What follows belongs to an exercise in optimizing a design on an open flow for small area; a production flow would make more cautious choices.
Where RTL was checked, it was by simulation tests only, not by an equivalence proof against the original.
The series may have gaps, and a smaller design here may also do less where the tests do not look.
No functional check of the RTL was part of runs 3 and 4.

### flow/config.mk
export PLATFORM = sky130hd
export DESIGN_NAME = Pipelined_Processor
export DESIGN_NICKNAME = Pipelined_Processor
export VERILOG_FILES = /design/flow/design.v
export SDC_FILE = /design/flow/constraint.sdc
export NUM_CORES = 4
export LEC_CHECK = 0
export CAP_MARGIN = 20
export CORE_MARGIN = 2
export CORE_UTILIZATION = 40
export SLEW_MARGIN = 20
### flow/design.v
`timescale 1ns / 1ps
module ALU(
    input  [7:0] SrcA, 
    input  [7:0] SrcB,
    input  [3:0] ALUControl,
    output reg [7:0] ALUResult,
    output reg Zero
);
parameter ADD          = 4'b1000;
parameter SUBTRACT     = 4'b1001;
parameter MULTIPLY     = 4'b1010;
parameter DIVIDE       = 4'b1011;
parameter AND          = 4'b1100;
parameter OR           = 4'b1101;
parameter NOT          = 4'b1110;
parameter XOR          = 4'b1111;
parameter Right_Shift  = 4'b0110;
parameter Left_Shift   = 4'b0111;
parameter LOAD         = 4'b0010;  
parameter STORE        = 4'b0011;   
parameter JUMP         = 4'b0100;
parameter Equal_to     = 4'b0101;
always @(*) begin
    case (ALUControl)
        ADD:          ALUResult = SrcA + SrcB;
        SUBTRACT:     ALUResult = SrcA + (~SrcB + 1'b1);
        MULTIPLY:     ALUResult = SrcA * SrcB;
        DIVIDE:       ALUResult = (SrcB != 0) ? SrcA / SrcB : 8'b0;
        AND:          ALUResult = SrcA & SrcB;
        OR:           ALUResult = SrcA | SrcB;
        NOT:          ALUResult = ~SrcA;
        XOR:          ALUResult = SrcA ^ SrcB;
        Right_Shift:  ALUResult = $signed(SrcA) >>> 1;
        Left_Shift:   ALUResult = $signed(SrcA) << 1;
        Equal_to:    ALUResult = (SrcA == SrcB) ? 8'b00000001 : 8'b00000000;
        default:   begin
          ALUResult = 8'b00000000;
        end
    endcase
      Zero = (ALUResult == 0) ? 1'b1 : 1'b0;
end
endmodule
module ControlUnit(
    input [3:0] opcode,
    input [2:0] funct,
    input Zero,
    output reg RegWrite,
    output reg ALUSrc,
    output reg MemWrite,
    output reg [3:0] ALUControl,
    output reg ResultSrc,
    output reg PCSrc
);
parameter OP_RTYPE        = 4'b0000;
parameter OP_LOAD_IM      = 4'b0001;
parameter OP_LOAD         = 4'b0010;
parameter OP_STORE        = 4'b0011;
parameter OP_JUMP         = 4'b0100;
parameter OP_EQUAL_TO     = 4'b0101;
parameter OP_RIGHT_SHIFT  = 4'b0110;
parameter OP_LEFT_SHIFT   = 4'b0111;
parameter OP_ADDI         = 4'b1000;
parameter OP_BEQ          = 4'b1001;
parameter F_ADD           = 3'b000;
parameter F_SUBTRACT      = 3'b001;
parameter F_MULTIPLY      = 3'b010;
parameter F_DIVIDE        = 3'b011;
parameter F_AND           = 3'b100;
parameter F_OR            = 3'b101;
parameter F_XOR           = 3'b110;
parameter F_NOT           = 3'b111;
parameter ALU_ADD         = 4'b1000;
parameter ALU_SUBTRACT    = 4'b1001;
parameter ALU_MULTIPLY    = 4'b1010;
parameter ALU_DIVIDE      = 4'b1011;
parameter ALU_AND         = 4'b1100;
parameter ALU_OR          = 4'b1101;
parameter ALU_NOT         = 4'b1110;
parameter ALU_XOR         = 4'b1111;
parameter ALU_RIGHT_SHIFT = 4'b0110;
parameter ALU_LEFT_SHIFT  = 4'b0111;
parameter ALU_EQUAL_TO    = 4'b0101;
  always @(*) begin
    RegWrite    = 0;
    ALUSrc      = 0;
    MemWrite    = 0;
    ALUControl  = 4'b0000;
    ResultSrc   = 0;
    PCSrc       = 0;
    case (opcode)
        OP_RTYPE: begin
            RegWrite = 1;
            ALUSrc   = 0;
            case (funct)
                F_ADD:      ALUControl = ALU_ADD;
                F_SUBTRACT: ALUControl = ALU_SUBTRACT;
                F_MULTIPLY: ALUControl = ALU_MULTIPLY;
                F_DIVIDE:   ALUControl = ALU_DIVIDE;
                F_AND:      ALUControl = ALU_AND;
                F_OR:       ALUControl = ALU_OR;
                F_XOR:      ALUControl = ALU_XOR;
                F_NOT:      ALUControl = ALU_NOT;
            endcase
        end
        OP_LOAD_IM: begin
            RegWrite   = 1;
            ALUSrc     = 1;
            ALUControl = ALU_ADD;
            ResultSrc  = 0;
        end
        OP_LOAD: begin
            RegWrite   = 1;
            ALUSrc     = 1;
            ALUControl = ALU_ADD;
            ResultSrc  = 1;
        end
        OP_STORE: begin
        RegWrite = 1;
            ALUSrc     = 1;
            ResultSrc = 0;
            MemWrite   = 1;
            ALUControl = ALU_ADD;
        end
        OP_EQUAL_TO: begin
            ALUControl = ALU_EQUAL_TO;
            PCSrc      = Zero;
        end
        OP_JUMP: begin
            PCSrc = 1;
        end
        OP_RIGHT_SHIFT: begin
            RegWrite   = 1;
            ALUSrc     = 0;
            ALUControl = ALU_RIGHT_SHIFT;
        end
        OP_LEFT_SHIFT: begin
            RegWrite   = 1;
            ALUSrc     = 0;
            ALUControl = ALU_LEFT_SHIFT;
        end
        OP_ADDI: begin
        RegWrite   = 1;
    ALUSrc     = 1;
    ALUControl = ALU_ADD;
    ResultSrc  = 0;
        end
        OP_BEQ: begin
       RegWrite = 0;
       ALUControl = ALU_EQUAL_TO;
       MemWrite = 0;
       ResultSrc = 0;
       ALUSrc = 0;
       PCSrc = Zero;
       end
        default: ALUControl = 4'b0000;
    endcase
end
endmodule
module Extender(
    input  [2:0] in0,
    output reg [7:0] ImmExt
);
    always @(*) begin
        if (in0[2] == 0)
            ImmExt = {5'b00000, in0};  
        else
            ImmExt = {5'b11111, in0};  
    end
endmodule
module Register_file(rdata1, rdata2, wrtData, srcreg1, srcreg2, destreg, write, clk, reset);
input clk, reset, write;
input [2:0] srcreg1, srcreg2, destreg;
input [7:0] wrtData;
output [7:0] rdata1, rdata2;
integer i;
reg [7:0] regfile [0:7];
assign rdata1 = regfile[srcreg1];
assign rdata2 = regfile[srcreg2];
always @ (posedge   clk or posedge reset )begin
if (reset) begin
  for ( i = 0; i < 8; i = i + 1)
    regfile[i] <= i;
end
else  if (write) begin 
    regfile[destreg] <= wrtData;
end
end
endmodule
module MUX_2x1(
input [7:0] in0, input [7:0] in1, input select, output [7:0] out0
    );
    assign out0 = (select ==0) ? in0 : in1;
endmodule
module Forwarding_Mux( Src_in, Result, ALU_Result, forward, Src_out);
input [7:0] Src_in;
input [7:0] Result;
input [7:0] ALU_Result;
input [1:0] forward;
output [7:0] Src_out;
assign Src_out = (forward == 2'b00) ? Src_in:
                 (forward == 2'b01) ? ALU_Result:
                 (forward == 2'b10) ? Result:
                 Src_in;
                 endmodule 
module pc(pc, clk, reset, pcnext, stallF);
input clk, reset;
input [7:0] pcnext;
input stallF;
output reg [7:0] pc;
always  @(posedge   clk or posedge reset) begin
if(reset)
pc <= 8'b0;
else if (!stallF)
pc <= pcnext;
end
endmodule
module IF_ID(
  input [7:0] pcplus1_f,
  input [15:0] instr_f,
  input [7:0] pc_f,
  output reg [7:0] pc_d,
  output reg [7:0] pcplus1_d,
  output reg [15:0] instr_d,
  input clk, input reset,
  input stallD, flushD
);
 always @(posedge clk or posedge reset) begin
  if (reset) begin
    pcplus1_d <= 8'd0;
    instr_d <= 16'd0;
    pc_d <= 8'd0;
  end else if (flushD) begin
    pcplus1_d <= 8'd0;
    instr_d <= 16'd0;
    pc_d <= 8'd0;
  end else if (!stallD) begin
    pcplus1_d <= pcplus1_f;
    instr_d <= instr_f;
    pc_d <= pc_f;
  end
end
endmodule
module ID_EX(
  input [7:0] SrcA, SrcB_reg, pcplus1, ImmExt,
  input [2:0] destreg, Rs1D, Rs2D,
  input RegWrite, ALUSrc, ResultSrc, MemWrite,
  input [3:0] ALUControl,
  output reg [7:0] SrcA_out, SrcB_reg_out, pcplus1_out, ImmExt_out,
  output reg [2:0] destreg_out, Rs1E, Rs2E,
  output reg RegWrite_out, ALUSrc_out, ResultSrc_out, MemWrite_out,
  output reg [3:0] ALUControl_out,
  input clk, input reset, flushE
);
  always @(posedge clk or posedge reset) begin
  if (reset) begin
    SrcA_out <= 0; SrcB_reg_out <= 0; pcplus1_out <= 0; ImmExt_out <= 0;
    destreg_out <= 0; Rs1E <= 0; Rs2E <= 0; RegWrite_out <= 0; ALUSrc_out <= 0; ResultSrc_out <= 0;
    MemWrite_out <= 0; ALUControl_out <= 0;
  end else begin
    if (flushE) begin
      SrcA_out <= 0; SrcB_reg_out <= 0; pcplus1_out <= 0; ImmExt_out <= 0;
      destreg_out <= 0; Rs1E <= 0; Rs2E <= 0; RegWrite_out <= 0; ALUSrc_out <= 0; ResultSrc_out <= 0;
      MemWrite_out <= 0; ALUControl_out <= 0;
    end else begin
      SrcA_out <= SrcA; SrcB_reg_out <= SrcB_reg; pcplus1_out <= pcplus1; ImmExt_out <= ImmExt;
      destreg_out <= destreg; Rs1E <= Rs1D; Rs2E <= Rs2D;
      RegWrite_out <= RegWrite; ALUSrc_out <= ALUSrc; ResultSrc_out <= ResultSrc;
      MemWrite_out <= MemWrite; ALUControl_out <= ALUControl;
    end
  end
end
endmodule
module EX_MEM(
  input [7:0] ALUResult, SrcB_reg, pcplus1,
  input [2:0] destreg,
  input RegWrite, MemWrite, ResultSrc,
  output reg [7:0] ALUResult_out, WriteData_out, pcplus1_out,
  output reg [2:0] destreg_out,
  output reg RegWrite_out, MemWrite_out, ResultSrc_out,
  input clk, input reset
);
  always @(posedge clk or posedge reset) begin
    if (reset) begin
      ALUResult_out <= 0; WriteData_out <= 0; pcplus1_out <= 0;
      destreg_out <= 0; RegWrite_out <= 0; MemWrite_out <= 0; ResultSrc_out <= 0;
    end else begin
      ALUResult_out <= ALUResult; WriteData_out <= SrcB_reg; pcplus1_out <= pcplus1;
      destreg_out <= destreg;
      RegWrite_out <= RegWrite; MemWrite_out <= MemWrite; ResultSrc_out <= ResultSrc;
    end
  end
endmodule
module MEM_WB(
  input [7:0] ReadData, ALUResult, pcplus1,
  input [2:0] destreg,
  input RegWrite, ResultSrc,
  output reg [7:0] ReadData_out, ALUResult_out, pcplus1_out,
  output reg [2:0] destreg_out,
  output reg RegWrite_out, ResultSrc_out,
  input clk, input reset
);
  always @(posedge clk or posedge reset) begin
    if (reset) begin
      ReadData_out <= 0; ALUResult_out <= 0; pcplus1_out <= 0;
      destreg_out <= 0; RegWrite_out <= 0; ResultSrc_out <= 0;
    end else begin
      ReadData_out <= ReadData; ALUResult_out <= ALUResult; pcplus1_out <= pcplus1;
      destreg_out <= destreg;
      RegWrite_out <= RegWrite; ResultSrc_out <= ResultSrc;
    end
  end
endmodule
module Hazard_unit( 
input [2:0] Rs1D, Rs2D, Rs1E, Rs2E, a1_d, a1_e, a1_w, a1_m,
input [3:0] opcode,
input regwrite_m, regwrite_w, ResultSrc_e, pcsrc,
output reg StallF, StallD, FlushD, FlushE,
output reg [1:0] ForwardAE, ForwardBE);
wire hzd;
assign hzd = (ResultSrc_e && (a1_e != 0) &&
              ((a1_e == a1_d) || (a1_e == Rs1D) || (a1_e == Rs2D)) &&
              (opcode != 4'b0101) && (opcode != 4'b0100));
always @(*) begin
        StallF = hzd;
        StallD = hzd;
        FlushE = hzd;
        FlushD = pcsrc;  
    end                           
always @(*) begin
        if (regwrite_m && (a1_m != 0) && (a1_m == Rs1E))
            ForwardAE = 2'b01;  
        else if (regwrite_w && (a1_w != 0) && (a1_w == Rs1E))
            ForwardAE = 2'b10;  
        else
            ForwardAE = 2'b00;  
        if (regwrite_m && (a1_m != 0) && (a1_m == Rs2E))
            ForwardBE = 2'b01;  
        else if (regwrite_w && (a1_w != 0) && (a1_w == Rs2E))
            ForwardBE = 2'b10;  
        else
            ForwardBE = 2'b00;  
    end
endmodule
module Pipelined_Processor(
input CLK,
input reset,
output [7:0] imem_addr,
input [15:0] imem_data,
output [7:0] dmem_addr,
output [7:0] dmem_wdata,
output dmem_we,
input [7:0] dmem_rdata,
output [7:0] result 
   );
wire pcsrc;
wire [7:0] pcplus1_f;
wire [7:0] pcnext_f;
wire [7:0] pc_f, pc_d;
wire [15:0] instr_f, instr_d;
wire signed [7:0] SrcA_d, SrcA_e;
wire signed [7:0] RD1e, RD2e;  
wire signed [7:0] SrcB ;
wire Zero;
wire [7:0] ALUResult_e, ALUResult_m, ALUResult_w;
wire [3:0] ALUControl_d, ALUControl_e;
wire ALUSrc_d, ALUSrc_e, ResultSrc_e, ResultSrc_d, ResultSrc_m, ResultSrc_w;
wire [7:0] pcplus1_d, pcplus1_e, pcplus1_m, pcplus1_w;
wire [2:0] a1_d, Rs1D, Rs2D;
wire [2:0] Rs1E, Rs2E;
wire [2:0] a1_e, a1_m, a1_w;  
wire [3:0] opcode;
wire [2:0] funct;
wire [7:0] SrcB_reg, SrcB_reg_e, SrcB_reg_m;
wire [7:0] wrtdata;
wire [7:0] read_data_w, read_data_m;
wire MemWrite_d, MemWrite_e, MemWrite_m;
wire regwrite_d, regwrite_e, regwrite_w, regwrite_m;
wire [7:0] ImmExt_d, ImmExt_e;  
wire [1:0] ForwardAE, ForwardBE;
wire stallF, flushD, stallD, flushE;
pc p0(.pcnext(pcnext_f),. reset(reset), .pc(pc_f), .stallF(stallF), .clk(CLK));
assign pcplus1_f = pc_f + 1;
assign imem_addr = pc_f;
assign instr_f = imem_data;
assign opcode = instr_f[15:12];
assign pcnext_f = (opcode == 4'b0101 && Zero) ? (pc_f + ImmExt_d) : 
  (pcsrc) ? ImmExt_d :
                (pc_f + 1);
assign a1_d = instr_f[8:6];   
assign funct = instr_f[11:9];
assign Rs1D = instr_f[5:3];
assign Rs2D = instr_f[2:0];
  Extender e0(.in0(Rs2D), .ImmExt(ImmExt_d));
IF_ID l0(.clk(CLK), .flushD(flushD), .stallD(stallD), .pcplus1_f(pcnext_f), .pcplus1_d(pcplus1_d),  .reset(reset), .pc_f(pc_f), .pc_d(pc_d),  .instr_d(instr_d), .instr_f(instr_f));
ControlUnit c0(.opcode(opcode), .funct(funct), .Zero(Zero), .ALUSrc(ALUSrc_d), .MemWrite(MemWrite_d), .ALUControl(ALUControl_d), .ResultSrc(ResultSrc_d), .PCSrc(pcsrc), .RegWrite(regwrite_d));
  Register_file r0(.clk(CLK), .reset(reset), .write(regwrite_w), .destreg(a1_w), .srcreg1(Rs1D), .srcreg2(Rs2D), .rdata1(SrcA_d), .rdata2(SrcB_reg), .wrtData(wrtdata));
ID_EX l1(.clk(CLK), .flushE(flushE), .reset(reset), .SrcA(SrcA_d), .SrcB_reg(SrcB_reg), 
.pcplus1(pcplus1_d), .ImmExt(ImmExt_d), 
.destreg(a1_d), .Rs1D(Rs1D), .Rs2D(Rs2D), .Rs1E(Rs1E), .Rs2E(Rs2E),
.RegWrite(regwrite_d), .ALUSrc(ALUSrc_d), .ResultSrc(ResultSrc_d), 
.MemWrite(MemWrite_d), .ALUControl(ALUControl_d), 
.SrcA_out(RD1e),
.SrcB_reg_out(RD2e), 
.pcplus1_out(pcplus1_e),
.ImmExt_out(ImmExt_e), .destreg_out(a1_e), 
.RegWrite_out(regwrite_e), .ALUSrc_out(ALUSrc_e), 
.ResultSrc_out(ResultSrc_e), 
.MemWrite_out(MemWrite_e), 
.ALUControl_out(ALUControl_e));
Forwarding_Mux m0(.Src_in(RD1e), .Result(wrtdata), .ALU_Result(ALUResult_m), .forward(ForwardAE), .Src_out(SrcA_e));
Forwarding_Mux m1(.Src_in(RD2e), .Result(wrtdata), .ALU_Result(ALUResult_m), .forward(ForwardBE), .Src_out(SrcB_reg_e));
MUX_2x1 alu(.in0(SrcB_reg_e), .in1(ImmExt_e), .select(ALUSrc_e), .out0(SrcB));
ALU a0( .SrcA(SrcA_e), .SrcB(SrcB), .Zero(Zero), .ALUResult(ALUResult_e), .ALUControl(ALUControl_e));
EX_MEM l2(.clk(CLK), .reset(reset), 
.ALUResult(ALUResult_e), .SrcB_reg(SrcB_reg_e),
.pcplus1(pcplus1_e), 
          .RegWrite(regwrite_e), .MemWrite(MemWrite_e),
          .ResultSrc(ResultSrc_e), 
.ALUResult_out(ALUResult_m), .destreg(a1_e), 
.WriteData_out(SrcB_reg_m ), .pcplus1_out(pcplus1_m), .destreg_out(a1_m), .RegWrite_out(regwrite_m), .MemWrite_out(MemWrite_m), .ResultSrc_out(ResultSrc_m));
assign dmem_addr = ALUResult_m;
assign dmem_wdata = SrcB_reg_m;
assign dmem_we = MemWrite_m;
assign read_data_m = dmem_rdata;
MEM_WB l3(.clk(CLK), .reset(reset), .ReadData(read_data_m), .ALUResult(ALUResult_m), .pcplus1(pcplus1_m), .destreg(a1_m), .RegWrite(regwrite_m), .ResultSrc(ResultSrc_m), .ReadData_out(read_data_w), .ALUResult_out(ALUResult_w), .pcplus1_out(pcplus1_w), .destreg_out(a1_w), .RegWrite_out(regwrite_w), .ResultSrc_out(ResultSrc_w));
MUX_2x1 read(.in0(ALUResult_w), .in1(read_data_w), .select(ResultSrc_w), .out0(wrtdata));
assign result = wrtdata;
Hazard_unit h0(.Rs1D(Rs1D), .Rs2D(Rs2D), .Rs1E(Rs1E), .Rs2E(Rs2E), .a1_d(a1_d), .a1_e(a1_e), .a1_w(a1_w), .a1_m(a1_m), .opcode(opcode), .regwrite_m(regwrite_m), .regwrite_w(regwrite_w), .ResultSrc_e(ResultSrc_e), .pcsrc(pcsrc), .StallF(stallF), .StallD(stallD), .FlushD(flushD), .FlushE(flushE), .ForwardAE(ForwardAE), .ForwardBE(ForwardBE));
endmodule
### flow/run.sh
#!/bin/bash
# synth_recipe.tcl (not shown) runs the flow's synth.tcl, then flattens the netlist and writes it again
# the make line also repeats each setting of config.mk as NAME=value (left out here)
make -C /OpenROAD-flow-scripts/flow DESIGN_CONFIG=/design/flow/config.mk WORK_HOME=/design/flow/orfs CLKGATE_MAP_FILE= SYNTH_SCRIPT=/design/flow/synth_recipe.tcl finish
### flow/constraint.sdc
create_clock -name core_clock -period 13.5 [get_ports {CLK}]
set_input_delay 2.7000 -clock core_clock [delete_from_list [all_inputs] [get_ports {CLK}]]
set_output_delay 2.7000 -clock core_clock [all_outputs]
set_load 0.01 [all_outputs]
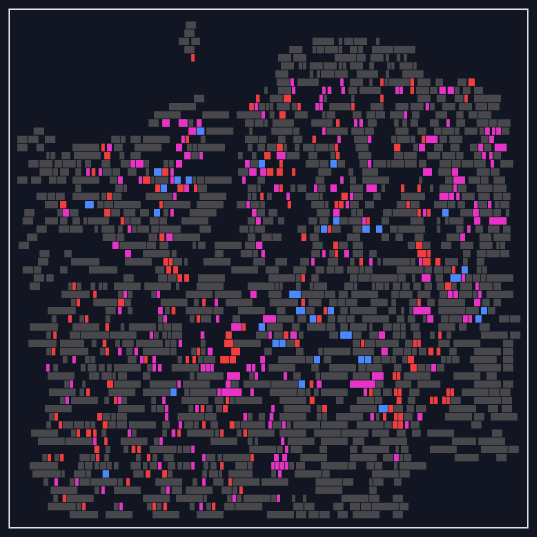
Fig. 1. Selected gate families (run 1).
Scale: 3 px per um.
- red: nand cells (cells 168)
- magenta: nor cells (cells 201; where widely spread)
- blue: and/or cells (cells 33)
commonest non-fill, non-tap cell in the layout: dfrtp_1
fraction of area in multi-input gates: 53.59%
Layout Cells excl Fill: 1778

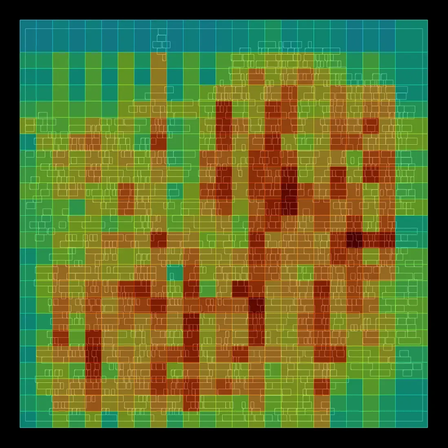
Fig. 2. Routing congestion (run 1).
routing usage on met2: 38.73%
met1 GRT Util: 34.66%

==> flow_metrics.tcl, run 1 <==
set metrics [dict create \
    largest_class "multi-input gates" \
    synth.area.top_cells "dfrtp_1, ha_1, nor2_1" \
    largest_reg_flops 64 \
    cpPeakStageDelay_ns 0.45 \
    drive_above_1_share_pct 16.58 \
    maxSlewViolCount 0 \
    portBuffers 58 \
    coreArea_sq_um 27860 \
    nMultiInputCombCells 998 \
    clk_pin_slew_ns 0.07 \
    cp-end-kind "flip-flop" \
    grt_overflow 0 \
    multi_input_area_sq_um 7283 \
    remaining_drc_errors 0 \
    synth-adder-area-share_pct 12.15 \
    hpwl_um 26270 \
    top_register "r0.regfile" \
    hold_viol 0 \
    worstPathArrival_ns 13.25 \
    worstSkewPairLatency_ns 0.44 \
    ys_warn_count 11 \
    antenna_left 0 \
    start_util_pct 40.67 \
    hold_ws_ns 0.3548 \
    clk_share_pct 4.428 \
    synthArstFlopShare_pct 100.0 \
    cp_max_fo 8 \
    outcome "finished clean" \
    die_w_um 172.3 \
    timing.rr.start "l2.destreg_out[2]" \
    synth_mux_area_share_pct 6.868 \
    yosys_most_used_dff "dfrtp_1" \
    fin_ws_ns 0.5774 \
    initialDrtViolationCount 821 \
    post-place-ws_ns -0.5845 \
    nFlopsAndLatches 148 \
    final.setup.tns_ns 0 \
    crit_end "p0.pc[7]" \
    fin_worst_skew_ns 0.01579 \
    ctsHoldBuffers 0 \
    post_synth_xor_area_fraction_pct 4.859 \
    fin_area_sq_um 13590 \
    post_synth_inst_count 1287 \
    yosysTopAreaCell "dfrtp_1" \
    syn_area_per_cell_sq_um 8.804 \
    ys_seq_area_share_pct 32.82 \
    maxCapViolCount 0 \
    viasPerCell 5.724 \
    ctsResizeCount 7 \
    syn_area_sq_um 11330 \
    max_freq_mhz 77.38 \
    synth_top_family_by_area "compound AO/OA/AOI/OAI gates" \
    min_from "l1.MemWrite_out" \
    first_pass_iters 5 \
    post-place-cells 1731 \
    layout.area.seq_sq_um 3720 \
    cts_inserted_buffers 17 \
    place_congestion 0.9357 \
    place_area_sq_um 12660 \
    r2r_end "p0.pc[7]" \
    n_all_buffers 140 \
    root_buffer "clkbuf_16" \
    grt_start_max_net_pins 81 \
    syn_nets 1414 \
    grt_pass1_vias 9930 \
    tightest_slew_ns 1.063 \
    start_kind "flip-flop" \
    fin_nets 1513 \
    fin_crit_ns 12.92 \
    max-clock-path-buffers 2 \
    final_cell_mix "dfrtp_1, nor2_1, nand2_1" \
    syn_to_final_growth_pct 19.94 \
    grt_pass1_wl_um 56330 \
    antenna_found_initial 1 \
    critical_path_class "reg2reg" \
    synth_compound_area_share_pct 21.46 \
    final-nonclk-buf-share_pct 8.801 \
    antennaDiodeCount 1 \
    cts_tree "yes" \
    seq_share_pct 27.37 \
    yosys.area_share.simple_pct 16.76 \
    cts_setup_buffers 1 \
    fillers 2658 \
    cpMostUsedCell "o21a_1" \
    tapCellCount 378 \
    crit_slowest_cell "dfrtp_2" \
    holdCritPathClass "reg2reg" \
    worst-r2r-setup-slack_ns 0.58 \
    ios 59 \
    rows 61 \
    num-clock-buffers 17 \
    htree_levels 4 \
    whs_endpoint "l2.MemWrite_out" \
    ys_types 94 \
    setup_viol 0 \
    nNonClkInverters 81 \
    max_slew_margin_pct 28.19 \
]
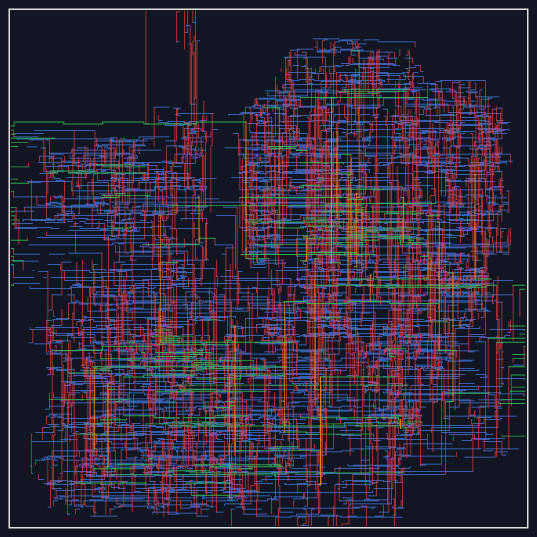
Fig. 3. Metal layers overlaid (run 1).
Scale: 3 px per um.
- blue: M1 (wire length 16300 um)
- green: M3 (wire length 2580 um)
- red: M2 (wire length 16100 um)
- orange: M4 (wire length 853 um)
WL final: 35840 um
Total GRT Usage: 24.94%
via count: 10180
Routed wire per std cell: 20.16 um

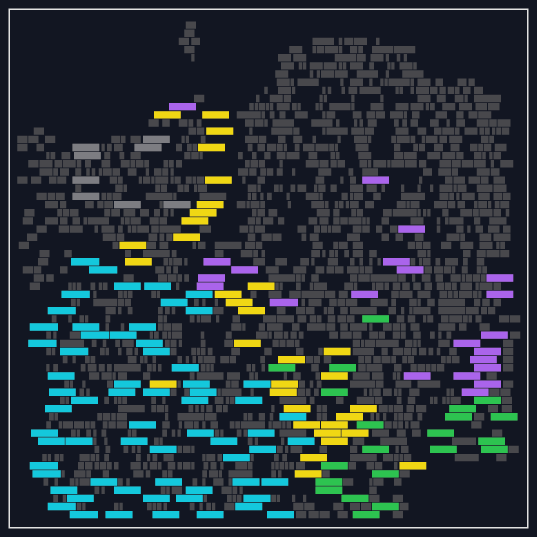
Fig. 4. Flops by top-level scope (run 1).
Scale: 3 px per um. Other sequential cells in the stronger grey, the rest of the logic in the fainter grey.
- cyan: `r0` (sequential cells 64)
- green: `l3` (sequential cells 21)
- purple: `l2` (sequential cells 22)
- yellow: `l1` (sequential cells 33)
Die ar.: 29690 sq um
Layout Utilization: 48.79%

==> run 1: cells in the mapped netlist (11+ instances only) <==
cell and number:
fa_1 15, nor3_1 34, dfstp_2 12, o221ai_1 11, clkbuf_1 42, xnor2_1 38
mux2_2 26, mux2i_1 35, nand2b_1 16, o21a_1 18, o21ai_0 93, inv_1 73
a211oi_1 18, nand3_1 32, nand2_1 108, ha_1 86, nor2_1 134, dfrtp_1 136
a21oi_1 96, o22ai_1 17, a21o_1 13, xor2_1 16, nor2b_1 18
==> run 1: worst max-delay path, delay by kind of cell (launching register included) <==
| family | cells | cell delay, ns |
|---|---|---|
| mux | 3 | 0.82 |
| simple gates | 24 | 3.37 |
| compound gates | 34 | 5.52 |
| flops | 1 | 0.45 |
| fa+ha+maj | 8 | 2.37 |
| buf+inv | 2 | 0.24 |
==> run 1: routing by layer <==
metal	GRT usage (%)	wire length (um)
met1	34.66	16320
met5	0	0
met2	38.73	16090
met3	5.631	2575
met4	7.673	852
Fig. 5: run 1, placement density heat map
Scale: 2 px per um. The die is cut into 17 by 17 equal tiles; dark blue is low, red is high, 0 to 100% covered.
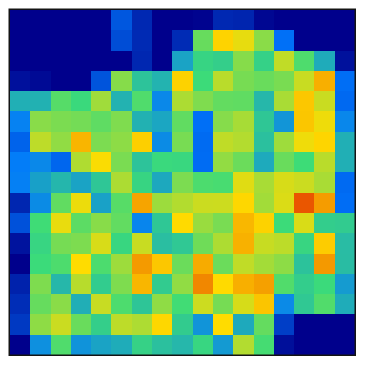

--- run 2 (changed files replaced; the others as in run 1) ---
==> flow/design.v <==
`timescale 1ns / 1ps
module Pipelined_Processor(
    input CLK,
    input reset,
    output [7:0] imem_addr,
    input [15:0] imem_data,
    output [7:0] dmem_addr,
    output [7:0] dmem_wdata,
    output dmem_we,
    input [7:0] dmem_rdata,
    output [7:0] result
);
localparam ALU_NOP = 4'b0000, ALU_EQ  = 4'b0101, ALU_SRA = 4'b0110, ALU_SLL = 4'b0111,
           ALU_ADD = 4'b1000, ALU_SUB = 4'b1001, ALU_MUL = 4'b1010, ALU_DIV = 4'b1011,
           ALU_AND = 4'b1100, ALU_OR  = 4'b1101, ALU_NOT = 4'b1110, ALU_XOR = 4'b1111;
reg  [7:0] pc;
reg  [7:0] rf [0:7];
reg  [7:0] a_e, b_e;
reg  [2:0] imm_e, rd_e;
reg  [3:0] alu_e;
reg        rw_e, mw_e, ld_e, src_e;
reg  [7:0] res_m, wd_m;
reg  [2:0] rd_m;
reg        rw_m, mw_m, ld_m;
reg  [7:0] res_w;
reg  [2:0] rd_w;
reg        rw_w;
wire [3:0] op  = imem_data[15:12];
wire [2:0] fn  = imem_data[11:9];
wire [2:0] rd  = imem_data[8:6];
wire [2:0] rs1 = imem_data[5:3];
wire [2:0] rs2 = imem_data[2:0];
wire [7:0] imm = {{5{rs2[2]}}, rs2};
reg        rw_d, mw_d, ld_d, src_d;
reg  [3:0] alu_d;
always @(*) begin
    rw_d = 1'b0; mw_d = 1'b0; ld_d = 1'b0; src_d = 1'b0; alu_d = ALU_NOP;
    case (op)
        4'b0000: begin
            rw_d = 1'b1;
            case (fn)
                3'b000: alu_d = ALU_ADD;
                3'b001: alu_d = ALU_SUB;
                3'b010: alu_d = ALU_MUL;
                3'b011: alu_d = ALU_DIV;
                3'b100: alu_d = ALU_AND;
                3'b101: alu_d = ALU_OR;
                3'b110: alu_d = ALU_XOR;
                default: alu_d = ALU_NOT;
            endcase
        end
        4'b0001, 4'b1000: begin rw_d = 1'b1; src_d = 1'b1; alu_d = ALU_ADD; end
        4'b0010: begin rw_d = 1'b1; src_d = 1'b1; ld_d = 1'b1; alu_d = ALU_ADD; end
        4'b0011: begin rw_d = 1'b1; src_d = 1'b1; mw_d = 1'b1; alu_d = ALU_ADD; end
        4'b0101, 4'b1001: alu_d = ALU_EQ;
        4'b0110: begin rw_d = 1'b1; alu_d = ALU_SRA; end
        4'b0111: begin rw_d = 1'b1; alu_d = ALU_SLL; end
        default: ;
    endcase
end
wire [7:0] a = a_e;
wire [7:0] b = b_e;
wire [7:0] addb = src_e ? {{5{imm_e[2]}}, imm_e} : b;
wire [8:1] bz;                       
assign bz[8] = 1'b1;
genvar k;
generate
    for (k = 7; k >= 1; k = k - 1) begin : gbz
        assign bz[k] = bz[k+1] & ~b[k];
    end
endgenerate
wire [7:0] quo;
generate
    for (k = 0; k < 8; k = k + 1) begin : dv
        wire [k:0]   t;
        wire [k+1:0] d;
        wire         q;
        wire [k:0]   r;
        if (k == 0) begin : g0
            assign t = a[7];
        end else begin : gn
            assign t = {dv[k-1].r, a[7-k]};
        end
        assign d = {1'b0, t} - {1'b0, b[k:0]};
        assign q = ~d[k+1] & bz[k+1];
        assign r = q ? d[k:0] : t;
        assign quo[7-k] = q;
    end
endgenerate
wire bnz = ~(bz[1] & ~b[0]);
wire [7:0] prod = a * b;
reg [7:0] y;
always @(*) begin
    case (alu_e)
        ALU_ADD: y = a + addb;
        ALU_SUB: y = a - b;
        ALU_MUL: y = prod;
        ALU_DIV: y = bnz ? quo : 8'd0;
        ALU_AND: y = a & b;
        ALU_OR:  y = a | b;
        ALU_NOT: y = ~a;
        ALU_XOR: y = a ^ b;
        ALU_SRA: y = {a[7], a[7:1]};
        ALU_SLL: y = {a[6:0], 1'b0};
        ALU_EQ:  y = {7'd0, a == b};
        default: y = 8'd0;
    endcase
end
wire zero = (y == 8'd0);
wire hzd = ld_e && (rd_e != 3'd0) &&
           ((rd_e == rd) || (rd_e == rs1) || (rd_e == rs2)) &&
           (op != 4'b0101) && (op != 4'b0100);
wire [7:0] wb_m = ld_m ? dmem_rdata : res_m;    
wire fe1 = rw_e && (rd_e != 3'd0) && (rd_e == rs1);
wire fm1 = rw_m && (rd_m != 3'd0) && (rd_m == rs1);
wire fe2 = rw_e && (rd_e != 3'd0) && (rd_e == rs2);
wire fm2 = rw_m && (rd_m != 3'd0) && (rd_m == rs2);
wire [7:0] opa = fe1 ? y : fm1 ? wb_m : rf[rs1];
wire [7:0] opb = fe2 ? y : fm2 ? wb_m : rf[rs2];
wire rel   = (op == 4'b0101) && zero;
wire pcsrc = (op == 4'b0100) || (((op == 4'b0101) || (op == 4'b1001)) && zero);
wire [7:0] pcnext = rel ? pc + imm : pcsrc ? imm : pc + 8'd1;
always @(posedge CLK or posedge reset) begin
    if (reset)
        pc <= 8'd0;
    else if (!hzd)
        pc <= pcnext;
end
always @(posedge CLK or posedge reset) begin
    if (reset) begin
        rw_e <= 1'b0; mw_e <= 1'b0; ld_e <= 1'b0; alu_e <= ALU_NOP;
    end else if (hzd) begin
        rw_e <= 1'b0; mw_e <= 1'b0; ld_e <= 1'b0; alu_e <= ALU_NOP;
    end else begin
        rw_e <= rw_d; mw_e <= mw_d; ld_e <= ld_d; alu_e <= alu_d;
    end
end
always @(posedge CLK) begin
    a_e <= opa; b_e <= opb; imm_e <= rs2; rd_e <= rd; src_e <= src_d;
    wd_m <= b_e; rd_m <= rd_e;
    rd_w <= rd_m;
end
always @(posedge CLK or posedge reset) begin
    if (reset) begin
        res_m <= 8'd0; rw_m <= 1'b0; mw_m <= 1'b0; ld_m <= 1'b0;
        res_w <= 8'd0; rw_w <= 1'b0;
    end else begin
        res_m <= y; rw_m <= rw_e; mw_m <= mw_e; ld_m <= ld_e;
        res_w <= wb_m; rw_w <= rw_m;
    end
end
integer i;
always @(posedge CLK or posedge reset) begin
    if (reset) begin
        for (i = 0; i < 8; i = i + 1)
            rf[i] <= i;
    end else if (rw_w) begin
        rf[rd_w] <= res_w;
    end
end
assign imem_addr  = pc;
assign dmem_addr  = res_m;
assign dmem_wdata = wd_m;
assign dmem_we    = mw_m;
assign result     = res_w;
endmodule
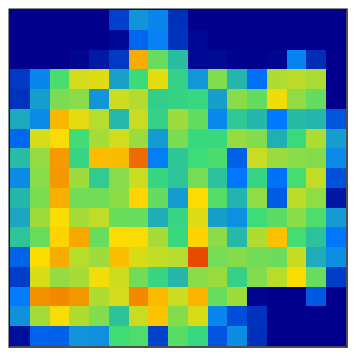
Fig. 6. Placement density heat map (run 2).
Scale: 2 px per um. The die is cut into 17 by 17 equal tiles; dark blue is low, red is high, 0 to 100% covered.
- tiles over 75% full: 8.0%
- mean over tiles: 42%
- fullest tile: 92%
- nearly empty tiles: 17%
Initial Util: 40.34%
Layout Utilization: 46.10%
core footprint: 26730 sq um

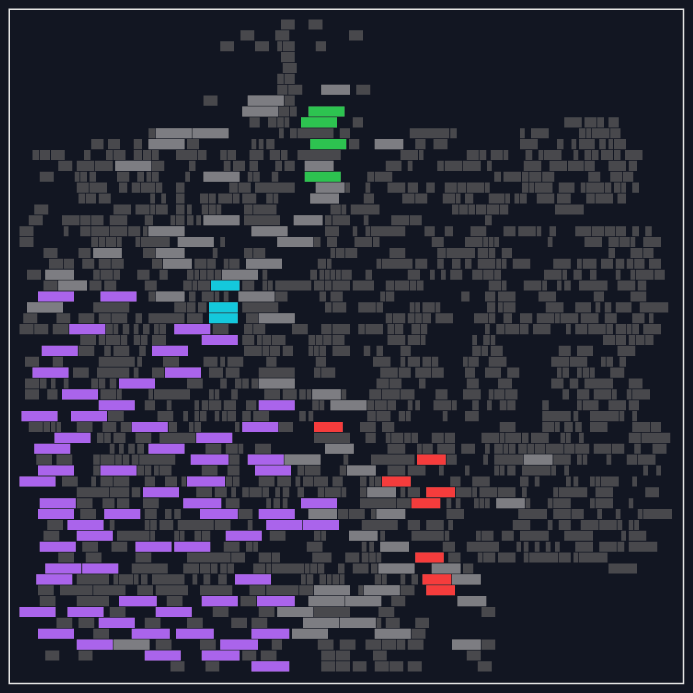
Fig. 7. Sequential cells coloured by netlist name (run 2).
Scale: 4 px per um. Other sequential cells in the stronger grey, the rest of the logic in the fainter grey.
- red: `b_e` (sequential cells 8)
- green: `alu_e` (sequential cells 4; where north)
- purple: `rf` (sequential cells 64)
- cyan: `rd_w` (sequential cells 3)
Seq/total area: 26.24%
register area: 3233 sq um

==> run 2 against run 1 <==
Against the previous run: critical path depth down 17; maximum frequency rose by 2.4%; still clean; synthesized area fell by 4.8%; wire length fell by 14%; global-route usage down 2.7 points; first-iteration DRC count fell by 17%; final cell count shrank 14%; non-clock buffer count down 63.
==> flow_metrics.tcl, run 2 <==
set metrics [dict create \
    wl_per_cell_um 20.09 \
    crit_end "pc[5]" \
    ys_warn_count 2 \
    syn_area_sq_um 10780 \
    largest_reg_flops 64 \
    hold_viol 0 \
    cts_setup_buffers 0 \
    met2_usage_pct 36.26 \
    top_usage_layer "met2" \
    place_area_sq_um 11680 \
    yosysTopAreaCell "dfrtp_1" \
    outcome "finished clean" \
    first_pass_iters 8 \
    path_delay_family "compound AO/OA/AOI/OAI gates" \
    fin_area_sq_um 12320 \
    grtUsageMet3_pct 2.703 \
    grt_pass1_wl_um 49620 \
    root_buffer "clkbuf_16" \
    synth-seq-cells 136 \
    hpwl_um 22200 \
    yosysMostFrequentCell "ha_1" \
    fin_crit_ns 12.62 \
    top_register "rf" \
    critical_path_class "reg2reg" \
    synth_compound_area_share_pct 15.78 \
    antenna_found_initial 0 \
    post_synth_xor_area_fraction_pct 5.141 \
    path_depth 54 \
    place_congestion 0.8819 \
    drive_above_1_share_pct 15.98 \
    r2r_end "pc[5]" \
    holdCritPathClass "reg2reg" \
    clock_sinks 136 \
    yosys_most_used_dff "dfrtp_1" \
    initialDrtViolationCount 684 \
    syn_nets 1279 \
    path_buf_inv 3 \
    cts_tree "yes" \
    final.setup.tns_ns 0 \
    cpPeakStageDelay_ns 0.61 \
    fin_worst_skew_ns 0.01168 \
    synth.area.top_cells "dfrtp_1, ha_1, mux2_2" \
    cp_max_fo 13 \
    worst-r2r-setup-slack_ns 0.88 \
    grt_overflow 0 \
    antenna_left 0 \
    start_kind "flip-flop" \
    yosys.area_share.simple_pct 14.69 \
    syn_area_per_cell_sq_um 9.482 \
    max_freq_mhz 79.24 \
    tightest_slew_ns 1.027 \
    fin_nets 1324 \
    ys_types 88 \
    remaining_drc_errors 0 \
    ctsResizeCount 0 \
    drt-total-wl_um 30860 \
    synthArstFlopShare_pct 72.79 \
    ios 59 \
    crit_slowest_cell "or4_4" \
    ctsHoldBuffers 0 \
    ys_seq_area_share_pct 29.99 \
    wl_met1_um 14280 \
    maxCapViolCount 0 \
    synth_mux_area_share_pct 14.36 \
    multi_input_area_sq_um 7029 \
    rows 60 \
    post_synth_inst_count 1137 \
    setup_viol 0 \
    die_w_um 168.2 \
    fin_ws_ns 0.8805 \
    routed-wl-met2_um 14580 \
    reg2reg_depth 54 \
    min_from "mw_e" \
    htree_levels 4 \
    synth-adder-area-share_pct 14.92 \
    max_slew_margin_pct 31.13 \
    grt_util_met1_pct 31.56 \
    wl_met3_um 1417 \
    cts_inserted_buffers 17 \
    max-clock-path-buffers 2 \
    viasPerCell 5.722 \
    timing.rr.start "b_e[4]" \
    antennaDiodeCount 0 \
    grt_pass1_vias 8675 \
    worstSkewPairLatency_ns 0.43 \
    worstPathArrival_ns 12.93 \
    clk_pin_slew_ns 0.06 \
    grt_use_total_pct 22.28 \
    hold_ws_ns 0.3550 \
    syn_to_final_growth_pct 14.26 \
    portBuffers 58 \
    fillers 2591 \
    post-place-cells 1504 \
    post-place-ws_ns 0.8217 \
    ys_top_cells_by_count "ha_1, nor2_1, dfrtp_1" \
    grt_start_max_net_pins 61 \
    maxSlewViolCount 0 \
    cp-end-kind "flip-flop" \
]
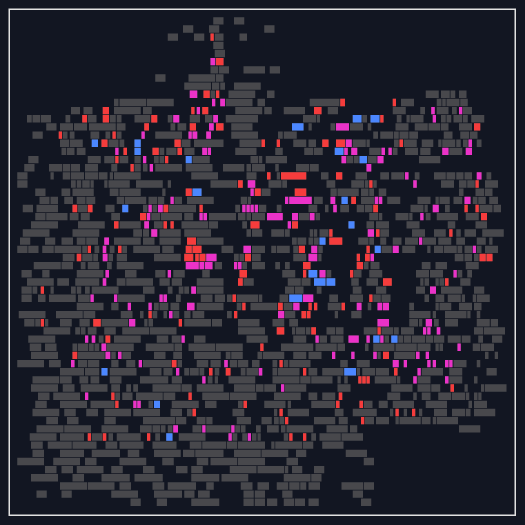
Fig. 8. Selected gate families (run 2).
Scale: 3 px per um.
- magenta: nor cells (cells 146)
- blue: and/or cells (cells 25)
- red: nand cells (cells 135)
fraction of area in multi-input gates: 57.06%
Layout Cells excl Fill: 1536
commonest non-fill, non-tap cell in the layout: ha_1

==> run 2: cell types whose count changed after synthesis, moves of 9 or more <==
cell,change
o221ai_1,-10
dfrtp_1,-49
a211oi_1,-10
nand3_1,-11
nor3_1,-9
ha_1,+9
nand2_1,-35
o22ai_1,-10
a21oi_1,-18
nor2_1,-45
clkbuf_1,-14
mux2_2,+59
dfxtp_1,+37
o21ai_0,-24
==> run 2: kinds of logic after synthesis <==
family / Yosys count
muxes: 129
and+or+nand+nor: 306
DFF: 136
AOI/OAI and AO/OA: 264
buffers and inverters: 128
xor gates and xnor gates: 58
adders and majority gates: 116
==> run 2: layout make-up <==
cell class              instances  area share (%)
inverters                      77           2.366
well taps                     341           3.463
repair buffers                 77           5.830
clock buffers                  20           3.707
multi-input cells             873           57.06
clock inverters                12           1.330
flip-flops and latches        136           26.24
Fig. 9: run 2, routing congestion
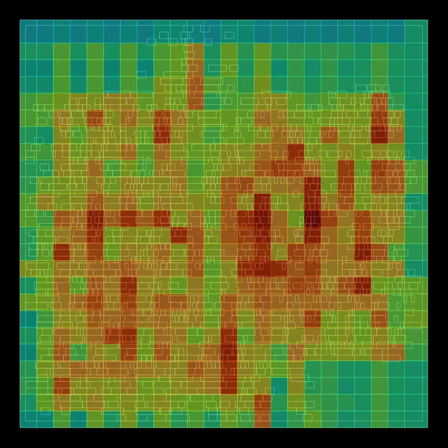

## Run 3: files that changed since run 2, shown whole
==> flow/design.v <==
`timescale 1ns / 1ps
module Pipelined_Processor(
    input CLK,
    input reset,
    output [7:0] imem_addr,
    input [15:0] imem_data,
    output [7:0] dmem_addr,
    output [7:0] dmem_wdata,
    output dmem_we,
    input [7:0] dmem_rdata,
    output [7:0] result
);
localparam C_NOP = 4'b0000, C_EQ  = 4'b0001, C_SRA = 4'b0010, C_SLL  = 4'b0011,
           C_AND = 4'b0100, C_OR  = 4'b0101, C_XOR = 4'b0110, C_NOT  = 4'b0111,
           C_ADD = 4'b1000, C_SUB = 4'b1001, C_MUL = 4'b1010, C_DIV  = 4'b1011,
           C_ADI = 4'b1100, C_LD  = 4'b1101, C_ST  = 4'b1110;
reg  [7:0] pc;
reg  [7:0] rf [0:7];
reg  [7:0] a_e, b_e;
reg  [2:0] imm_e, rd_e;
reg  [3:0] c_e;
reg  [7:0] res_m, wd_m;
reg  [2:0] rd_m;
reg        rw_m, mw_m, ld_m;
reg  [7:0] res_w;
reg  [2:0] rd_w;
reg        rw_w;
wire [3:0] op  = imem_data[15:12];
wire [2:0] fn  = imem_data[11:9];
wire [2:0] rd  = imem_data[8:6];
wire [2:0] rs1 = imem_data[5:3];
wire [2:0] rs2 = imem_data[2:0];
reg  [3:0] c_d;
always @(*) begin
    case (op)
        4'b0000:
            case (fn)
                3'b000: c_d = C_ADD;
                3'b001: c_d = C_SUB;
                3'b010: c_d = C_MUL;
                3'b011: c_d = C_DIV;
                3'b100: c_d = C_AND;
                3'b101: c_d = C_OR;
                3'b110: c_d = C_XOR;
                default: c_d = C_NOT;
            endcase
        4'b0001, 4'b1000: c_d = C_ADI;
        4'b0010: c_d = C_LD;
        4'b0011: c_d = C_ST;
        4'b0101, 4'b1001: c_d = C_EQ;
        4'b0110: c_d = C_SRA;
        4'b0111: c_d = C_SLL;
        default: c_d = C_NOP;
    endcase
end
wire [7:0] a = a_e;
wire [7:0] b = b_e;
wire rw_e = c_e[3] | c_e[2] | c_e[1];
wire ld_e = (c_e == C_LD);
wire mw_e = (c_e == C_ST);
wire src  = c_e[3] & c_e[2];
wire sub  = c_e[0] & ~c_e[2];       
wire dvm  = c_e[0];                  
genvar k, i;
wire [7:0] addb = src ? {{5{imm_e[2]}}, imm_e} : b;
wire [7:0] addx = addb ^ {8{sub}};
wire [7:0] sum;
wire [8:0] ac;                       
assign ac[0] = sub;
generate
    for (i = 0; i < 8; i = i + 1) begin : ad
        assign sum[i]  = a[i] ^ addx[i] ^ ac[i];
        assign ac[i+1] = (a[i] & addx[i]) | (ac[i] & (a[i] ^ addx[i]));
    end
endgenerate
wire [8:1] bz;                       
assign bz[8] = 1'b1;
generate
    for (k = 7; k >= 1; k = k - 1) begin : gbz
        assign bz[k] = bz[k+1] & ~b[k];
    end
endgenerate
wire [7:0] quo;
generate
    for (k = 0; k < 8; k = k + 1) begin : st
        wire [k:0]   x, yy, s, o;
        wire [k+1:0] c;
        wire         q;
        wire         m = dvm | a[7-k];
        assign c[0] = 1'b0;
        for (i = 0; i <= k; i = i + 1) begin : cb
            if (i == 0) begin : g0
                assign x[0] = dvm & ~a[7-k];
            end else begin : gn
                assign x[i] = st[k-1].o[i-1];
            end
            assign yy[i] = b[i] & m;
            assign s[i] = x[i] ^ yy[i] ^ c[i];
            assign c[i+1] = (x[i] & yy[i]) | (x[i] & c[i]) | (yy[i] & c[i]);
            if (k == 7) begin : gl
                assign o[i] = s[i];
            end else begin : gm
                assign o[i] = (q | ~dvm) ? s[i] : x[i];
            end
        end
        assign q = ~c[k+1] & bz[k+1];
        assign quo[7-k] = q;
    end
endgenerate
wire bnz = ~(bz[1] & ~b[0]);
wire [7:0] prod = st[7].o;
wire [7:0] axb = a ^ b;
reg  [7:0] ynd;                      
always @(*) begin
    case (c_e)
        C_ADD, C_SUB, C_ADI, C_LD, C_ST, 4'b1111: ynd = sum;
        C_MUL: ynd = prod;
        C_AND: ynd = a & b;
        C_OR:  ynd = a | b;
        C_NOT: ynd = ~a;
        C_XOR: ynd = axb;
        C_SRA: ynd = {a[7], a[7:1]};
        C_SLL: ynd = {a[6:0], 1'b0};
        C_EQ:  ynd = {7'd0, ~|axb};
        default: ynd = 8'd0;
    endcase
end
wire isdiv = (c_e == C_DIV);
wire [7:0] y = isdiv ? (bnz ? quo : 8'd0) : ynd;
wire zero = isdiv ? (~bnz | ~ac[8]) : (ynd == 8'd0);
wire hzd = ld_e && (rd_e != 3'd0) &&
           ((rd_e == rd) || (rd_e == rs1) || (rd_e == rs2)) &&
           (op != 4'b0101) && (op != 4'b0100);
wire [7:0] wb_m = ld_m ? dmem_rdata : res_m;    
wire fe1 = rw_e && (rd_e != 3'd0) && (rd_e == rs1);
wire fm1 = rw_m && (rd_m != 3'd0) && (rd_m == rs1);
wire fe2 = rw_e && (rd_e != 3'd0) && (rd_e == rs2);
wire fm2 = rw_m && (rd_m != 3'd0) && (rd_m == rs2);
wire [7:0] opa = fe1 ? y : fm1 ? wb_m : rf[rs1];
wire [7:0] opb = fe2 ? y : fm2 ? wb_m : rf[rs2];
wire [7:0] imm   = {{5{rs2[2]}}, rs2};
wire [7:0] pc1   = pc + 8'd1;
wire [7:0] pcimm = pc + imm;
wire [7:0] pcnz  = (op == 4'b0100) ? imm : pc1;
wire [7:0] pcz   = (op == 4'b0101) ? pcimm :
                   ((op == 4'b0100) || (op == 4'b1001)) ? imm : pc1;
wire [7:0] pcnext = zero ? pcz : pcnz;
always @(posedge CLK or posedge reset) begin
    if (reset)
        pc <= 8'd0;
    else if (!hzd)
        pc <= pcnext;
end
always @(posedge CLK or posedge reset) begin
    if (reset)
        c_e <= C_NOP;
    else if (hzd)
        c_e <= C_NOP;
    else
        c_e <= c_d;
end
always @(posedge CLK) begin
    a_e <= opa; b_e <= opb; imm_e <= rs2; rd_e <= rd;
    wd_m <= b_e; rd_m <= rd_e;
    rd_w <= rd_m;
end
always @(posedge CLK or posedge reset) begin
    if (reset) begin
        res_m <= 8'd0; rw_m <= 1'b0; mw_m <= 1'b0; ld_m <= 1'b0;
        res_w <= 8'd0; rw_w <= 1'b0;
    end else begin
        res_m <= y; rw_m <= rw_e; mw_m <= mw_e; ld_m <= ld_e;
        res_w <= wb_m; rw_w <= rw_m;
    end
end
integer n;
always @(posedge CLK or posedge reset) begin
    if (reset) begin
        for (n = 0; n < 8; n = n + 1)
            rf[n] <= n;
    end else if (rw_w) begin
        rf[rd_w] <= res_w;
    end
end
assign imem_addr  = pc;
assign dmem_addr  = res_m;
assign dmem_wdata = wd_m;
assign dmem_we    = mw_m;
assign result     = res_w;
endmodule
==> flow/config.mk <==
export PLATFORM = sky130hd
export DESIGN_NAME = Pipelined_Processor
export DESIGN_NICKNAME = Pipelined_Processor
export VERILOG_FILES = /design/flow/design.v
export SDC_FILE = /design/flow/constraint.sdc
export NUM_CORES = 4
export LEC_CHECK = 0
export ABC_AREA = 1
export CAP_MARGIN = 20
export CORE_MARGIN = 2
export CORE_UTILIZATION = 50
export CTS_BUF_LIST = sky130_fd_sc_hd__clkbuf_8
export SLEW_MARGIN = 20
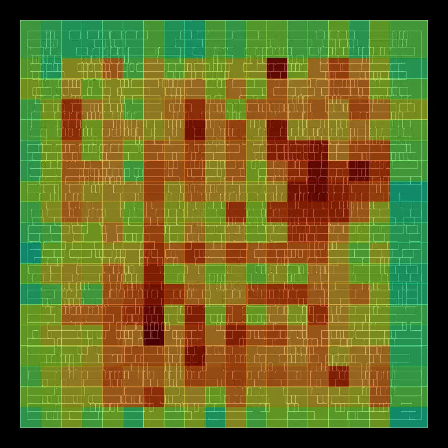
Fig. 10. Routing congestion (run 3).
Routed wire per std cell: 18.01 um
routing usage on met2: 46.31%

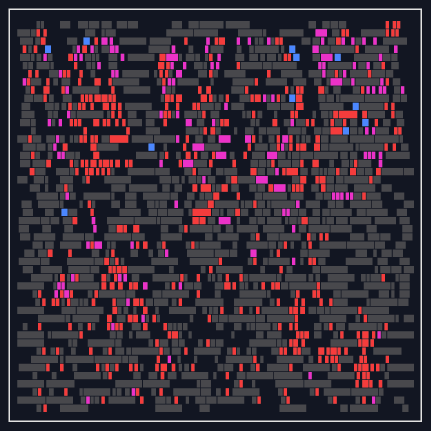
Fig. 11. Selected gate families (run 3).
Scale: 3 px per um.
Layout Cells excl Fill: 1585
commonest non-fill, non-tap cell in the layout: nand2_1
fraction of area in multi-input gates: 48.01%

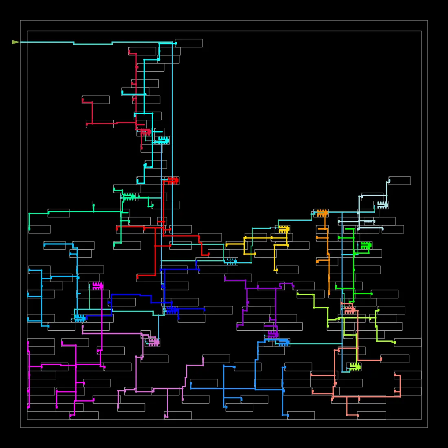
Fig. 12. CTS result over the die (run 3).
clk sink count: 132
H-tree depth: 4
CTS root buffer: clkbuf_8
Num CTS Buffers: 17

==> run 3 against run 2 <==
Against the previous run: critical endpoint is now pc[7]; setup slack got worse by 1.4 ns; sequential share of layout area up 1.8 points; non-clock buffer count increased by 95; critical path type unchanged; now fails the layout checks on negative setup slack.
==> flow_metrics.tcl, run 3 <==
set metrics [dict create \
    syn_area_per_cell_sq_um 7.471 \
    fillers 1560 \
    fin_worst_skew_ns 0.01848 \
    die_w_um 136.8 \
    fin_nets 1441 \
    hold_ws_ns 0.4165 \
    grt_overflow 0 \
    remaining_drc_errors 0 \
    multi_input_area_sq_um 5369 \
    yosysMostFrequentCell "nand2_1" \
    post_synth_xor_area_fraction_pct 2.978 \
    cpPeakStageDelay_ns 0.42 \
    post-place-cells 1509 \
    max-clock-path-buffers 2 \
    routed-wl-met2_um 12640 \
    synth_mux_area_share_pct 0.9501 \
    tapCellCount 225 \
    grt_use_total_pct 31.13 \
    drt-total-wl_um 28540 \
    top_register "rf" \
    maxSlewViolCount 0 \
    crit_slowest_cell "fa_2" \
    critical_path_class "reg2reg" \
    clk_pin_slew_ns 0.09 \
    path_depth 74 \
    post-place-ws_ns -0.7086 \
    start_util_pct 51.01 \
    n_all_buffers 172 \
    synth-adder-area-share_pct 12.71 \
    wl_met3_um 2328 \
    utilization_pct 64.66 \
    path_delay_family "adder cells" \
    maxUsedRoutingLayer "met4" \
    worstSkewPairLatency_ns 0.47 \
    outcome "failed layout checks" \
    post_synth_inst_count 1181 \
    nFlopsAndLatches 132 \
    die-area_sq_um 18730 \
    largest_reg_flops 64 \
    first_pass_iters 6 \
    setup_viol 14 \
    grt_util_met1_pct 45.85 \
    yosys_most_used_dff "dfrtp_1" \
    synth_compound_area_share_pct 14.68 \
    fin_crit_ns 14.02 \
    grt_start_max_net_pins 77 \
    maxCapViolCount 0 \
    grt_pass1_vias 8082 \
    clk_share_pct 3.502 \
    final.setup.tns_ns -5.508 \
    drive_above_1_share_pct 19.49 \
    cp-end-kind "flip-flop" \
    check-failures "negative setup slack" \
    start_kind "flip-flop" \
    fin_ws_ns -0.5179 \
    antenna_left 0 \
    antenna_found_initial 0 \
    syn_area_sq_um 8823 \
    yosysTopAreaCell "dfrtp_1" \
    nNonClkInverters 139 \
    antennaDiodeCount 0 \
    seq_share_pct 28.08 \
    syn_to_final_growth_pct 26.74 \
    max_slew_margin_pct 28.76 \
    top_usage_layer "met2" \
    tightest_slew_ns 1.060 \
    ys_types 49 \
    largest_class "multi-input gates" \
    ys_top_cells_by_count "nand2_1, inv_1, o21ai_0" \
    wl_met1_um 12880 \
    initialDrtViolationCount 905 \
    synth.area.top_cells "dfrtp_1, nand2_1, dfxtp_1" \
    holdCritPathClass "reg2reg" \
    ios 59 \
    final-nonclk-buf-share_pct 13.13 \
    path_buf_inv 8 \
    hpwl_um 20760 \
    viasPerCell 5.588 \
    synth_top_family_by_area "simple AND/OR/NAND/NOR gates" \
    yosys.area_share.simple_pct 26.11 \
    grtUsageMet3_pct 6.037 \
    cpMostUsedCell "fa_2" \
    cp_max_fo 8 \
]
run 3: cell count changes after synthesis, moves of 19 or more:
cell      change
nor2_1       +26
nand2b_1     -21
nand3_1      +29
inv_1        +57
mux2i_1      -27
nand4_1      +21
xnor2_1      -30
nor3_1       -19
mux2_2       -82
ha_1         -63
nand2_1     +260
o21ai_0      +56
a21oi_1      -49
run 3: logic make-up after synthesis:
group | Yosys count
AO/OA/AOI/OAI | 225
XOR/XNOR | 30
adder cells (fa/ha/maj) | 68
buffers and inverters | 164
flip-flops | 132
multiplexers | 8
AND/OR/NAND/NOR | 554
run 3: path summary, 6_finish.rpt:
check	startpoint	end	slack (ns)
min in group asynchronous	reset	rf[4][1]	2.51
worst min register to register	rd_m[2]	rd_w[2]	0.42
max in group asynchronous	reset	rf[6][2]	9.90
worst min-delay path	rd_m[2]	rd_w[2]	0.42
worst max register to register	b_e[7]	pc[7]	-0.52
worst max-delay path	b_e[7]	pc[7]	-0.52
run 3: worst reg2reg max path: cells and delay by family, from the launching register on:
kind / cells / cell delay [ns]
buffers and inverters: 8 / 0.51
DFF: 1 / 0.34
and+or+nand+nor: 32 / 3.24
adders and majority gates: 28 / 9.37
AOI/OAI and AO/OA: 6 / 0.50
Fig. 13: run 3, metal layers overlaid
Scale: 4 px per um.
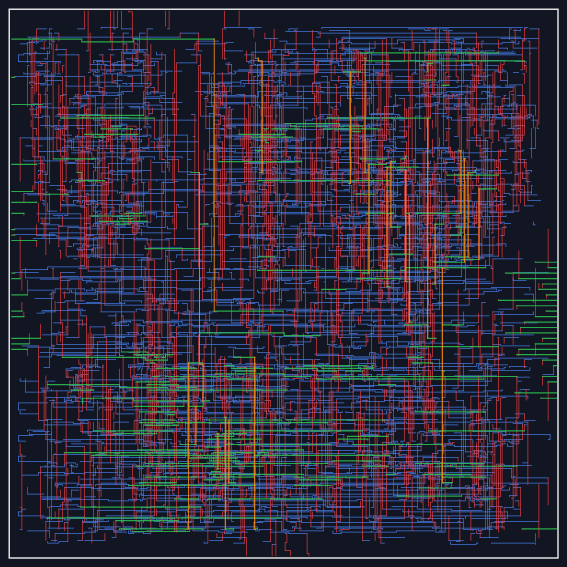

## Run 4: what changed since run 3
--- a/flow/config.mk
+++ b/flow/config.mk
@@ -9,5 +9,4 @@
 export CAP_MARGIN = 20
 export CORE_MARGIN = 2
 export CORE_UTILIZATION = 50
-export CTS_BUF_LIST = sky130_fd_sc_hd__clkbuf_8
 export SLEW_MARGIN = 20
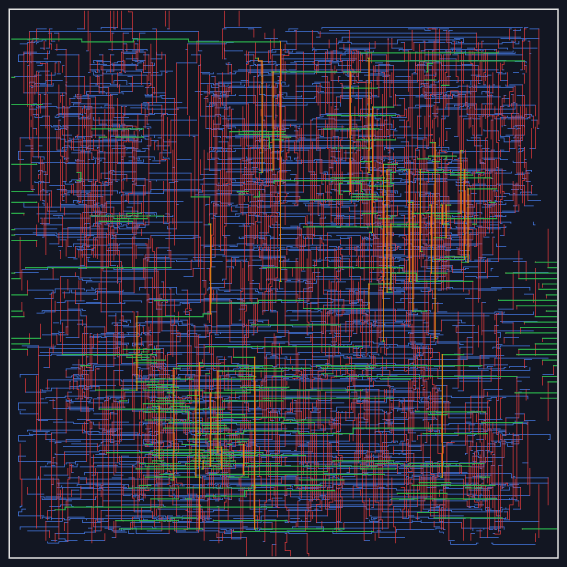
Fig. 14. Metal layers overlaid (run 4).
Scale: 4 px per um.
- green: M3 (wire length 2550 um)
- blue: M1 (wire length 12700 um)
- red: M2 (wire length 12800 um)
- orange: M4 (wire length 784 um)
Routed wire per std cell: 18.02 um
Total GRT Usage: 31.38%
via count: 9001
WL final: 28860 um

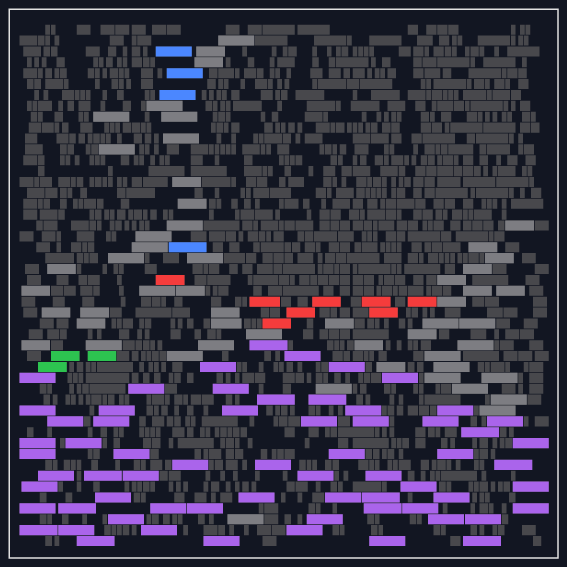
Fig. 15. Sequential cells coloured by netlist name (run 4).
Scale: 4 px per um. Other sequential cells in the stronger grey, the rest of the logic in the fainter grey.
- purple: `rf` (sequential cells 64)
- blue: `c_e` (sequential cells 4)
- red: `b_e` (sequential cells 8; where centre)
- green: `rd_w` (sequential cells 3)
register area: 3142 sq um
Layout Utilization: 66.63%
Seq/total area: 27.26%

==> run 4 against run 3 <==
Against the previous run: the layout still fails its checks (negative setup slack); global-route usage rose by 0.25 points; setup slack got worse by 0.045 ns; wire length rose by 1.1%; critical path depth increased by 3; flip-flop and latch count is the same; first-iteration DRC count is 10% higher; hold slack got worse by 0.0011 ns; final cell count grew 1.1%; critical endpoint is now pc[3].
==> flow_metrics.tcl, run 4 <==
set metrics [dict create \
    fillers 1520 \
    start_util_pct 51.01 \
    post-place-cells 1509 \
    yosysMostFrequentCell "nand2_1" \
    path_depth 77 \
    hpwl_um 20760 \
    fin_ws_ns -0.5633 \
    worstPathArrival_ns 14.38 \
    top_register "rf" \
    yosysTopAreaCell "dfrtp_1" \
    post-place-ws_ns -0.7086 \
    path_delay_family "adder cells" \
    syn_nets 1275 \
    grt_overflow 0 \
    wl_met3_um 2550 \
    place_area_sq_um 10260 \
    antenna_left 0 \
    fin_nets 1458 \
    r2r_end "pc[3]" \
    tightest_slew_ns 1.122 \
    final_common_cell "nand2_1" \
    cp_max_fo 8 \
    ios 59 \
    ctsHoldBuffers 0 \
    htree_levels 4 \
    holdCritPathClass "reg2reg" \
    ys_seq_area_share_pct 35.56 \
    reg2reg_depth 77 \
    routed-wl-met2_um 12830 \
    first_pass_iters 6 \
    grt_pass1_wl_um 44420 \
    remaining_drc_errors 0 \
    drive_above_1_share_pct 20.77 \
    synthArstFlopShare_pct 72.73 \
    yosys_most_used_dff "dfrtp_1" \
    check-failures "negative setup slack" \
    maxSlewViolCount 0 \
    cts_inserted_buffers 17 \
    maxCapViolCount 0 \
    crit_slowest_cell "fa_2" \
    fin_area_sq_um 11520 \
    antenna_found_initial 0 \
    final_cell_mix "nand2_1, buf_4, inv_1" \
    start_kind "flip-flop" \
    synth.area.top_cells "dfrtp_1, nand2_1, dfxtp_1" \
    path_buf_inv 23 \
    crit_end "pc[3]" \
    antennaDiodeCount 0 \
    ys_top_cells_by_count "nand2_1, inv_1, o21ai_0" \
    outcome "failed layout checks" \
    cpPeakStageDelay_ns 0.42 \
    timing.rr.start "b_e[7]" \
    max_freq_mhz 71.11 \
    whs_endpoint "rd_w[2]" \
    clk_pin_slew_ns 0.06 \
    max_slew_margin_pct 24.65 \
    rows 48 \
    cpMostUsedCell "fa_2" \
    critical_path_class "reg2reg" \
    post_synth_inst_count 1181 \
    worst-r2r-setup-slack_ns -0.56 \
    coreArea_sq_um 17300 \
    largest_reg_flops 64 \
    syn_to_final_growth_pct 30.62 \
    root_buffer "clkbuf_16" \
    worstSkewPairLatency_ns 0.43 \
    fin_worst_skew_ns 0.01374 \
    viasPerCell 5.619 \
    cp-startpoint "b_e[7]" \
    ys_warn_count 2 \
    setup_viol 14 \
    synth-seq-cells 132 \
    cts_setup_buffers 48 \
    place_congestion 0.9827 \
    grt_start_max_net_pins 77 \
]
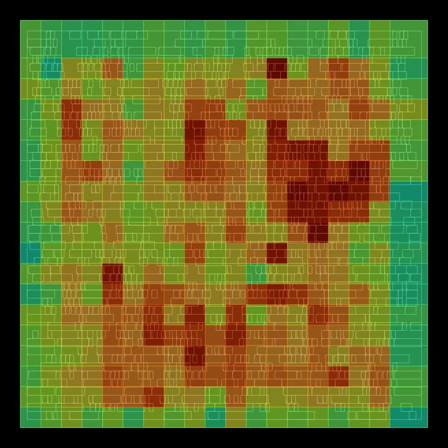
Fig. 16. Routing congestion (run 4).
GRT met3 Usage: 5.667%
routing usage on met2: 47.39%
met1 GRT Util: 46.16%
gr busiest metal: met2

run 4: through the flow:
| stage | hold WS, ns | util (%) | setup TNS [ns] |
|---|---|---|---|
| after floorplan | 0.3537 | - | -2.452 |
| after global placement | 0.3970 | 59.32 | -4.258 |
| after detailed placement | 0.3816 | 59.32 | -7.284 |
| after CTS | 0.4150 | 65.26 | -3.433 |
| after global routing | 0.4244 | 66.63 | -15.18 |
| final | 0.4153 | 66.63 | -5.583 |
run 4: final cells by class:
type	count	area, sq um	area share (%)
multi-input cells	885	5390	46.77
repair buffers	189	1597	13.85
clock buffers	17	425.4	3.691
well taps	225	281.5	2.443
clock inverters	15	157.7	1.368
inverters	139	531.8	4.614
flip-flops and latches	132	3142	27.26
run 4: kinds of logic after synthesis:
group | share of synthesized area [%]
AO/OA/AOI/OAI | 14.68
XOR/XNOR | 2.978
adder cells (fa/ha/maj) | 12.71
buffers and inverters | 7.019
flip-flops | 35.56
multiplexers | 0.9501
AND/OR/NAND/NOR | 26.11
Fig. 17: run 4, selected gate families
Scale: 3 px per um.
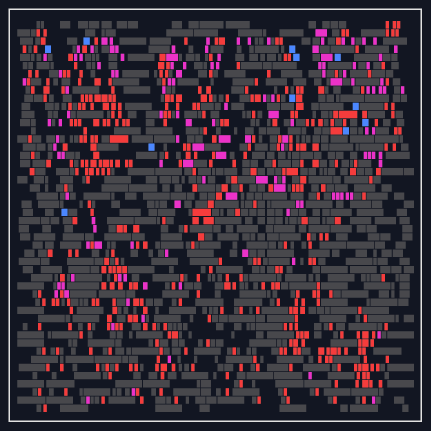

## Run 5: what changed since run 4
--- a/flow/design.v
+++ b/flow/design.v
@@ -83,10 +83,11 @@
 wire [7:0] quo;
 generate
     for (k = 0; k < 8; k = k + 1) begin : st
-        wire [k:0]   x, yy, s, o;
+        wire [k:0]   x, yy, o;
         wire [k+1:0] c;
         wire         q;
-        wire         m = dvm | a[7-k];
+        wire         m   = dvm | a[7-k];
+        wire         sel = q | ~dvm;         
         assign c[0] = 1'b0;
         for (i = 0; i <= k; i = i + 1) begin : cb
             if (i == 0) begin : g0
@@ -94,13 +95,12 @@
             end else begin : gn
                 assign x[i] = st[k-1].o[i-1];
             end
-            assign yy[i] = b[i] & m;
-            assign s[i] = x[i] ^ yy[i] ^ c[i];
-            assign c[i+1] = (x[i] & yy[i]) | (x[i] & c[i]) | (yy[i] & c[i]);
+            assign yy[i]  = b[i] & m;
+            assign c[i+1] = (x[i] & yy[i]) | (c[i] & (x[i] | yy[i]));
             if (k == 7) begin : gl
-                assign o[i] = s[i];
+                assign o[i] = x[i] ^ yy[i] ^ c[i];
             end else begin : gm
-                assign o[i] = (q | ~dvm) ? s[i] : x[i];
+                assign o[i] = x[i] ^ (sel & (yy[i] ^ c[i]));
             end
         end
         assign q = ~c[k+1] & bz[k+1];
--- a/flow/config.mk
+++ b/flow/config.mk
@@ -8,5 +8,6 @@
 export ABC_AREA = 1
 export CAP_MARGIN = 20
 export CORE_MARGIN = 2
-export CORE_UTILIZATION = 50
+export CORE_UTILIZATION = 65
+export CTS_BUF_LIST = sky130_fd_sc_hd__clkbuf_8
 export SLEW_MARGIN = 20
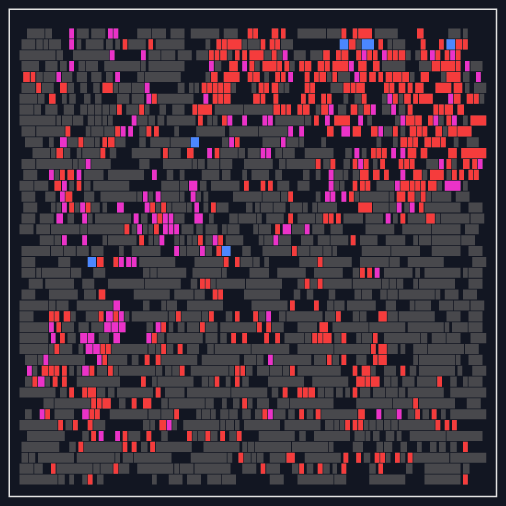
Fig. 18. Selected gate families (run 5).
Scale: 4 px per um.
- magenta: nor cells (cells 137)
- blue: and/or cells (cells 6)
- red: nand cells (cells 392; where widely spread)
Layout Cells excl Fill: 1475
fraction of area in multi-input gates: 49.69%

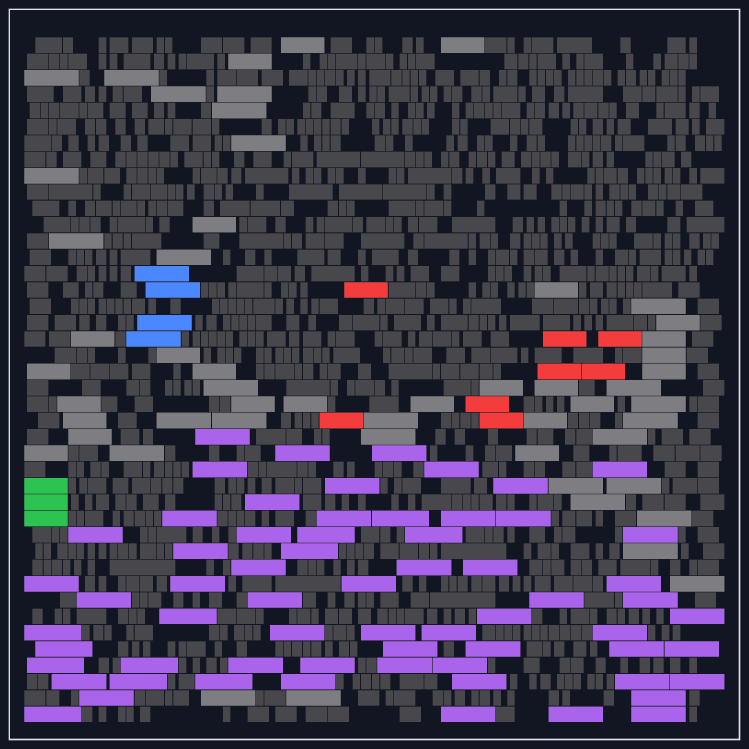
Fig. 19. Sequential cells coloured by netlist name (run 5).
Scale: 6 px per um. Other sequential cells in the stronger grey, the rest of the logic in the fainter grey.
- purple: `rf` (sequential cells 64)
- blue: `c_e` (sequential cells 4; where west)
- red: `b_e` (sequential cells 8)
- green: `rd_w` (sequential cells 3)
register area: 3138 sq um
Layout Utilization: 76.08%
Seq/total area: 30.90%

==> run 5 against run 4 <==
Against the previous run: now clean on timing, DRC and antenna; flip-flop and latch count did not move; critical path type unchanged; wire length fell by 9.1%; critical path depth fell by 8; non-clock buffer count fell by 126.
==> flow_metrics.tcl, run 5 <==
set metrics [dict create \
    outcome "finished clean" \
    nFlopsAndLatches 132 \
    path_depth 69 \
    max_freq_mhz 96.24 \
    grt_pass1_vias 8349 \
    post-place-cells 1443 \
    grt_start_max_net_pins 69 \
    clk_pin_slew_ns 0.08 \
    grt_overflow 0 \
    drive_above_1_share_pct 8.006 \
    crit_slowest_cell "a2111oi_0" \
    via_count 8893 \
    syn_area_per_cell_sq_um 7.309 \
    hold_viol 0 \
    top_register "rf" \
    cp-end-kind "flip-flop" \
    remaining_drc_errors 0 \
    path_buf_inv 7 \
    cts_tree "yes" \
    nNonClkInverters 181 \
    tapCellCount 176 \
    cts_inserted_buffers 17 \
    syn_area_sq_um 8969 \
    maxCapViolCount 0 \
    ys_seq_area_share_pct 34.99 \
    synth-seq-cells 132 \
    yosys_most_used_dff "dfrtp_1" \
    multi_input_area_sq_um 5046 \
    fillers 1059 \
    portBuffers 58 \
    antenna_found_initial 0 \
    yosysTopAreaCell "dfrtp_1" \
    grt_util_met1_pct 51.60 \
    largest_reg_flops 64 \
    timing.rr.start "c_e[0]" \
    grt_pass1_wl_um 42190 \
    rows 42 \
    setup_viol 0 \
    initialDrtViolationCount 1217 \
    cpMostUsedCell "nand2_1" \
    reg2reg_depth 69 \
    tightest_slew_ns 1.246 \
    yosysMostFrequentCell "nand2_1" \
    antenna_left 0 \
    crit_end "pc[1]" \
    synthArstFlopShare_pct 72.73 \
    place_area_sq_um 9704 \
    final_cell_mix "nand2_1, inv_1, o21ai_0" \
    fin_worst_skew_ns 0.01518 \
    viasPerCell 6.029 \
    ctsResizeCount 0 \
    max_slew_margin_pct 16.31 \
    cp-startpoint "c_e[0]" \
    ys_types 56 \
    place_congestion 1.022 \
    final.setup.tns_ns 0 \
    fin_crit_ns 10.39 \
    hold_ws_ns 0.3911 \
    cts_setup_buffers 0 \
    die_w_um 121.5 \
    grtUsageMet3_pct 9.821 \
    fin_ws_ns 3.110 \
    nMultiInputCombCells 891 \
    n_all_buffers 63 \
    num-clock-buffers 18 \
    final-nonclk-buf-share_pct 6.087 \
    drt-total-wl_um 26240 \
    ctsHoldBuffers 0 \
    ys_warn_count 2 \
    post-place-ws_ns 3.409 \
    syn_nets 1293 \
    start_kind "flip-flop" \
]
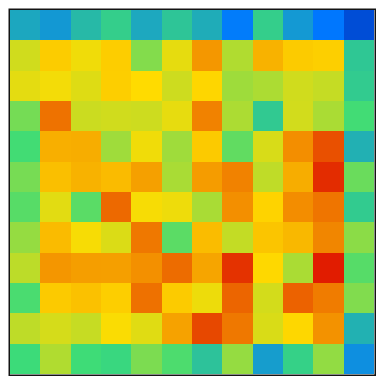
Fig. 20. Placement density heat map (run 5).
Scale: 3 px per um. The die is cut into 12 by 12 equal tiles; dark blue is low, red is high, 0 to 100% covered.
- fullest tile: 97%
- tiles over 75% full: 40%
- mean over tiles: 67%
Initial Util: 67.19%
core footprint: 13350 sq um

==> run 5: changes by cell type in the layout (fill, tap and decap cells not counted), sizes merged, moves of 12 or more <==
| cell | delta |
|---|---|
| buf | -126 |
| nand2 | -35 |
| inv | +34 |
| nand3 | +23 |
| fa | -21 |
| a21oi | +12 |
| a221oi | +12 |
| o211ai | +12 |
==> run 5: logic make-up after synthesis <==
family | after synthesis | synth area share, %
fa+ha+maj | 40 | 6.836
flops | 132 | 34.99
mux | 8 | 0.9626
simple gates | 535 | 26.17
buf+inv | 204 | 8.747
compound gates | 262 | 17.63
xor+xnor | 46 | 4.660
==> run 5: metal layers <==
metal / vias to the layer above / part of all wire (%)
met2: 516 / 45
li1: 4190 / -
met4: 0 / 2.9
met1: 4107 / 41
met3: 80 / 11
met5: - / 0
==> run 5: how the worst min path moves through the flow <==
| stage | from | endpoint | depth (start not counted) |
|---|---|---|---|
| floorplan | b_e[0] | wd_m[0] | 0 |
| global placement | b_e[4] | wd_m[4] | 0 |
| detailed placement | rw_m | rw_w | 0 |
| CTS | b_e[4] | wd_m[4] | 0 |
| global route | b_e[4] | wd_m[4] | 0 |
| finish | b_e[4] | wd_m[4] | 0 |
Fig. 21: run 5, CTS result over the die
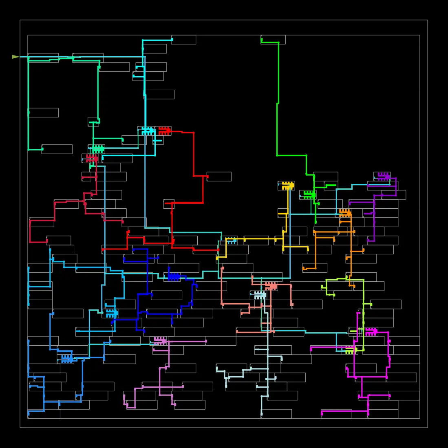

## Run 6: what changed since run 5
--- a/flow/config.mk
+++ b/flow/config.mk
@@ -8,6 +8,6 @@
 export ABC_AREA = 1
 export CAP_MARGIN = 20
 export CORE_MARGIN = 2
-export CORE_UTILIZATION = 65
+export CORE_UTILIZATION = 50
 export CTS_BUF_LIST = sky130_fd_sc_hd__clkbuf_8
 export SLEW_MARGIN = 20
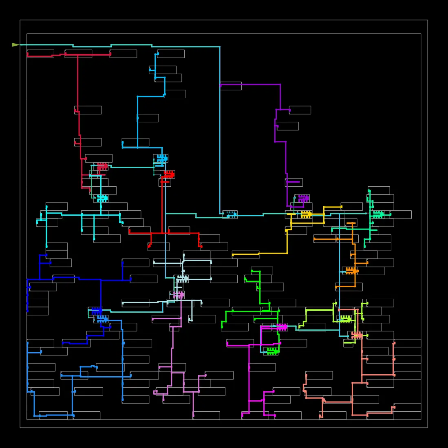
Fig. 22. CTS result over the die (run 6).
Seq Cell Count: 132

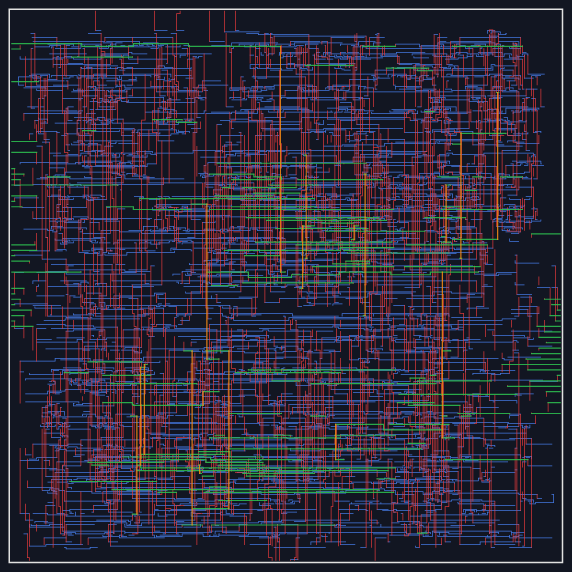
Fig. 23. Metal layers overlaid (run 6).
Scale: 4 px per um.
- red: M2 (wire length 11500 um)
- blue: M1 (wire length 12600 um)
- orange: M4 (wire length 468 um)
- green: M3 (wire length 2180 um)
WL final: 26810 um
Routed wire per std cell: 17.55 um
via count: 8408
Total GRT Usage: 29.33%

==> run 6 against run 5 <==
Against the previous run: still clean on timing, DRC and antenna; first-iteration DRC count is 42% lower; utilization is 17 points lower; sequential share of layout area is 0.19 points lower; synthesized area stayed put; critical path type unchanged; largest cell class unchanged.
==> flow_metrics.tcl, run 6 <==
set metrics [dict create \
    cp-startpoint "b_e[0]" \
    root_buffer "clkbuf_8" \
    worst-r2r-setup-slack_ns 3.29 \
    fin_ws_ns 3.286 \
    r2r_end "pc[1]" \
    syn_area_per_cell_sq_um 7.309 \
    min_from "b_e[5]" \
    synth_top_area_share_pct 23.44 \
    worstSkewPairLatency_ns 0.46 \
    drive_above_1_share_pct 8.596 \
    synthArstFlopShare_pct 72.73 \
    fin_crit_ns 10.21 \
    top_register "rf" \
    fin_worst_skew_ns 0.01508 \
    crit_slowest_cell "nor4_1" \
    maxCapViolCount 0 \
    htree_levels 4 \
    whs_endpoint "wd_m[5]" \
    grt_pass1_wl_um 42220 \
    cpPeakStageDelay_ns 0.53 \
    outcome "finished clean" \
    fin_nets 1356 \
    final.setup.tns_ns 0 \
    clk_pin_slew_ns 0.09 \
    worst_hold_path.num_cells 0 \
    worstPathArrival_ns 10.55 \
    post-place-ws_ns 3.484 \
    final_common_cell "nand2_1" \
    remaining_drc_errors 0 \
    largest_reg_flops 64 \
    path_buf_inv 7 \
    hpwl_um 20380 \
    grt_start_max_net_pins 78 \
    antennaDiodeCount 0 \
    hold_ws_ns 0.3987 \
    routed-wl-met2_um 11530 \
    start_util_pct 51.49 \
    layoutNonFillerInstCount 1528 \
    cp-end-kind "flip-flop" \
    ios 59 \
    post-place-cells 1496 \
    coreArea_sq_um 17420 \
    fin_area_sq_um 10220 \
    hold_viol 0 \
    ctsResizeCount 0 \
    wl_met3_um 2179 \
    cts_setup_buffers 0 \
    grt_overflow 0 \
    ys_seq_area_share_pct 34.99 \
    ys_top_cells_by_count "nand2_1, inv_1, o21ai_0" \
    antenna_found_initial 0 \
    cts_inserted_buffers 17 \
    path_delay_family "simple AND/OR/NAND/NOR gates" \
    place_congestion 0.9978 \
    first_pass_iters 5 \
    reg2reg_depth 66 \
    yosysMostFrequentCell "nand2_1" \
    max-clock-path-buffers 2 \
    final_cell_mix "nand2_1, inv_1, o21ai_0" \
    cp_max_fo 14 \
    grt_util_met1_pct 43.69 \
    critical_path_class "reg2reg" \
    maxSlewViolCount 0 \
    max_freq_mhz 97.91 \
    syn_to_final_growth_pct 13.94 \
    ctsHoldBuffers 0 \
    syn_nets 1293 \
    maxUsedRoutingLayer "met4" \
    place_area_sq_um 9796 \
    syn_area_sq_um 8969 \
    timing.rr.start "b_e[0]" \
    clock_sinks 132 \
    antenna_left 0 \
    portBuffers 58 \
    max_slew_margin_pct 21.51 \
    yosys_most_used_dff "dfrtp_1" \
    die_w_um 137.9 \
    die-area_sq_um 19020 \
    synth.area.top_cells "dfrtp_1, nand2_1, dfxtp_1" \
    ys_types 56 \
    viasPerCell 5.503 \
    rows 48 \
    yosysTopAreaCell "dfrtp_1" \
    synth-seq-cells 132 \
    post_synth_inst_count 1227 \
    initialDrtViolationCount 706 \
    setup_viol 0 \
    grt_pass1_vias 7876 \
    wl_met1_um 12630 \
    met2_usage_pct 43.65 \
    ys_warn_count 2 \
    start_kind "flip-flop" \
]
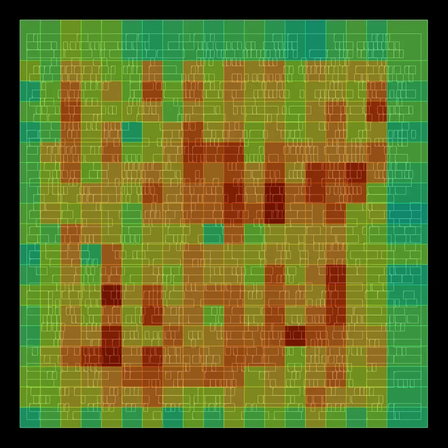
Fig. 24. Routing congestion (run 6).
Layout Utilization: 58.67%
GRT met3 Usage: 5.848%
gr busiest metal: met1

==> run 6: area by class of cell <==
type                    instances  area (sq um)
multi-input cells             891          5061
inverters                     181         681.9
clock inverters                14         160.2
fillers                      1687          7198
clock buffers                  18         247.7
repair buffers                 67         648.1
well taps                     225         281.5
flip-flops and latches        132          3138
==> run 6: cell families (layout without fill, tap and decap cells) <==
logic type               Yosys count  count (layout)  synth area share (%)
XOR/XNOR                          46              46                 4.660
buffers and inverters            204             280                 8.747
adder cells (fa/ha/maj)           40              40                 6.836
multiplexers                       8               8                0.9626
flip-flops                       132             132                 34.99
AND/OR/NAND/NOR                  535             535                 26.17
AO/OA/AOI/OAI                    262             262                 17.63
==> run 6: how the worst max path moves through the flow <==
| stage | endpoint | slack [ns] | cells after the start |
|---|---|---|---|
| final | pc[1] | 3.29 | 66 |
| after floorplan | pc[1] | 5.02 | 70 |
| after detailed placement | pc[1] | 3.48 | 68 |
| after CTS | pc[1] | 3.48 | 66 |
| after global routing | pc[1] | 2.29 | 65 |
| after global placement | pc[1] | 3.73 | 63 |
## Run 7: what changed since run 6
--- a/flow/config.mk
+++ b/flow/config.mk
@@ -10,4 +10,6 @@
 export CORE_MARGIN = 2
 export CORE_UTILIZATION = 50
 export CTS_BUF_LIST = sky130_fd_sc_hd__clkbuf_8
+export CTS_CLUSTER_DIAMETER = 100
+export CTS_CLUSTER_SIZE = 30
 export SLEW_MARGIN = 20
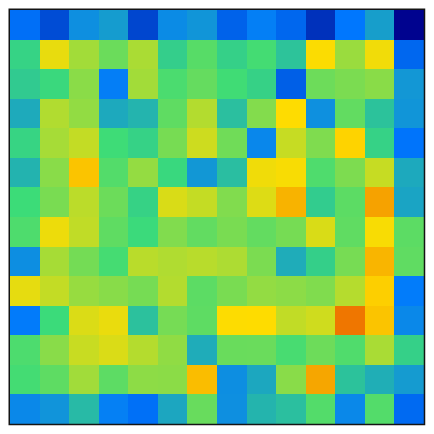
Fig. 25. Placement density heat map (run 7).
Scale: 3 px per um. The die is cut into 14 by 14 equal tiles; dark blue is low, red is high, 0 to 100% covered.
- tiles over 75% full: 5.1%
- mean over tiles: 52%
- fullest tile: 87%
- nearly empty tiles: 0.50%
Initial Util: 51.49%
core footprint: 17420 sq um

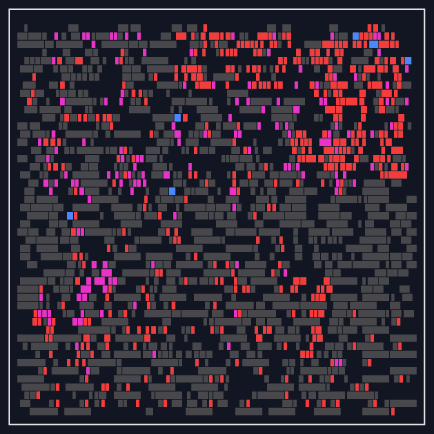
Fig. 26. Selected gate families (run 7).
Scale: 3 px per um.
fraction of area in multi-input gates: 49.53%
Layout Cells excl Fill: 1528

==> run 7 against run 6 <==
Against the previous run: final cell count unchanged; hold slack unchanged; highest routed layer unchanged; clock skew unchanged; critical path depth unchanged; largest cell class unchanged; critical path type unchanged.
==> flow_metrics.tcl, run 7 <==
set metrics [dict create \
    outcome "finished clean" \
    grt_pass1_wl_um 42220 \
    synthArstFlopShare_pct 72.73 \
    post-place-cells 1496 \
    crit_slowest_cell "nor4_1" \
    tightest_slew_ns 1.168 \
    drive_above_1_share_pct 8.596 \
    cpMostUsedCell "nand2_1" \
    critical_path_class "reg2reg" \
    fin_area_sq_um 10220 \
    ys_types 56 \
    cp_max_fo 14 \
    timing.rr.start "b_e[0]" \
    worst_hold_path.num_cells 0 \
    cts_tree "yes" \
    syn_area_sq_um 8969 \
    place_area_sq_um 9796 \
    fin_nets 1356 \
    rows 48 \
    largest_reg_flops 64 \
    remaining_drc_errors 0 \
    syn_to_final_growth_pct 13.94 \
    worst-r2r-setup-slack_ns 3.29 \
    ys_seq_area_share_pct 34.99 \
    max_slew_margin_pct 21.51 \
    grt_pass1_vias 7876 \
    synth.area.top_cells "dfrtp_1, nand2_1, dfxtp_1" \
    yosysMostFrequentCell "nand2_1" \
    clk_pin_slew_ns 0.09 \
    antenna_left 0 \
    hpwl_um 20380 \
    setup_viol 0 \
    hold_viol 0 \
    worstPathArrival_ns 10.55 \
    grt_start_max_net_pins 78 \
    path_buf_inv 7 \
    whs_endpoint "wd_m[5]" \
    maxSlewViolCount 0 \
    path_delay_family "simple AND/OR/NAND/NOR gates" \
    initialDrtViolationCount 706 \
    min_from "b_e[5]" \
    max_freq_mhz 97.91 \
    ys_warn_count 2 \
    synth-seq-cells 132 \
    cts_inserted_buffers 17 \
    top_register "rf" \
    r2r_end "pc[1]" \
    via_count 8408 \
    ctsHoldBuffers 0 \
    root_buffer "clkbuf_8" \
    die-area_sq_um 19020 \
    fin_worst_skew_ns 0.01508 \
    syn_area_per_cell_sq_um 7.309 \
    portBuffers 58 \
    path_depth 66 \
    clock_sinks 132 \
    syn_nets 1293 \
    holdCritPathClass "reg2reg" \
    wl_per_cell_um 17.55 \
    cts_setup_buffers 0 \
    start_kind "flip-flop" \
    drt-total-wl_um 26810 \
    viasPerCell 5.503 \
    grt_use_total_pct 29.33 \
    final.setup.tns_ns 0 \
    cp-startpoint "b_e[0]" \
    ys_top_cells_by_count "nand2_1, inv_1, o21ai_0" \
    die_w_um 137.9 \
    first_pass_iters 5 \
    htree_levels 4 \
    yosys_most_used_dff "dfrtp_1" \
    antennaDiodeCount 0 \
]
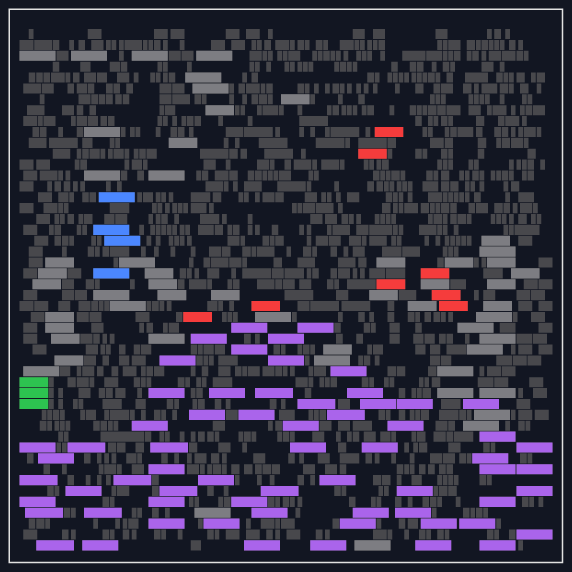
Fig. 27. Sequential cells coloured by netlist name (run 7).
Scale: 4 px per um. Other sequential cells in the stronger grey, the rest of the logic in the fainter grey.
- red: `b_e` (sequential cells 8)
- purple: `rf` (sequential cells 64)
- blue: `c_e` (sequential cells 4; where west)
- green: `rd_w` (sequential cells 3)
Seq/total area: 30.71%

run 7: area by class of cell:
cell class	count	area [sq um]	share of cell area, %
Clock inverter	14	160.2	1.567
Inverter	181	681.9	6.673
Timing Repair Buffer	67	648.1	6.343
Multi-Input combinational cell	891	5061	49.53
Clock buffer	18	247.7	2.424
Tap cell	225	281.5	2.755
Sequential cell	132	3138	30.71
run 7: per-stage QoR:
stage,hold slack [ns],worst slack [ns],util (%)
3_5_place_dp,0.3889,3.484,56.24
2_1_floorplan,0.3497,5.017,-
4_1_cts,0.4030,3.480,58.58
5_1_grt,0.4082,2.289,58.67
6_report,0.3987,3.286,58.67
3_3_place_gp,0.3738,3.726,56.24
run 7: per-layer routing:
metal	track usage [%]	wire length [um]	share of wire, %
met5	0	0	0
met4	7.256	467	1.7
met3	5.848	2179	8.1
met2	43.65	11530	43
met1	43.69	12630	47
run 7: cell families after synthesis:
kind of cell	Yosys count	synth area share [%]
xor+xnor	46	4.660
fa+ha+maj	40	6.836
compound gates	262	17.63
simple gates	535	26.17
mux	8	0.9626
flops	132	34.99
buf+inv	204	8.747
## Run 8: what changed since run 7
==> flow/flow/run.sh (new file) <==
#!/bin/bash
# Standard layout, but the port buffers use the smallest buffer cell.
set -euo pipefail
bash standard.sh "BUFFER_PORTS_ARGS=-buffer_cell sky130_fd_sc_hd__buf_1" finish > make_finish.log 2>&1
==> flow/standard.sh (new file) <==
#!/bin/bash
# synth_recipe.tcl (not shown) runs the flow's synth.tcl, then flattens the netlist and writes it again
# the make line also repeats each setting of config.mk as NAME=value (left out here)
make -C /OpenROAD-flow-scripts/flow DESIGN_CONFIG=/design/flow/config.mk WORK_HOME=/design/flow/orfs CLKGATE_MAP_FILE= SYNTH_SCRIPT=/design/flow/synth_recipe.tcl "${@:-finish}"
--- a/flow/config.mk
+++ b/flow/config.mk
@@ -10,6 +10,4 @@
 export CORE_MARGIN = 2
 export CORE_UTILIZATION = 50
 export CTS_BUF_LIST = sky130_fd_sc_hd__clkbuf_8
-export CTS_CLUSTER_DIAMETER = 100
-export CTS_CLUSTER_SIZE = 30
 export SLEW_MARGIN = 20
removed: flow/run.sh
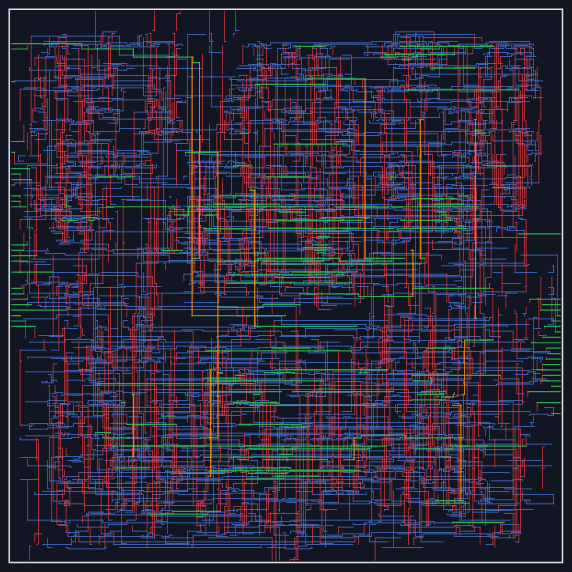
Fig. 28. Metal layers overlaid (run 8).
Scale: 4 px per um.
- red: M2 (wire length 11600 um)
- green: M3 (wire length 1890 um)
- orange: M4 (wire length 445 um)
- blue: M1 (wire length 13300 um)
via count: 8567
Total GRT Usage: 29.91%
WL final: 27220 um
Routed wire per std cell: 17.79 um

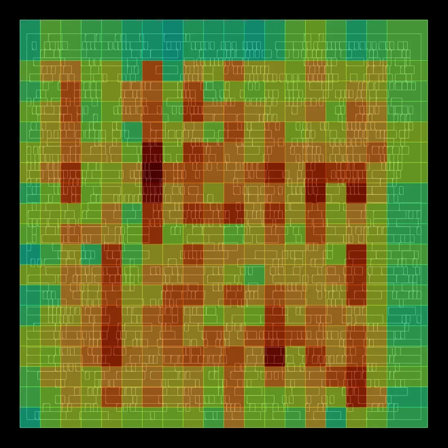
Fig. 29. Routing congestion (run 8).
met1 GRT Util: 45.56%
Layout Utilization: 56.69%
routing usage on met2: 43.21%
GRT met3 Usage: 5.592%

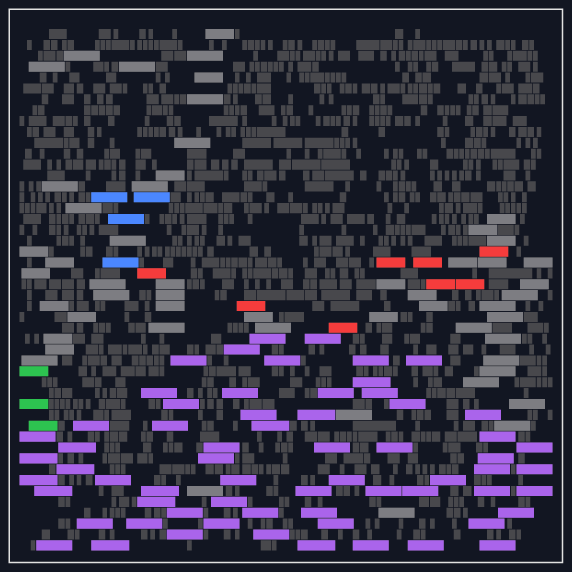
Fig. 30. Sequential cells coloured by netlist name (run 8).
Scale: 4 px per um. Other sequential cells in the stronger grey, the rest of the logic in the fainter grey.
- purple: `rf` (sequential cells 64)
- blue: `c_e` (sequential cells 4)
- red: `b_e` (sequential cells 8)
- green: `rd_w` (sequential cells 3)
- not coloured: 53
Seq/total area: 31.78%

==> run 8 against run 7 <==
Against the previous run: still clean on timing, DRC and antenna; synthesized cell count did not move; sequential share of layout area rose by 1.1 points; clock-buffer cell count did not move; via count rose by 1.9%; clock skew rose by 0.0018 ns.
==> flow_metrics.tcl, run 8 <==
set metrics [dict create \
    hold_ws_ns 0.3941 \
    yosysMostFrequentCell "nand2_1" \
    viasPerCell 5.599 \
    cpMostUsedCell "nand2_1" \
    antenna_left 0 \
    initialDrtViolationCount 683 \
    hold_viol 0 \
    start_kind "flip-flop" \
    tapCellCount 225 \
    top_register "rf" \
    post_synth_inst_count 1227 \
    num-clock-buffers 18 \
    synth_compound_area_share_pct 17.63 \
    synth_top_area_share_pct 23.44 \
    post-place-ws_ns 3.427 \
    cts_setup_buffers 0 \
    post_synth_xor_area_fraction_pct 4.660 \
    syn_area_sq_um 8969 \
    final_common_cell "nand2_1" \
    ys_warn_count 2 \
    holdCritPathClass "reg2reg" \
    routed-wl-met2_um 11610 \
    drive_above_1_share_pct 8.812 \
    fin_worst_skew_ns 0.01688 \
    ys_top_cells_by_count "nand2_1, inv_1, o21ai_0" \
    yosysTopAreaCell "dfrtp_1" \
    multi_input_area_share_pct 51.36 \
    maxUsedRoutingLayer "met4" \
    max_slew_margin_pct 20.67 \
    yosys.area_share.simple_pct 26.17 \
    clk_pin_slew_ns 0.09 \
    grt_pass1_wl_um 42850 \
    maxSlewViolCount 0 \
    cp-end-kind "flip-flop" \
    first_pass_iters 5 \
    worst_hold_path.num_cells 0 \
    tightest_slew_ns 1.181 \
    ctsResizeCount 0 \
    outcome "finished clean" \
    cts_inserted_buffers 17 \
    largest_class "multi-input gates" \
    start_util_pct 51.49 \
    rows 48 \
    maxCapViolCount 0 \
    synth-adder-area-share_pct 6.836 \
    fin_nets 1358 \
    cpPeakStageDelay_ns 0.71 \
    syn_nets 1293 \
    largest_reg_flops 64 \
    ios 59 \
    final.setup.tns_ns 0 \
    yosys_most_used_dff "dfrtp_1" \
    synth.area.top_cells "dfrtp_1, nand2_1, dfxtp_1" \
    nMultiInputCombCells 891 \
]
[run 8: changes by cell type in the layout (fill, tap and decap cells not counted), moves of 2 or more]
cell	previous run	this run
nor3_2	3	5
buf_1	0	58
inv_6	6	3
clkinv_2	0	2
clkdlybuf4s50_1	58	0
nor3_1	13	11
buf_4	9	11
inv_8	4	1
clkinv_4	1	3
[run 8: path summary, 6_finish.rpt]
| kind | from | endpoint | slack [ns] |
|---|---|---|---|
| setup / recovery | c_e[0] | pc[1] | 3.19 |
| hold / removal | b_e[4] | wd_m[4] | 0.39 |
| setup reg to reg | c_e[0] | pc[1] | 3.19 |
| hold reg to reg | b_e[4] | wd_m[4] | 0.39 |
| max in group asynchronous | reset | res_m[2] | 10.11 |
| min in group asynchronous | reset | rf[1][1] | 2.28 |
Fig. 31: run 8, selected gate families
Scale: 3 px per um.
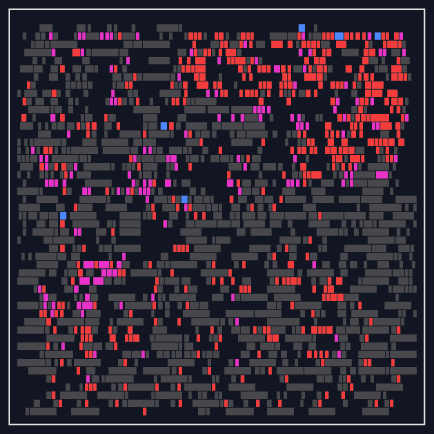

## Run 9: what changed since run 8
--- a/flow/design.v
+++ b/flow/design.v
@@ -110,24 +110,40 @@
 wire bnz = ~(bz[1] & ~b[0]);
 wire [7:0] prod = st[7].o;
 wire [7:0] axb = a ^ b;
-reg  [7:0] ynd;                      
+reg  [7:0] yl;                       
 always @(*) begin
     case (c_e)
-        C_ADD, C_SUB, C_ADI, C_LD, C_ST, 4'b1111: ynd = sum;
-        C_MUL: ynd = prod;
-        C_AND: ynd = a & b;
-        C_OR:  ynd = a | b;
-        C_NOT: ynd = ~a;
-        C_XOR: ynd = axb;
-        C_SRA: ynd = {a[7], a[7:1]};
-        C_SLL: ynd = {a[6:0], 1'b0};
-        C_EQ:  ynd = {7'd0, ~|axb};
-        default: ynd = 8'd0;
+        C_ADD, C_SUB, C_ADI, C_LD, C_ST, 4'b1111: yl = sum;
+        C_AND: yl = a & b;
+        C_OR:  yl = a | b;
+        C_NOT: yl = ~a;
+        C_XOR: yl = axb;
+        C_SRA: yl = {a[7], a[7:1]};
+        C_SLL: yl = {a[6:0], 1'b0};
+        C_EQ:  yl = {7'd0, ~|axb};
+        default: yl = 8'd0;
     endcase
 end
 wire isdiv = (c_e == C_DIV);
-wire [7:0] y = isdiv ? (bnz ? quo : 8'd0) : ynd;
-wire zero = isdiv ? (~bnz | ~ac[8]) : (ynd == 8'd0);
+wire ismul = (c_e == C_MUL);
+wire [7:0] y = isdiv ? (bnz ? quo : 8'd0) : ismul ? prod : yl;
+wire [8:0] za, zb;                   
+assign za[0] = 1'b1;
+assign zb[0] = 1'b1;
+generate
+    for (k = 0; k < 8; k = k + 1) begin : gz
+        assign za[k+1] = za[k] & ~a[k];
+        assign zb[k+1] = zb[k] & ~b[k];
+    end
+endgenerate
+reg zmul;
+integer z;
+always @(*) begin
+    zmul = 1'b0;
+    for (z = 0; z <= 8; z = z + 1)
+        zmul = zmul | (za[z] & zb[8-z]);
+end
+wire zero = isdiv ? (~bnz | ~ac[8]) : ismul ? zmul : (yl == 8'd0);
 wire hzd = ld_e && (rd_e != 3'd0) &&
            ((rd_e == rd) || (rd_e == rs1) || (rd_e == rs2)) &&
            (op != 4'b0101) && (op != 4'b0100);
@@ -136,8 +152,18 @@
 wire fm1 = rw_m && (rd_m != 3'd0) && (rd_m == rs1);
 wire fe2 = rw_e && (rd_e != 3'd0) && (rd_e == rs2);
 wire fm2 = rw_m && (rd_m != 3'd0) && (rd_m == rs2);
-wire [7:0] opa = fe1 ? y : fm1 ? wb_m : rf[rs1];
-wire [7:0] opb = fe2 ? y : fm2 ? wb_m : rf[rs2];
+wire       se1 = fe1, sm1 = fm1 & ~fe1, sr1 = ~fe1 & ~fm1;
+wire       se2 = fe2, sm2 = fm2 & ~fe2, sr2 = ~fe2 & ~fm2;
+reg  [7:0] opa, opb;
+integer j;
+always @(*) begin
+    opa = (y & {8{se1}}) | (wb_m & {8{sm1}});
+    opb = (y & {8{se2}}) | (wb_m & {8{sm2}});
+    for (j = 0; j < 8; j = j + 1) begin
+        opa = opa | (rf[j] & {8{sr1 & (rs1 == j)}});
+        opb = opb | (rf[j] & {8{sr2 & (rs2 == j)}});
+    end
+end
 wire [7:0] imm   = {{5{rs2[2]}}, rs2};
 wire [7:0] pc1   = pc + 8'd1;
 wire [7:0] pcimm = pc + imm;
==> flow/flow/run.sh (replaced) <==
#!/bin/bash
# Own layout flow: the standard ORFS flow (standard.sh) with three changes:
#  - synthesis maps logic with flow/abc.script, an area-oriented ABC script,
#    instead of ORFS's speed script (everything else in synthesis is unchanged);
#  - the port buffers use the smallest buffer cell;
#  - the clock tree is built without dummy loads.
# Each make run's full output goes to a log file in this folder; ORFS's own
# per-step logs are under orfs/logs.
set -euo pipefail
W=$PWD
F=$W/flow
sed "s#source \$::env(SCRIPTS_DIR)/synth.tcl#source $W/synth_abc.tcl#" synth_recipe.tcl > $W/synth_recipe_abc.tcl
sed "s#log_cmd abc {\*}\$abc_args#log_cmd abc {*}[lreplace \$abc_args 1 1 $F/abc.script]#" \
    $FLOW_HOME/scripts/synth.tcl > $W/synth_abc.tcl
grep -q "$W/synth_abc.tcl" $W/synth_recipe_abc.tcl
grep -q "$F/abc.script" $W/synth_abc.tcl
CTS="-sink_clustering_enable -repair_clock_nets -dont_use_dummy_load -buf_list sky130_fd_sc_hd__clkbuf_8"
bash standard.sh SYNTH_SCRIPT=$W/synth_recipe_abc.tcl \
    "BUFFER_PORTS_ARGS=-buffer_cell sky130_fd_sc_hd__buf_1" \
    "CTS_ARGS=$CTS" finish > $W/make_finish.log 2>&1
==> flow/flow/abc.script (new file) <==
strash
dch
amap
topo
stime -c
--- a/flow/config.mk
+++ b/flow/config.mk
@@ -5,7 +5,6 @@
 export SDC_FILE = /design/flow/constraint.sdc
 export NUM_CORES = 4
 export LEC_CHECK = 0
-export ABC_AREA = 1
 export CAP_MARGIN = 20
 export CORE_MARGIN = 2
 export CORE_UTILIZATION = 50
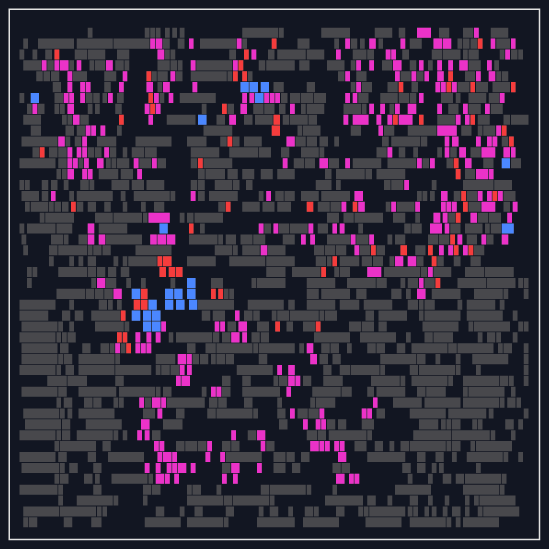
Fig. 32. Selected gate families (run 9).
Scale: 4 px per um.
Layout Cells excl Fill: 1388
fraction of area in multi-input gates: 48.61%

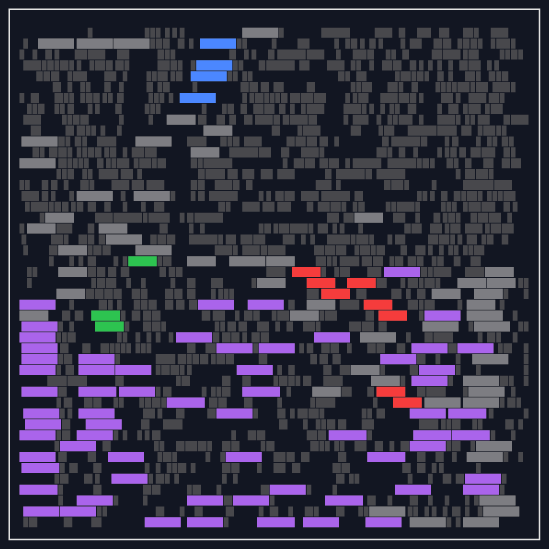
Fig. 33. Sequential cells coloured by netlist name (run 9).
Scale: 4 px per um. Other sequential cells in the stronger grey, the rest of the logic in the fainter grey.
- red: `b_e` (sequential cells 8)
- blue: `c_e` (sequential cells 4)
- green: `rd_w` (sequential cells 3)
- purple: `rf` (sequential cells 64)
- not coloured: 53
Seq/total area: 33.28%
Layout Utilization: 59.14%

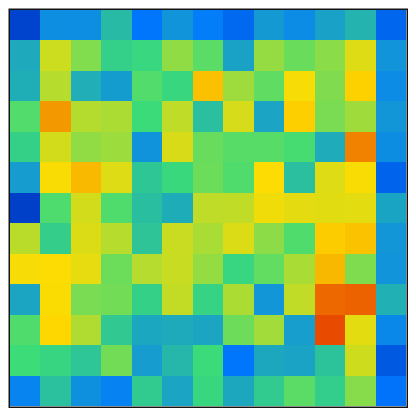
Fig. 34. Placement density heat map (run 9).
Scale: 3 px per um. The die is cut into 13 by 13 equal tiles; dark blue is low, red is high, 0 to 100% covered.
- mean over tiles: 52%
- fullest tile: 92%
- tiles over 75% full: 7.7%
core footprint: 15940 sq um
Initial Util: 51.51%

==> run 9 against run 8 <==
Against the previous run: flip-flop and latch count unchanged; hold slack worse by 0.0029 ns; critical path type unchanged.
==> flow_metrics.tcl, run 9 <==
set metrics [dict create \
    outcome "finished clean" \
    synth_mux_area_share_pct 0 \
    yosysTopAreaCell "dfrtp_1" \
    die_w_um 132.2 \
    syn_area_sq_um 8213 \
    tightest_slew_ns 1.067 \
    grt_overflow 0 \
    clk_pin_slew_ns 0.07 \
    max_freq_mhz 80.72 \
    max-clock-path-buffers 2 \
    path_depth 77 \
    grt_start_max_net_pins 59 \
    largest_reg_flops 64 \
    wl_per_cell_um 20.68 \
    num-clock-buffers 17 \
    synth.area.top_cells "dfrtp_1, o22ai_1, nor2_1" \
    hpwl_um 21070 \
    fin_crit_ns 12.39 \
    layout.area.seq_sq_um 3138 \
    worst-r2r-setup-slack_ns 1.11 \
    ys_types 43 \
    top_usage_layer "met1" \
    cp-startpoint "b_e[6]" \
    grt_use_total_pct 32.77 \
    worstPathArrival_ns 12.67 \
    first_pass_iters 5 \
    n_all_buffers 95 \
    crit_end "a_e[7]" \
    htree_levels 4 \
    cp-end-kind "flip-flop" \
    synthArstFlopShare_pct 72.73 \
    ys_top_cells_by_count "nor2_1, clkinv_1, o22ai_1" \
    initialDrtViolationCount 1005 \
    remaining_drc_errors 0 \
    syn_nets 1126 \
    post-place-ws_ns -0.4575 \
    via_count 8600 \
    cpPeakStageDelay_ns 0.46 \
    grtUsageMet3_pct 8.535 \
    cts_tree "yes" \
    path_buf_inv 9 \
    grt_pass1_wl_um 44410 \
    final_cell_mix "nor2_1, clkinv_1, o22ai_1" \
    ys_seq_area_share_pct 38.21 \
    nMultiInputCombCells 740 \
    drive_above_1_share_pct 9.727 \
    met2_usage_pct 47.11 \
    antennaDiodeCount 0 \
]
run 9: cell types whose count changed in the layout (fill, tap and decap cells not counted), moves of 26 or more:
cell	previous run	this run
nand2_1	279	53
clkinv_1	3	183
inv_1	170	0
o22ai_1	21	143
o21ai_0	124	44
nor2_1	116	195
nand3_1	62	9
buf_4	11	37
xor2_1	26	0
run 9: what timing repair did:
| item | 4_1_cts | 5_1_grt |
|---|---|---|
| buffers inserted | 0 | 5 |
| endpoints found under the setup margin | 9 | 22 |
| resized for setup | 11 | 52 |
| pin swaps | 0 | 10 |
| hold buffers | 0 | 0 |
run 9: per-stage QoR:
step	hold WS (ns)
2_1_floorplan	0.3537
3_3_place_gp	0.3895
3_5_place_dp	0.3818
4_1_cts	0.3928
5_1_grt	0.3979
6_report	0.3912
run 9: cells by family (layout without fill, tap and decap cells):
group,Yosys count,count (layout)
buf+inv,188,300
simple gates,355,355
compound gates,345,345
fa+ha+maj,40,40
flops,132,132
run 9: per-layer routing:
metal  share of wire [%]  vias up  wire (um)
met5                   0        -          0
met4                 2.0        0        586
met3                  11       51       3089
met2                  42      514      12030
met1                  45     3987      12990
li1                    -     4048          -
Fig. 35: run 9, metal layers overlaid
Scale: 4 px per um.
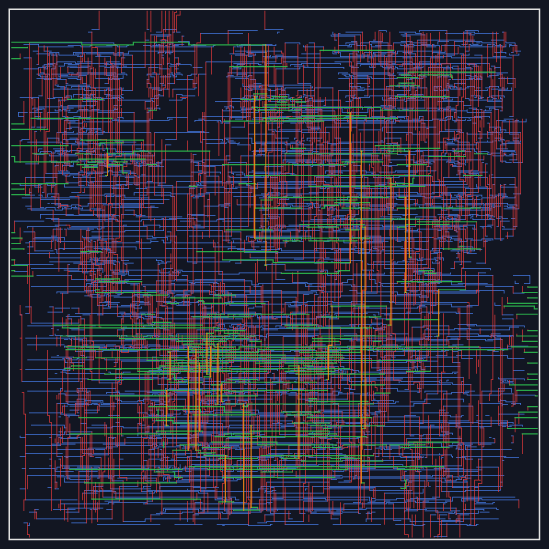

## Run 10: what changed since run 9
==> flow/flow/abc.script (replaced) <==
strash
dch
map -D 7000
topo
stime -c
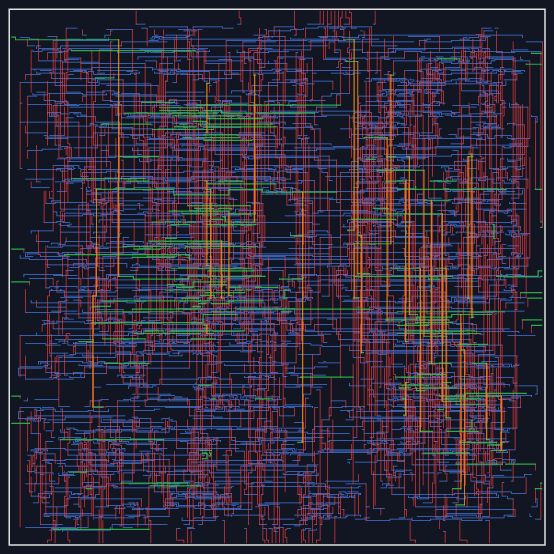
Fig. 36. Metal layers overlaid (run 10).
Scale: 4 px per um.
- red: M2 (wire length 12400 um)
- blue: M1 (wire length 12600 um)
- green: M3 (wire length 1680 um)
- orange: M4 (wire length 1030 um)
via count: 8331
WL final: 27730 um
Routed wire per std cell: 19.35 um

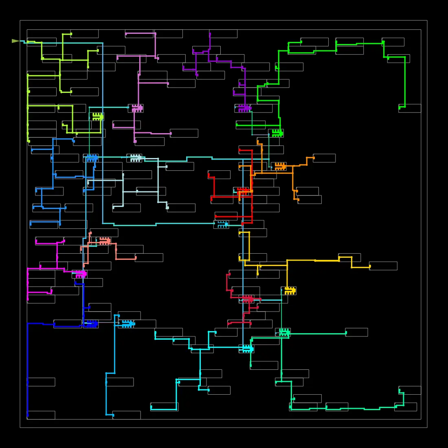
Fig. 37. CTS result over the die (run 10).

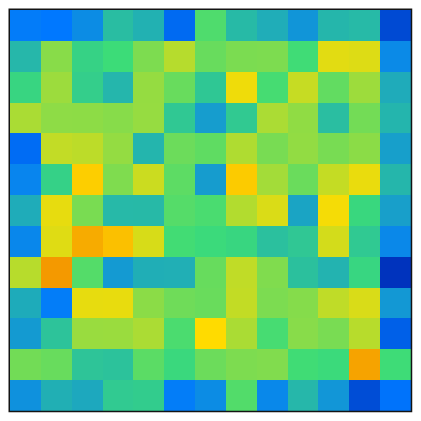
Fig. 38. Placement density heat map (run 10).
Scale: 3 px per um. The die is cut into 13 by 13 equal tiles; dark blue is low, red is high, 0 to 100% covered.
core footprint: 16520 sq um
Layout Utilization: 56.89%
Initial Util: 50.81%

==> run 10 against run 9 <==
Against the previous run: synthesized area increased by 2.2%; first-iteration DRC count decreased by 19%; register-to-register slack got worse by 0.02 ns; still clean; non-clock buffer count decreased by 13.
==> flow_metrics.tcl, run 10 <==
set metrics [dict create \
    synth.area.top_cells "dfrtp_1, dfxtp_1, nand2_1" \
    ctsHoldBuffers 0 \
    cp-startpoint "b_e[7]" \
    post-place-ws_ns 0.1659 \
    ys_seq_area_share_pct 37.38 \
    holdCritPathClass "reg2reg" \
    rows 47 \
    path_delay_family "compound AO/OA/AOI/OAI gates" \
    top_register "rf" \
    worstPathArrival_ns 12.71 \
    syn_to_final_growth_pct 11.97 \
    clk_pin_slew_ns 0.08 \
    largest_reg_flops 64 \
    synthArstFlopShare_pct 72.73 \
    cts_inserted_buffers 17 \
    antennaDiodeCount 0 \
    yosys_most_used_dff "dfrtp_1" \
    final_cell_mix "nand2_1, clkinv_1, nor2_1" \
    syn_nets 1180 \
    crit_slowest_cell "fa_2" \
    initialDrtViolationCount 814 \
    viasPerCell 5.814 \
    root_buffer "clkbuf_8" \
    layout.area.seq_sq_um 3139 \
    drive_above_1_share_pct 7.337 \
    cp_max_fo 7 \
    place_area_sq_um 8994 \
    place_congestion 0.9680 \
    path_buf_inv 6 \
    grt_overflow 0 \
    ys_types 38 \
    first_pass_iters 5 \
    fin_ws_ns 1.094 \
    remaining_drc_errors 0 \
    grt_use_total_pct 31.67 \
    worstSkewPairLatency_ns 0.46 \
    ys_top_cells_by_count "nand2_1, clkinv_1, nor2_1" \
    die-area_sq_um 17840 \
    layoutNonFillerInstCount 1433 \
    timing.rr.start "b_e[7]" \
    post-place-cells 1405 \
    syn_area_per_cell_sq_um 7.536 \
    final_common_cell "nand2_1" \
    htree_levels 4 \
    maxCapViolCount 0 \
    post_synth_inst_count 1114 \
    grt_pass1_wl_um 43140 \
    cpMostUsedCell "nand2_1" \
    min_from "rw_m" \
    multi_input_area_sq_um 4687 \
    outcome "finished clean" \
    hpwl_um 20950 \
    clock_sinks 132 \
    max_slew_margin_pct 33.14 \
    fillers 1599 \
    critical_path_class "reg2reg" \
    max-clock-path-buffers 2 \
    max_freq_mhz 80.61 \
    whs_endpoint "rw_w" \
    ys_warn_count 2 \
    r2r_end "a_e[0]" \
    maxSlewViolCount 0 \
    setup_viol 0 \
    worst_hold_path.num_cells 0 \
    grt_pass1_vias 7711 \
    fin_crit_ns 12.41 \
    syn_area_sq_um 8396 \
    worst-r2r-setup-slack_ns 1.09 \
    start_kind "flip-flop" \
    synth-seq-cells 132 \
    fin_worst_skew_ns 0.04755 \
    cts_tree "yes" \
    ios 59 \
    yosysTopAreaCell "dfrtp_1" \
    cpPeakStageDelay_ns 0.43 \
    hold_viol 0 \
    cp-end-kind "flip-flop" \
    grt_start_max_net_pins 75 \
    synth_top_area_share_pct 25.04 \
    antenna_found_initial 0 \
    required_ns 13.80 \
    portBuffers 58 \
    antenna_left 0 \
    crit_end "a_e[0]" \
    tightest_slew_ns 0.9952 \
    reg2reg_depth 83 \
    die_w_um 133.6 \
    yosysMostFrequentCell "nand2_1" \
    fin_area_sq_um 9400 \
]
run 10: through the flow:
step                      utilization (%)  setup TNS, ns  hold WS (ns)
after floorplan                         -              0        0.3539
after global placement              54.43              0        0.4181
after detailed placement            54.43              0        0.3965
after CTS                           55.84              0        0.4427
after global routing                56.89       -0.07045        0.4462
final                               56.89              0        0.4390
run 10: layer usage:
metal | global-route usage [%] | vias to the layer above | wire [um]
met5 | 0 | - | 0
met4 | 14.01 | 0 | 1028
met3 | 5.099 | 69 | 1677
met2 | 48.97 | 351 | 12440
met1 | 44.08 | 3934 | 12590
li1 | - | 3977 | -
run 10: timing repair:
item	in CTS	in global routing
setup buffers	0	11
setup endpoints to repair	0	14
endpoints found under the hold margin	0	0
resized for setup	0	36
run 10: kinds of logic after synthesis:
family	count (synthesis)	synth area share, %
mux	2	0.2385
flops	132	37.38
simple gates	408	19.46
xor+xnor	52	5.425
buf+inv	177	7.914
fa+ha+maj	43	7.660
compound gates	300	21.92
run 10: layout make-up:
type | count | area share [%]
tap | 220 | 2.928
clock buffer | 17 | 2.489
multi-input combinational | 805 | 49.86
timing repair buffer | 82 | 4.233
sequential | 132 | 33.40
inverter | 177 | 7.094
Fig. 39: run 10, selected gate families
Scale: 4 px per um.
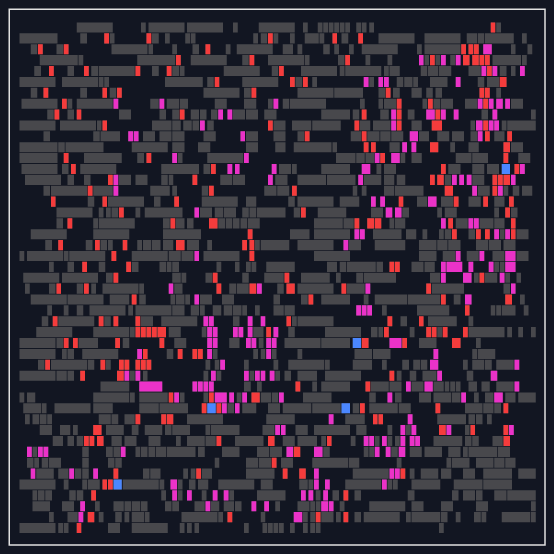

## Run 11: what changed since run 10
--- a/flow/config.mk
+++ b/flow/config.mk
@@ -9,4 +9,5 @@
 export CORE_MARGIN = 2
 export CORE_UTILIZATION = 50
 export CTS_BUF_LIST = sky130_fd_sc_hd__clkbuf_8
+export GPL_TIMING_DRIVEN = 0
 export SLEW_MARGIN = 20
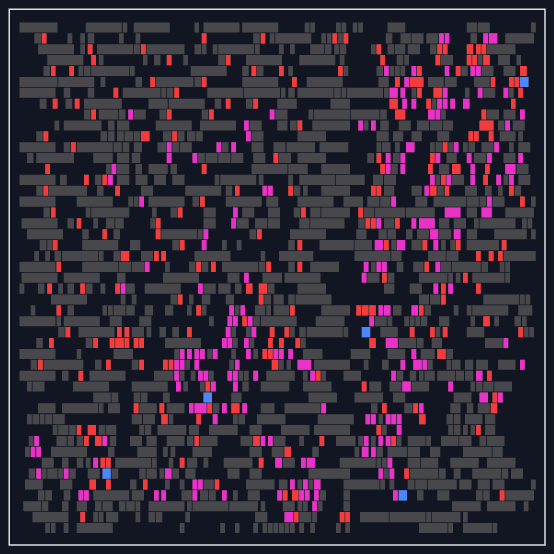
Fig. 40. Selected gate families (run 11).
Scale: 4 px per um.
- magenta: nor cells (cells 190)
- blue: and/or cells (cells 5)
- red: nand cells (cells 213; where widely spread)
fraction of area in multi-input gates: 49.90%
Layout Cells excl Fill: 1430

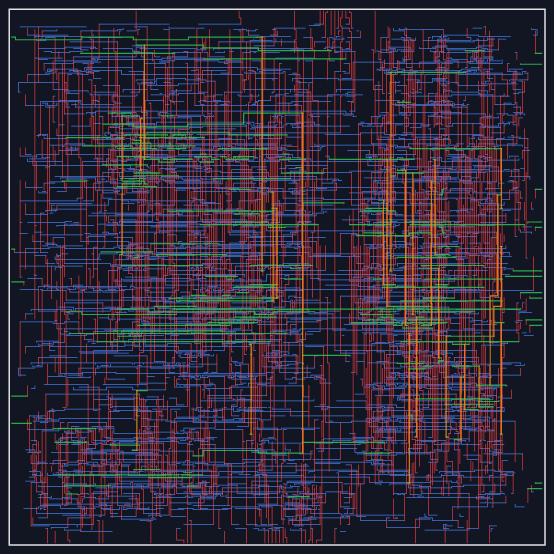
Fig. 41. Metal layers overlaid (run 11).
Scale: 4 px per um.
- green: M3 (wire length 1920 um)
- red: M2 (wire length 12600 um)
- blue: M1 (wire length 12000 um)
- orange: M4 (wire length 820 um)
Total GRT Usage: 31.79%
WL final: 27370 um

==> run 11 against run 10 <==
Against the previous run: still clean on timing, DRC and antenna; critical path depth unchanged; cell area up 0.69%; clock skew down 0.023 ns; highest routed layer unchanged.
==> flow_metrics.tcl, run 11 <==
set metrics [dict create \
    syn_area_per_cell_sq_um 7.536 \
    die_w_um 133.6 \
    ys_warn_count 2 \
    ys_types 38 \
    hold_viol 0 \
    final_common_cell "nand2_1" \
    synth_top_area_share_pct 25.04 \
    path_delay_family "compound AO/OA/AOI/OAI gates" \
    cts_setup_buffers 5 \
    cp-end-kind "flip-flop" \
    cpMostUsedCell "nand2_1" \
    largest_reg_flops 64 \
    grt_pass1_vias 7924 \
    holdCritPathClass "reg2reg" \
    grt_pass1_wl_um 43300 \
    place_congestion 0.9897 \
    setup_viol 0 \
    fin_crit_ns 12.75 \
    grt_util_met1_pct 42.54 \
    drive_above_1_share_pct 8.182 \
    hpwl_um 19800 \
    maxCapViolCount 0 \
    final.setup.tns_ns 0 \
    syn_nets 1180 \
    via_count 8287 \
    max-clock-path-buffers 2 \
    fin_ws_ns 0.7459 \
    ios 59 \
    max_slew_margin_pct 31.93 \
    grt_start_max_net_pins 52 \
    fin_worst_skew_ns 0.02410 \
    start_util_pct 50.81 \
    post_synth_xor_area_fraction_pct 5.425 \
    viasPerCell 5.795 \
    top_register "rf" \
    synth_mux_area_share_pct 0.2385 \
    met2_usage_pct 50.54 \
    grt_overflow 0 \
    ys_seq_area_share_pct 37.38 \
    synth-adder-area-share_pct 7.660 \
    cp_max_fo 7 \
    worstSkewPairLatency_ns 0.44 \
    portBuffers 58 \
    cts_inserted_buffers 17 \
    outcome "finished clean" \
    rows 47 \
    wl_met1_um 11980 \
    required_ns 13.79 \
    fin_nets 1278 \
    yosys.area_share.simple_pct 19.46 \
    antenna_left 0 \
    clock_sinks 132 \
    top_usage_layer "met2" \
    antenna_found_initial 0 \
    remaining_drc_errors 0 \
    ctsHoldBuffers 0 \
    routed-wl-met2_um 12650 \
    grtUsageMet3_pct 7.040 \
    max_freq_mhz 78.41 \
    start_kind "flip-flop" \
    synth_compound_area_share_pct 21.92 \
    place_area_sq_um 8937 \
    maxUsedRoutingLayer "met4" \
    cpPeakStageDelay_ns 0.43 \
    antennaDiodeCount 0 \
    die-area_sq_um 17840 \
    maxSlewViolCount 0 \
    clk_pin_slew_ns 0.07 \
    crit_slowest_cell "fa_2" \
    synthArstFlopShare_pct 72.73 \
    syn_to_final_growth_pct 12.74 \
    post-place-ws_ns -1.331 \
    fin_area_sq_um 9465 \
    path_buf_inv 6 \
    ctsResizeCount 20 \
    critical_path_class "reg2reg" \
    post_synth_inst_count 1114 \
    first_pass_iters 5 \
    htree_levels 4 \
    post-place-cells 1394 \
    cts_tree "yes" \
    synth-seq-cells 132 \
    hold_ws_ns 0.3793 \
    syn_area_sq_um 8396 \
]
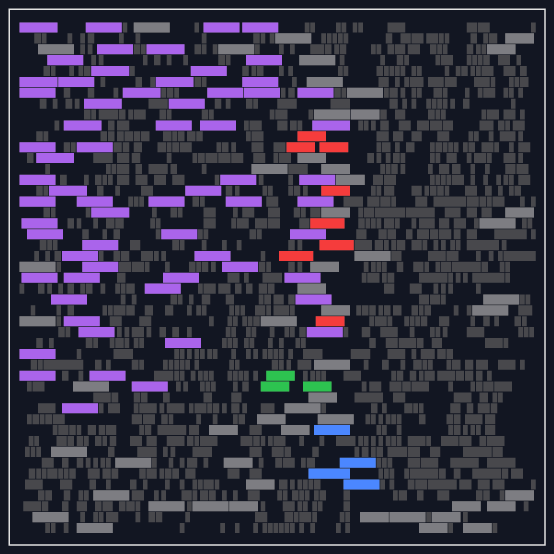
Fig. 42. Sequential cells coloured by netlist name (run 11).
Scale: 4 px per um. Other sequential cells in the stronger grey, the rest of the logic in the fainter grey.
Layout Utilization: 57.28%
Seq/total area: 33.31%

==> run 11: path summary, 6_finish.rpt <==
| path | slack [ns] | from | cells past startpoint | endpoint |
|---|---|---|---|---|
| max in group asynchronous | 10.58 | reset | 3 | rf[7][1] |
| worst max-delay path | 0.75 | b_e[6] | 83 | a_e[0] |
| worst max register to register | 0.75 | b_e[6] | 83 | a_e[0] |
| min in group asynchronous | 2.27 | reset | 2 | rf[1][3] |
| worst min-delay path | 0.38 | rw_m | 0 | rw_w |
| worst min register to register | 0.38 | rw_m | 0 | rw_w |
==> run 11: kinds of logic after synthesis <==
group,count (synthesis)
buf+inv,177
mux,2
compound gates,300
simple gates,408
xor+xnor,52
fa+ha+maj,43
flops,132
==> run 11: area by class of cell <==
type                       instances  area [sq um]
timing repair buffer              79         399.1
clock buffer                      17         234.0
tap                              220         275.3
inverter                         177         680.7
sequential                       132          3153
multi-input combinational        805          4723
fill                            1647          7059

[re-timing with driven ports]
The flow's constraints put no driver on any port. The routed layouts listed below were extracted and timed again, unchanged, in two steps. Step 1: set_driving_cell puts a clkbuf_16 on CLK and a buf_2 on each other input, an assumption about the parent block. Step 2 moves the port delays by t, midway between the first and last clock arrival at a register: inputs arrive t later, outputs are due t later. That takes back most of the time a late clock gives input paths. Three values: ideal ports, drivers, drivers and shift; two values: the first two.
run	shift t [ns]	setup WS [ns]	hold WS [ns]	latest minus earliest clock arrival (ns)
run 1	0.476	0.577 / 0.577 / 0.577	0.355 / 0.355 / 0.355	0.020 / 0.019
run 2	0.463	0.880 / 0.880 / 0.880	0.355 / 0.355 / 0.355	0.013 / 0.013
run 3	0.500	-0.518 / -0.518 / -0.518	0.416 / 0.416 / 0.416	0.018 / 0.019
run 4	0.470	-0.563 / -0.563 / -0.563	0.415 / 0.415 / 0.415	0.016 / 0.016
run 5	0.498	3.110 / 3.110 / 3.110	0.391 / 0.391 / 0.391	0.016 / 0.015
run 6	0.491	3.286 / 3.286 / 3.286	0.399 / 0.399 / 0.399	0.016 / 0.016
run 7	0.491	3.286 / 3.286 / 3.286	0.399 / 0.399 / 0.399	0.016 / 0.016
run 8	0.490	3.189 / 3.189 / 3.189	0.394 / 0.394 / 0.394	0.022 / 0.021
run 9	0.469	1.112 / 1.112 / 1.112	0.391 / 0.391 / 0.391	0.040 / 0.039
run 10	0.473	1.094 / 1.094 / 1.094	0.439 / 0.439 / 0.439	0.047 / 0.047
run 11	0.476	0.746 / 0.746 / 0.746	0.379 / 0.379 / 0.379	0.039 / 0.040
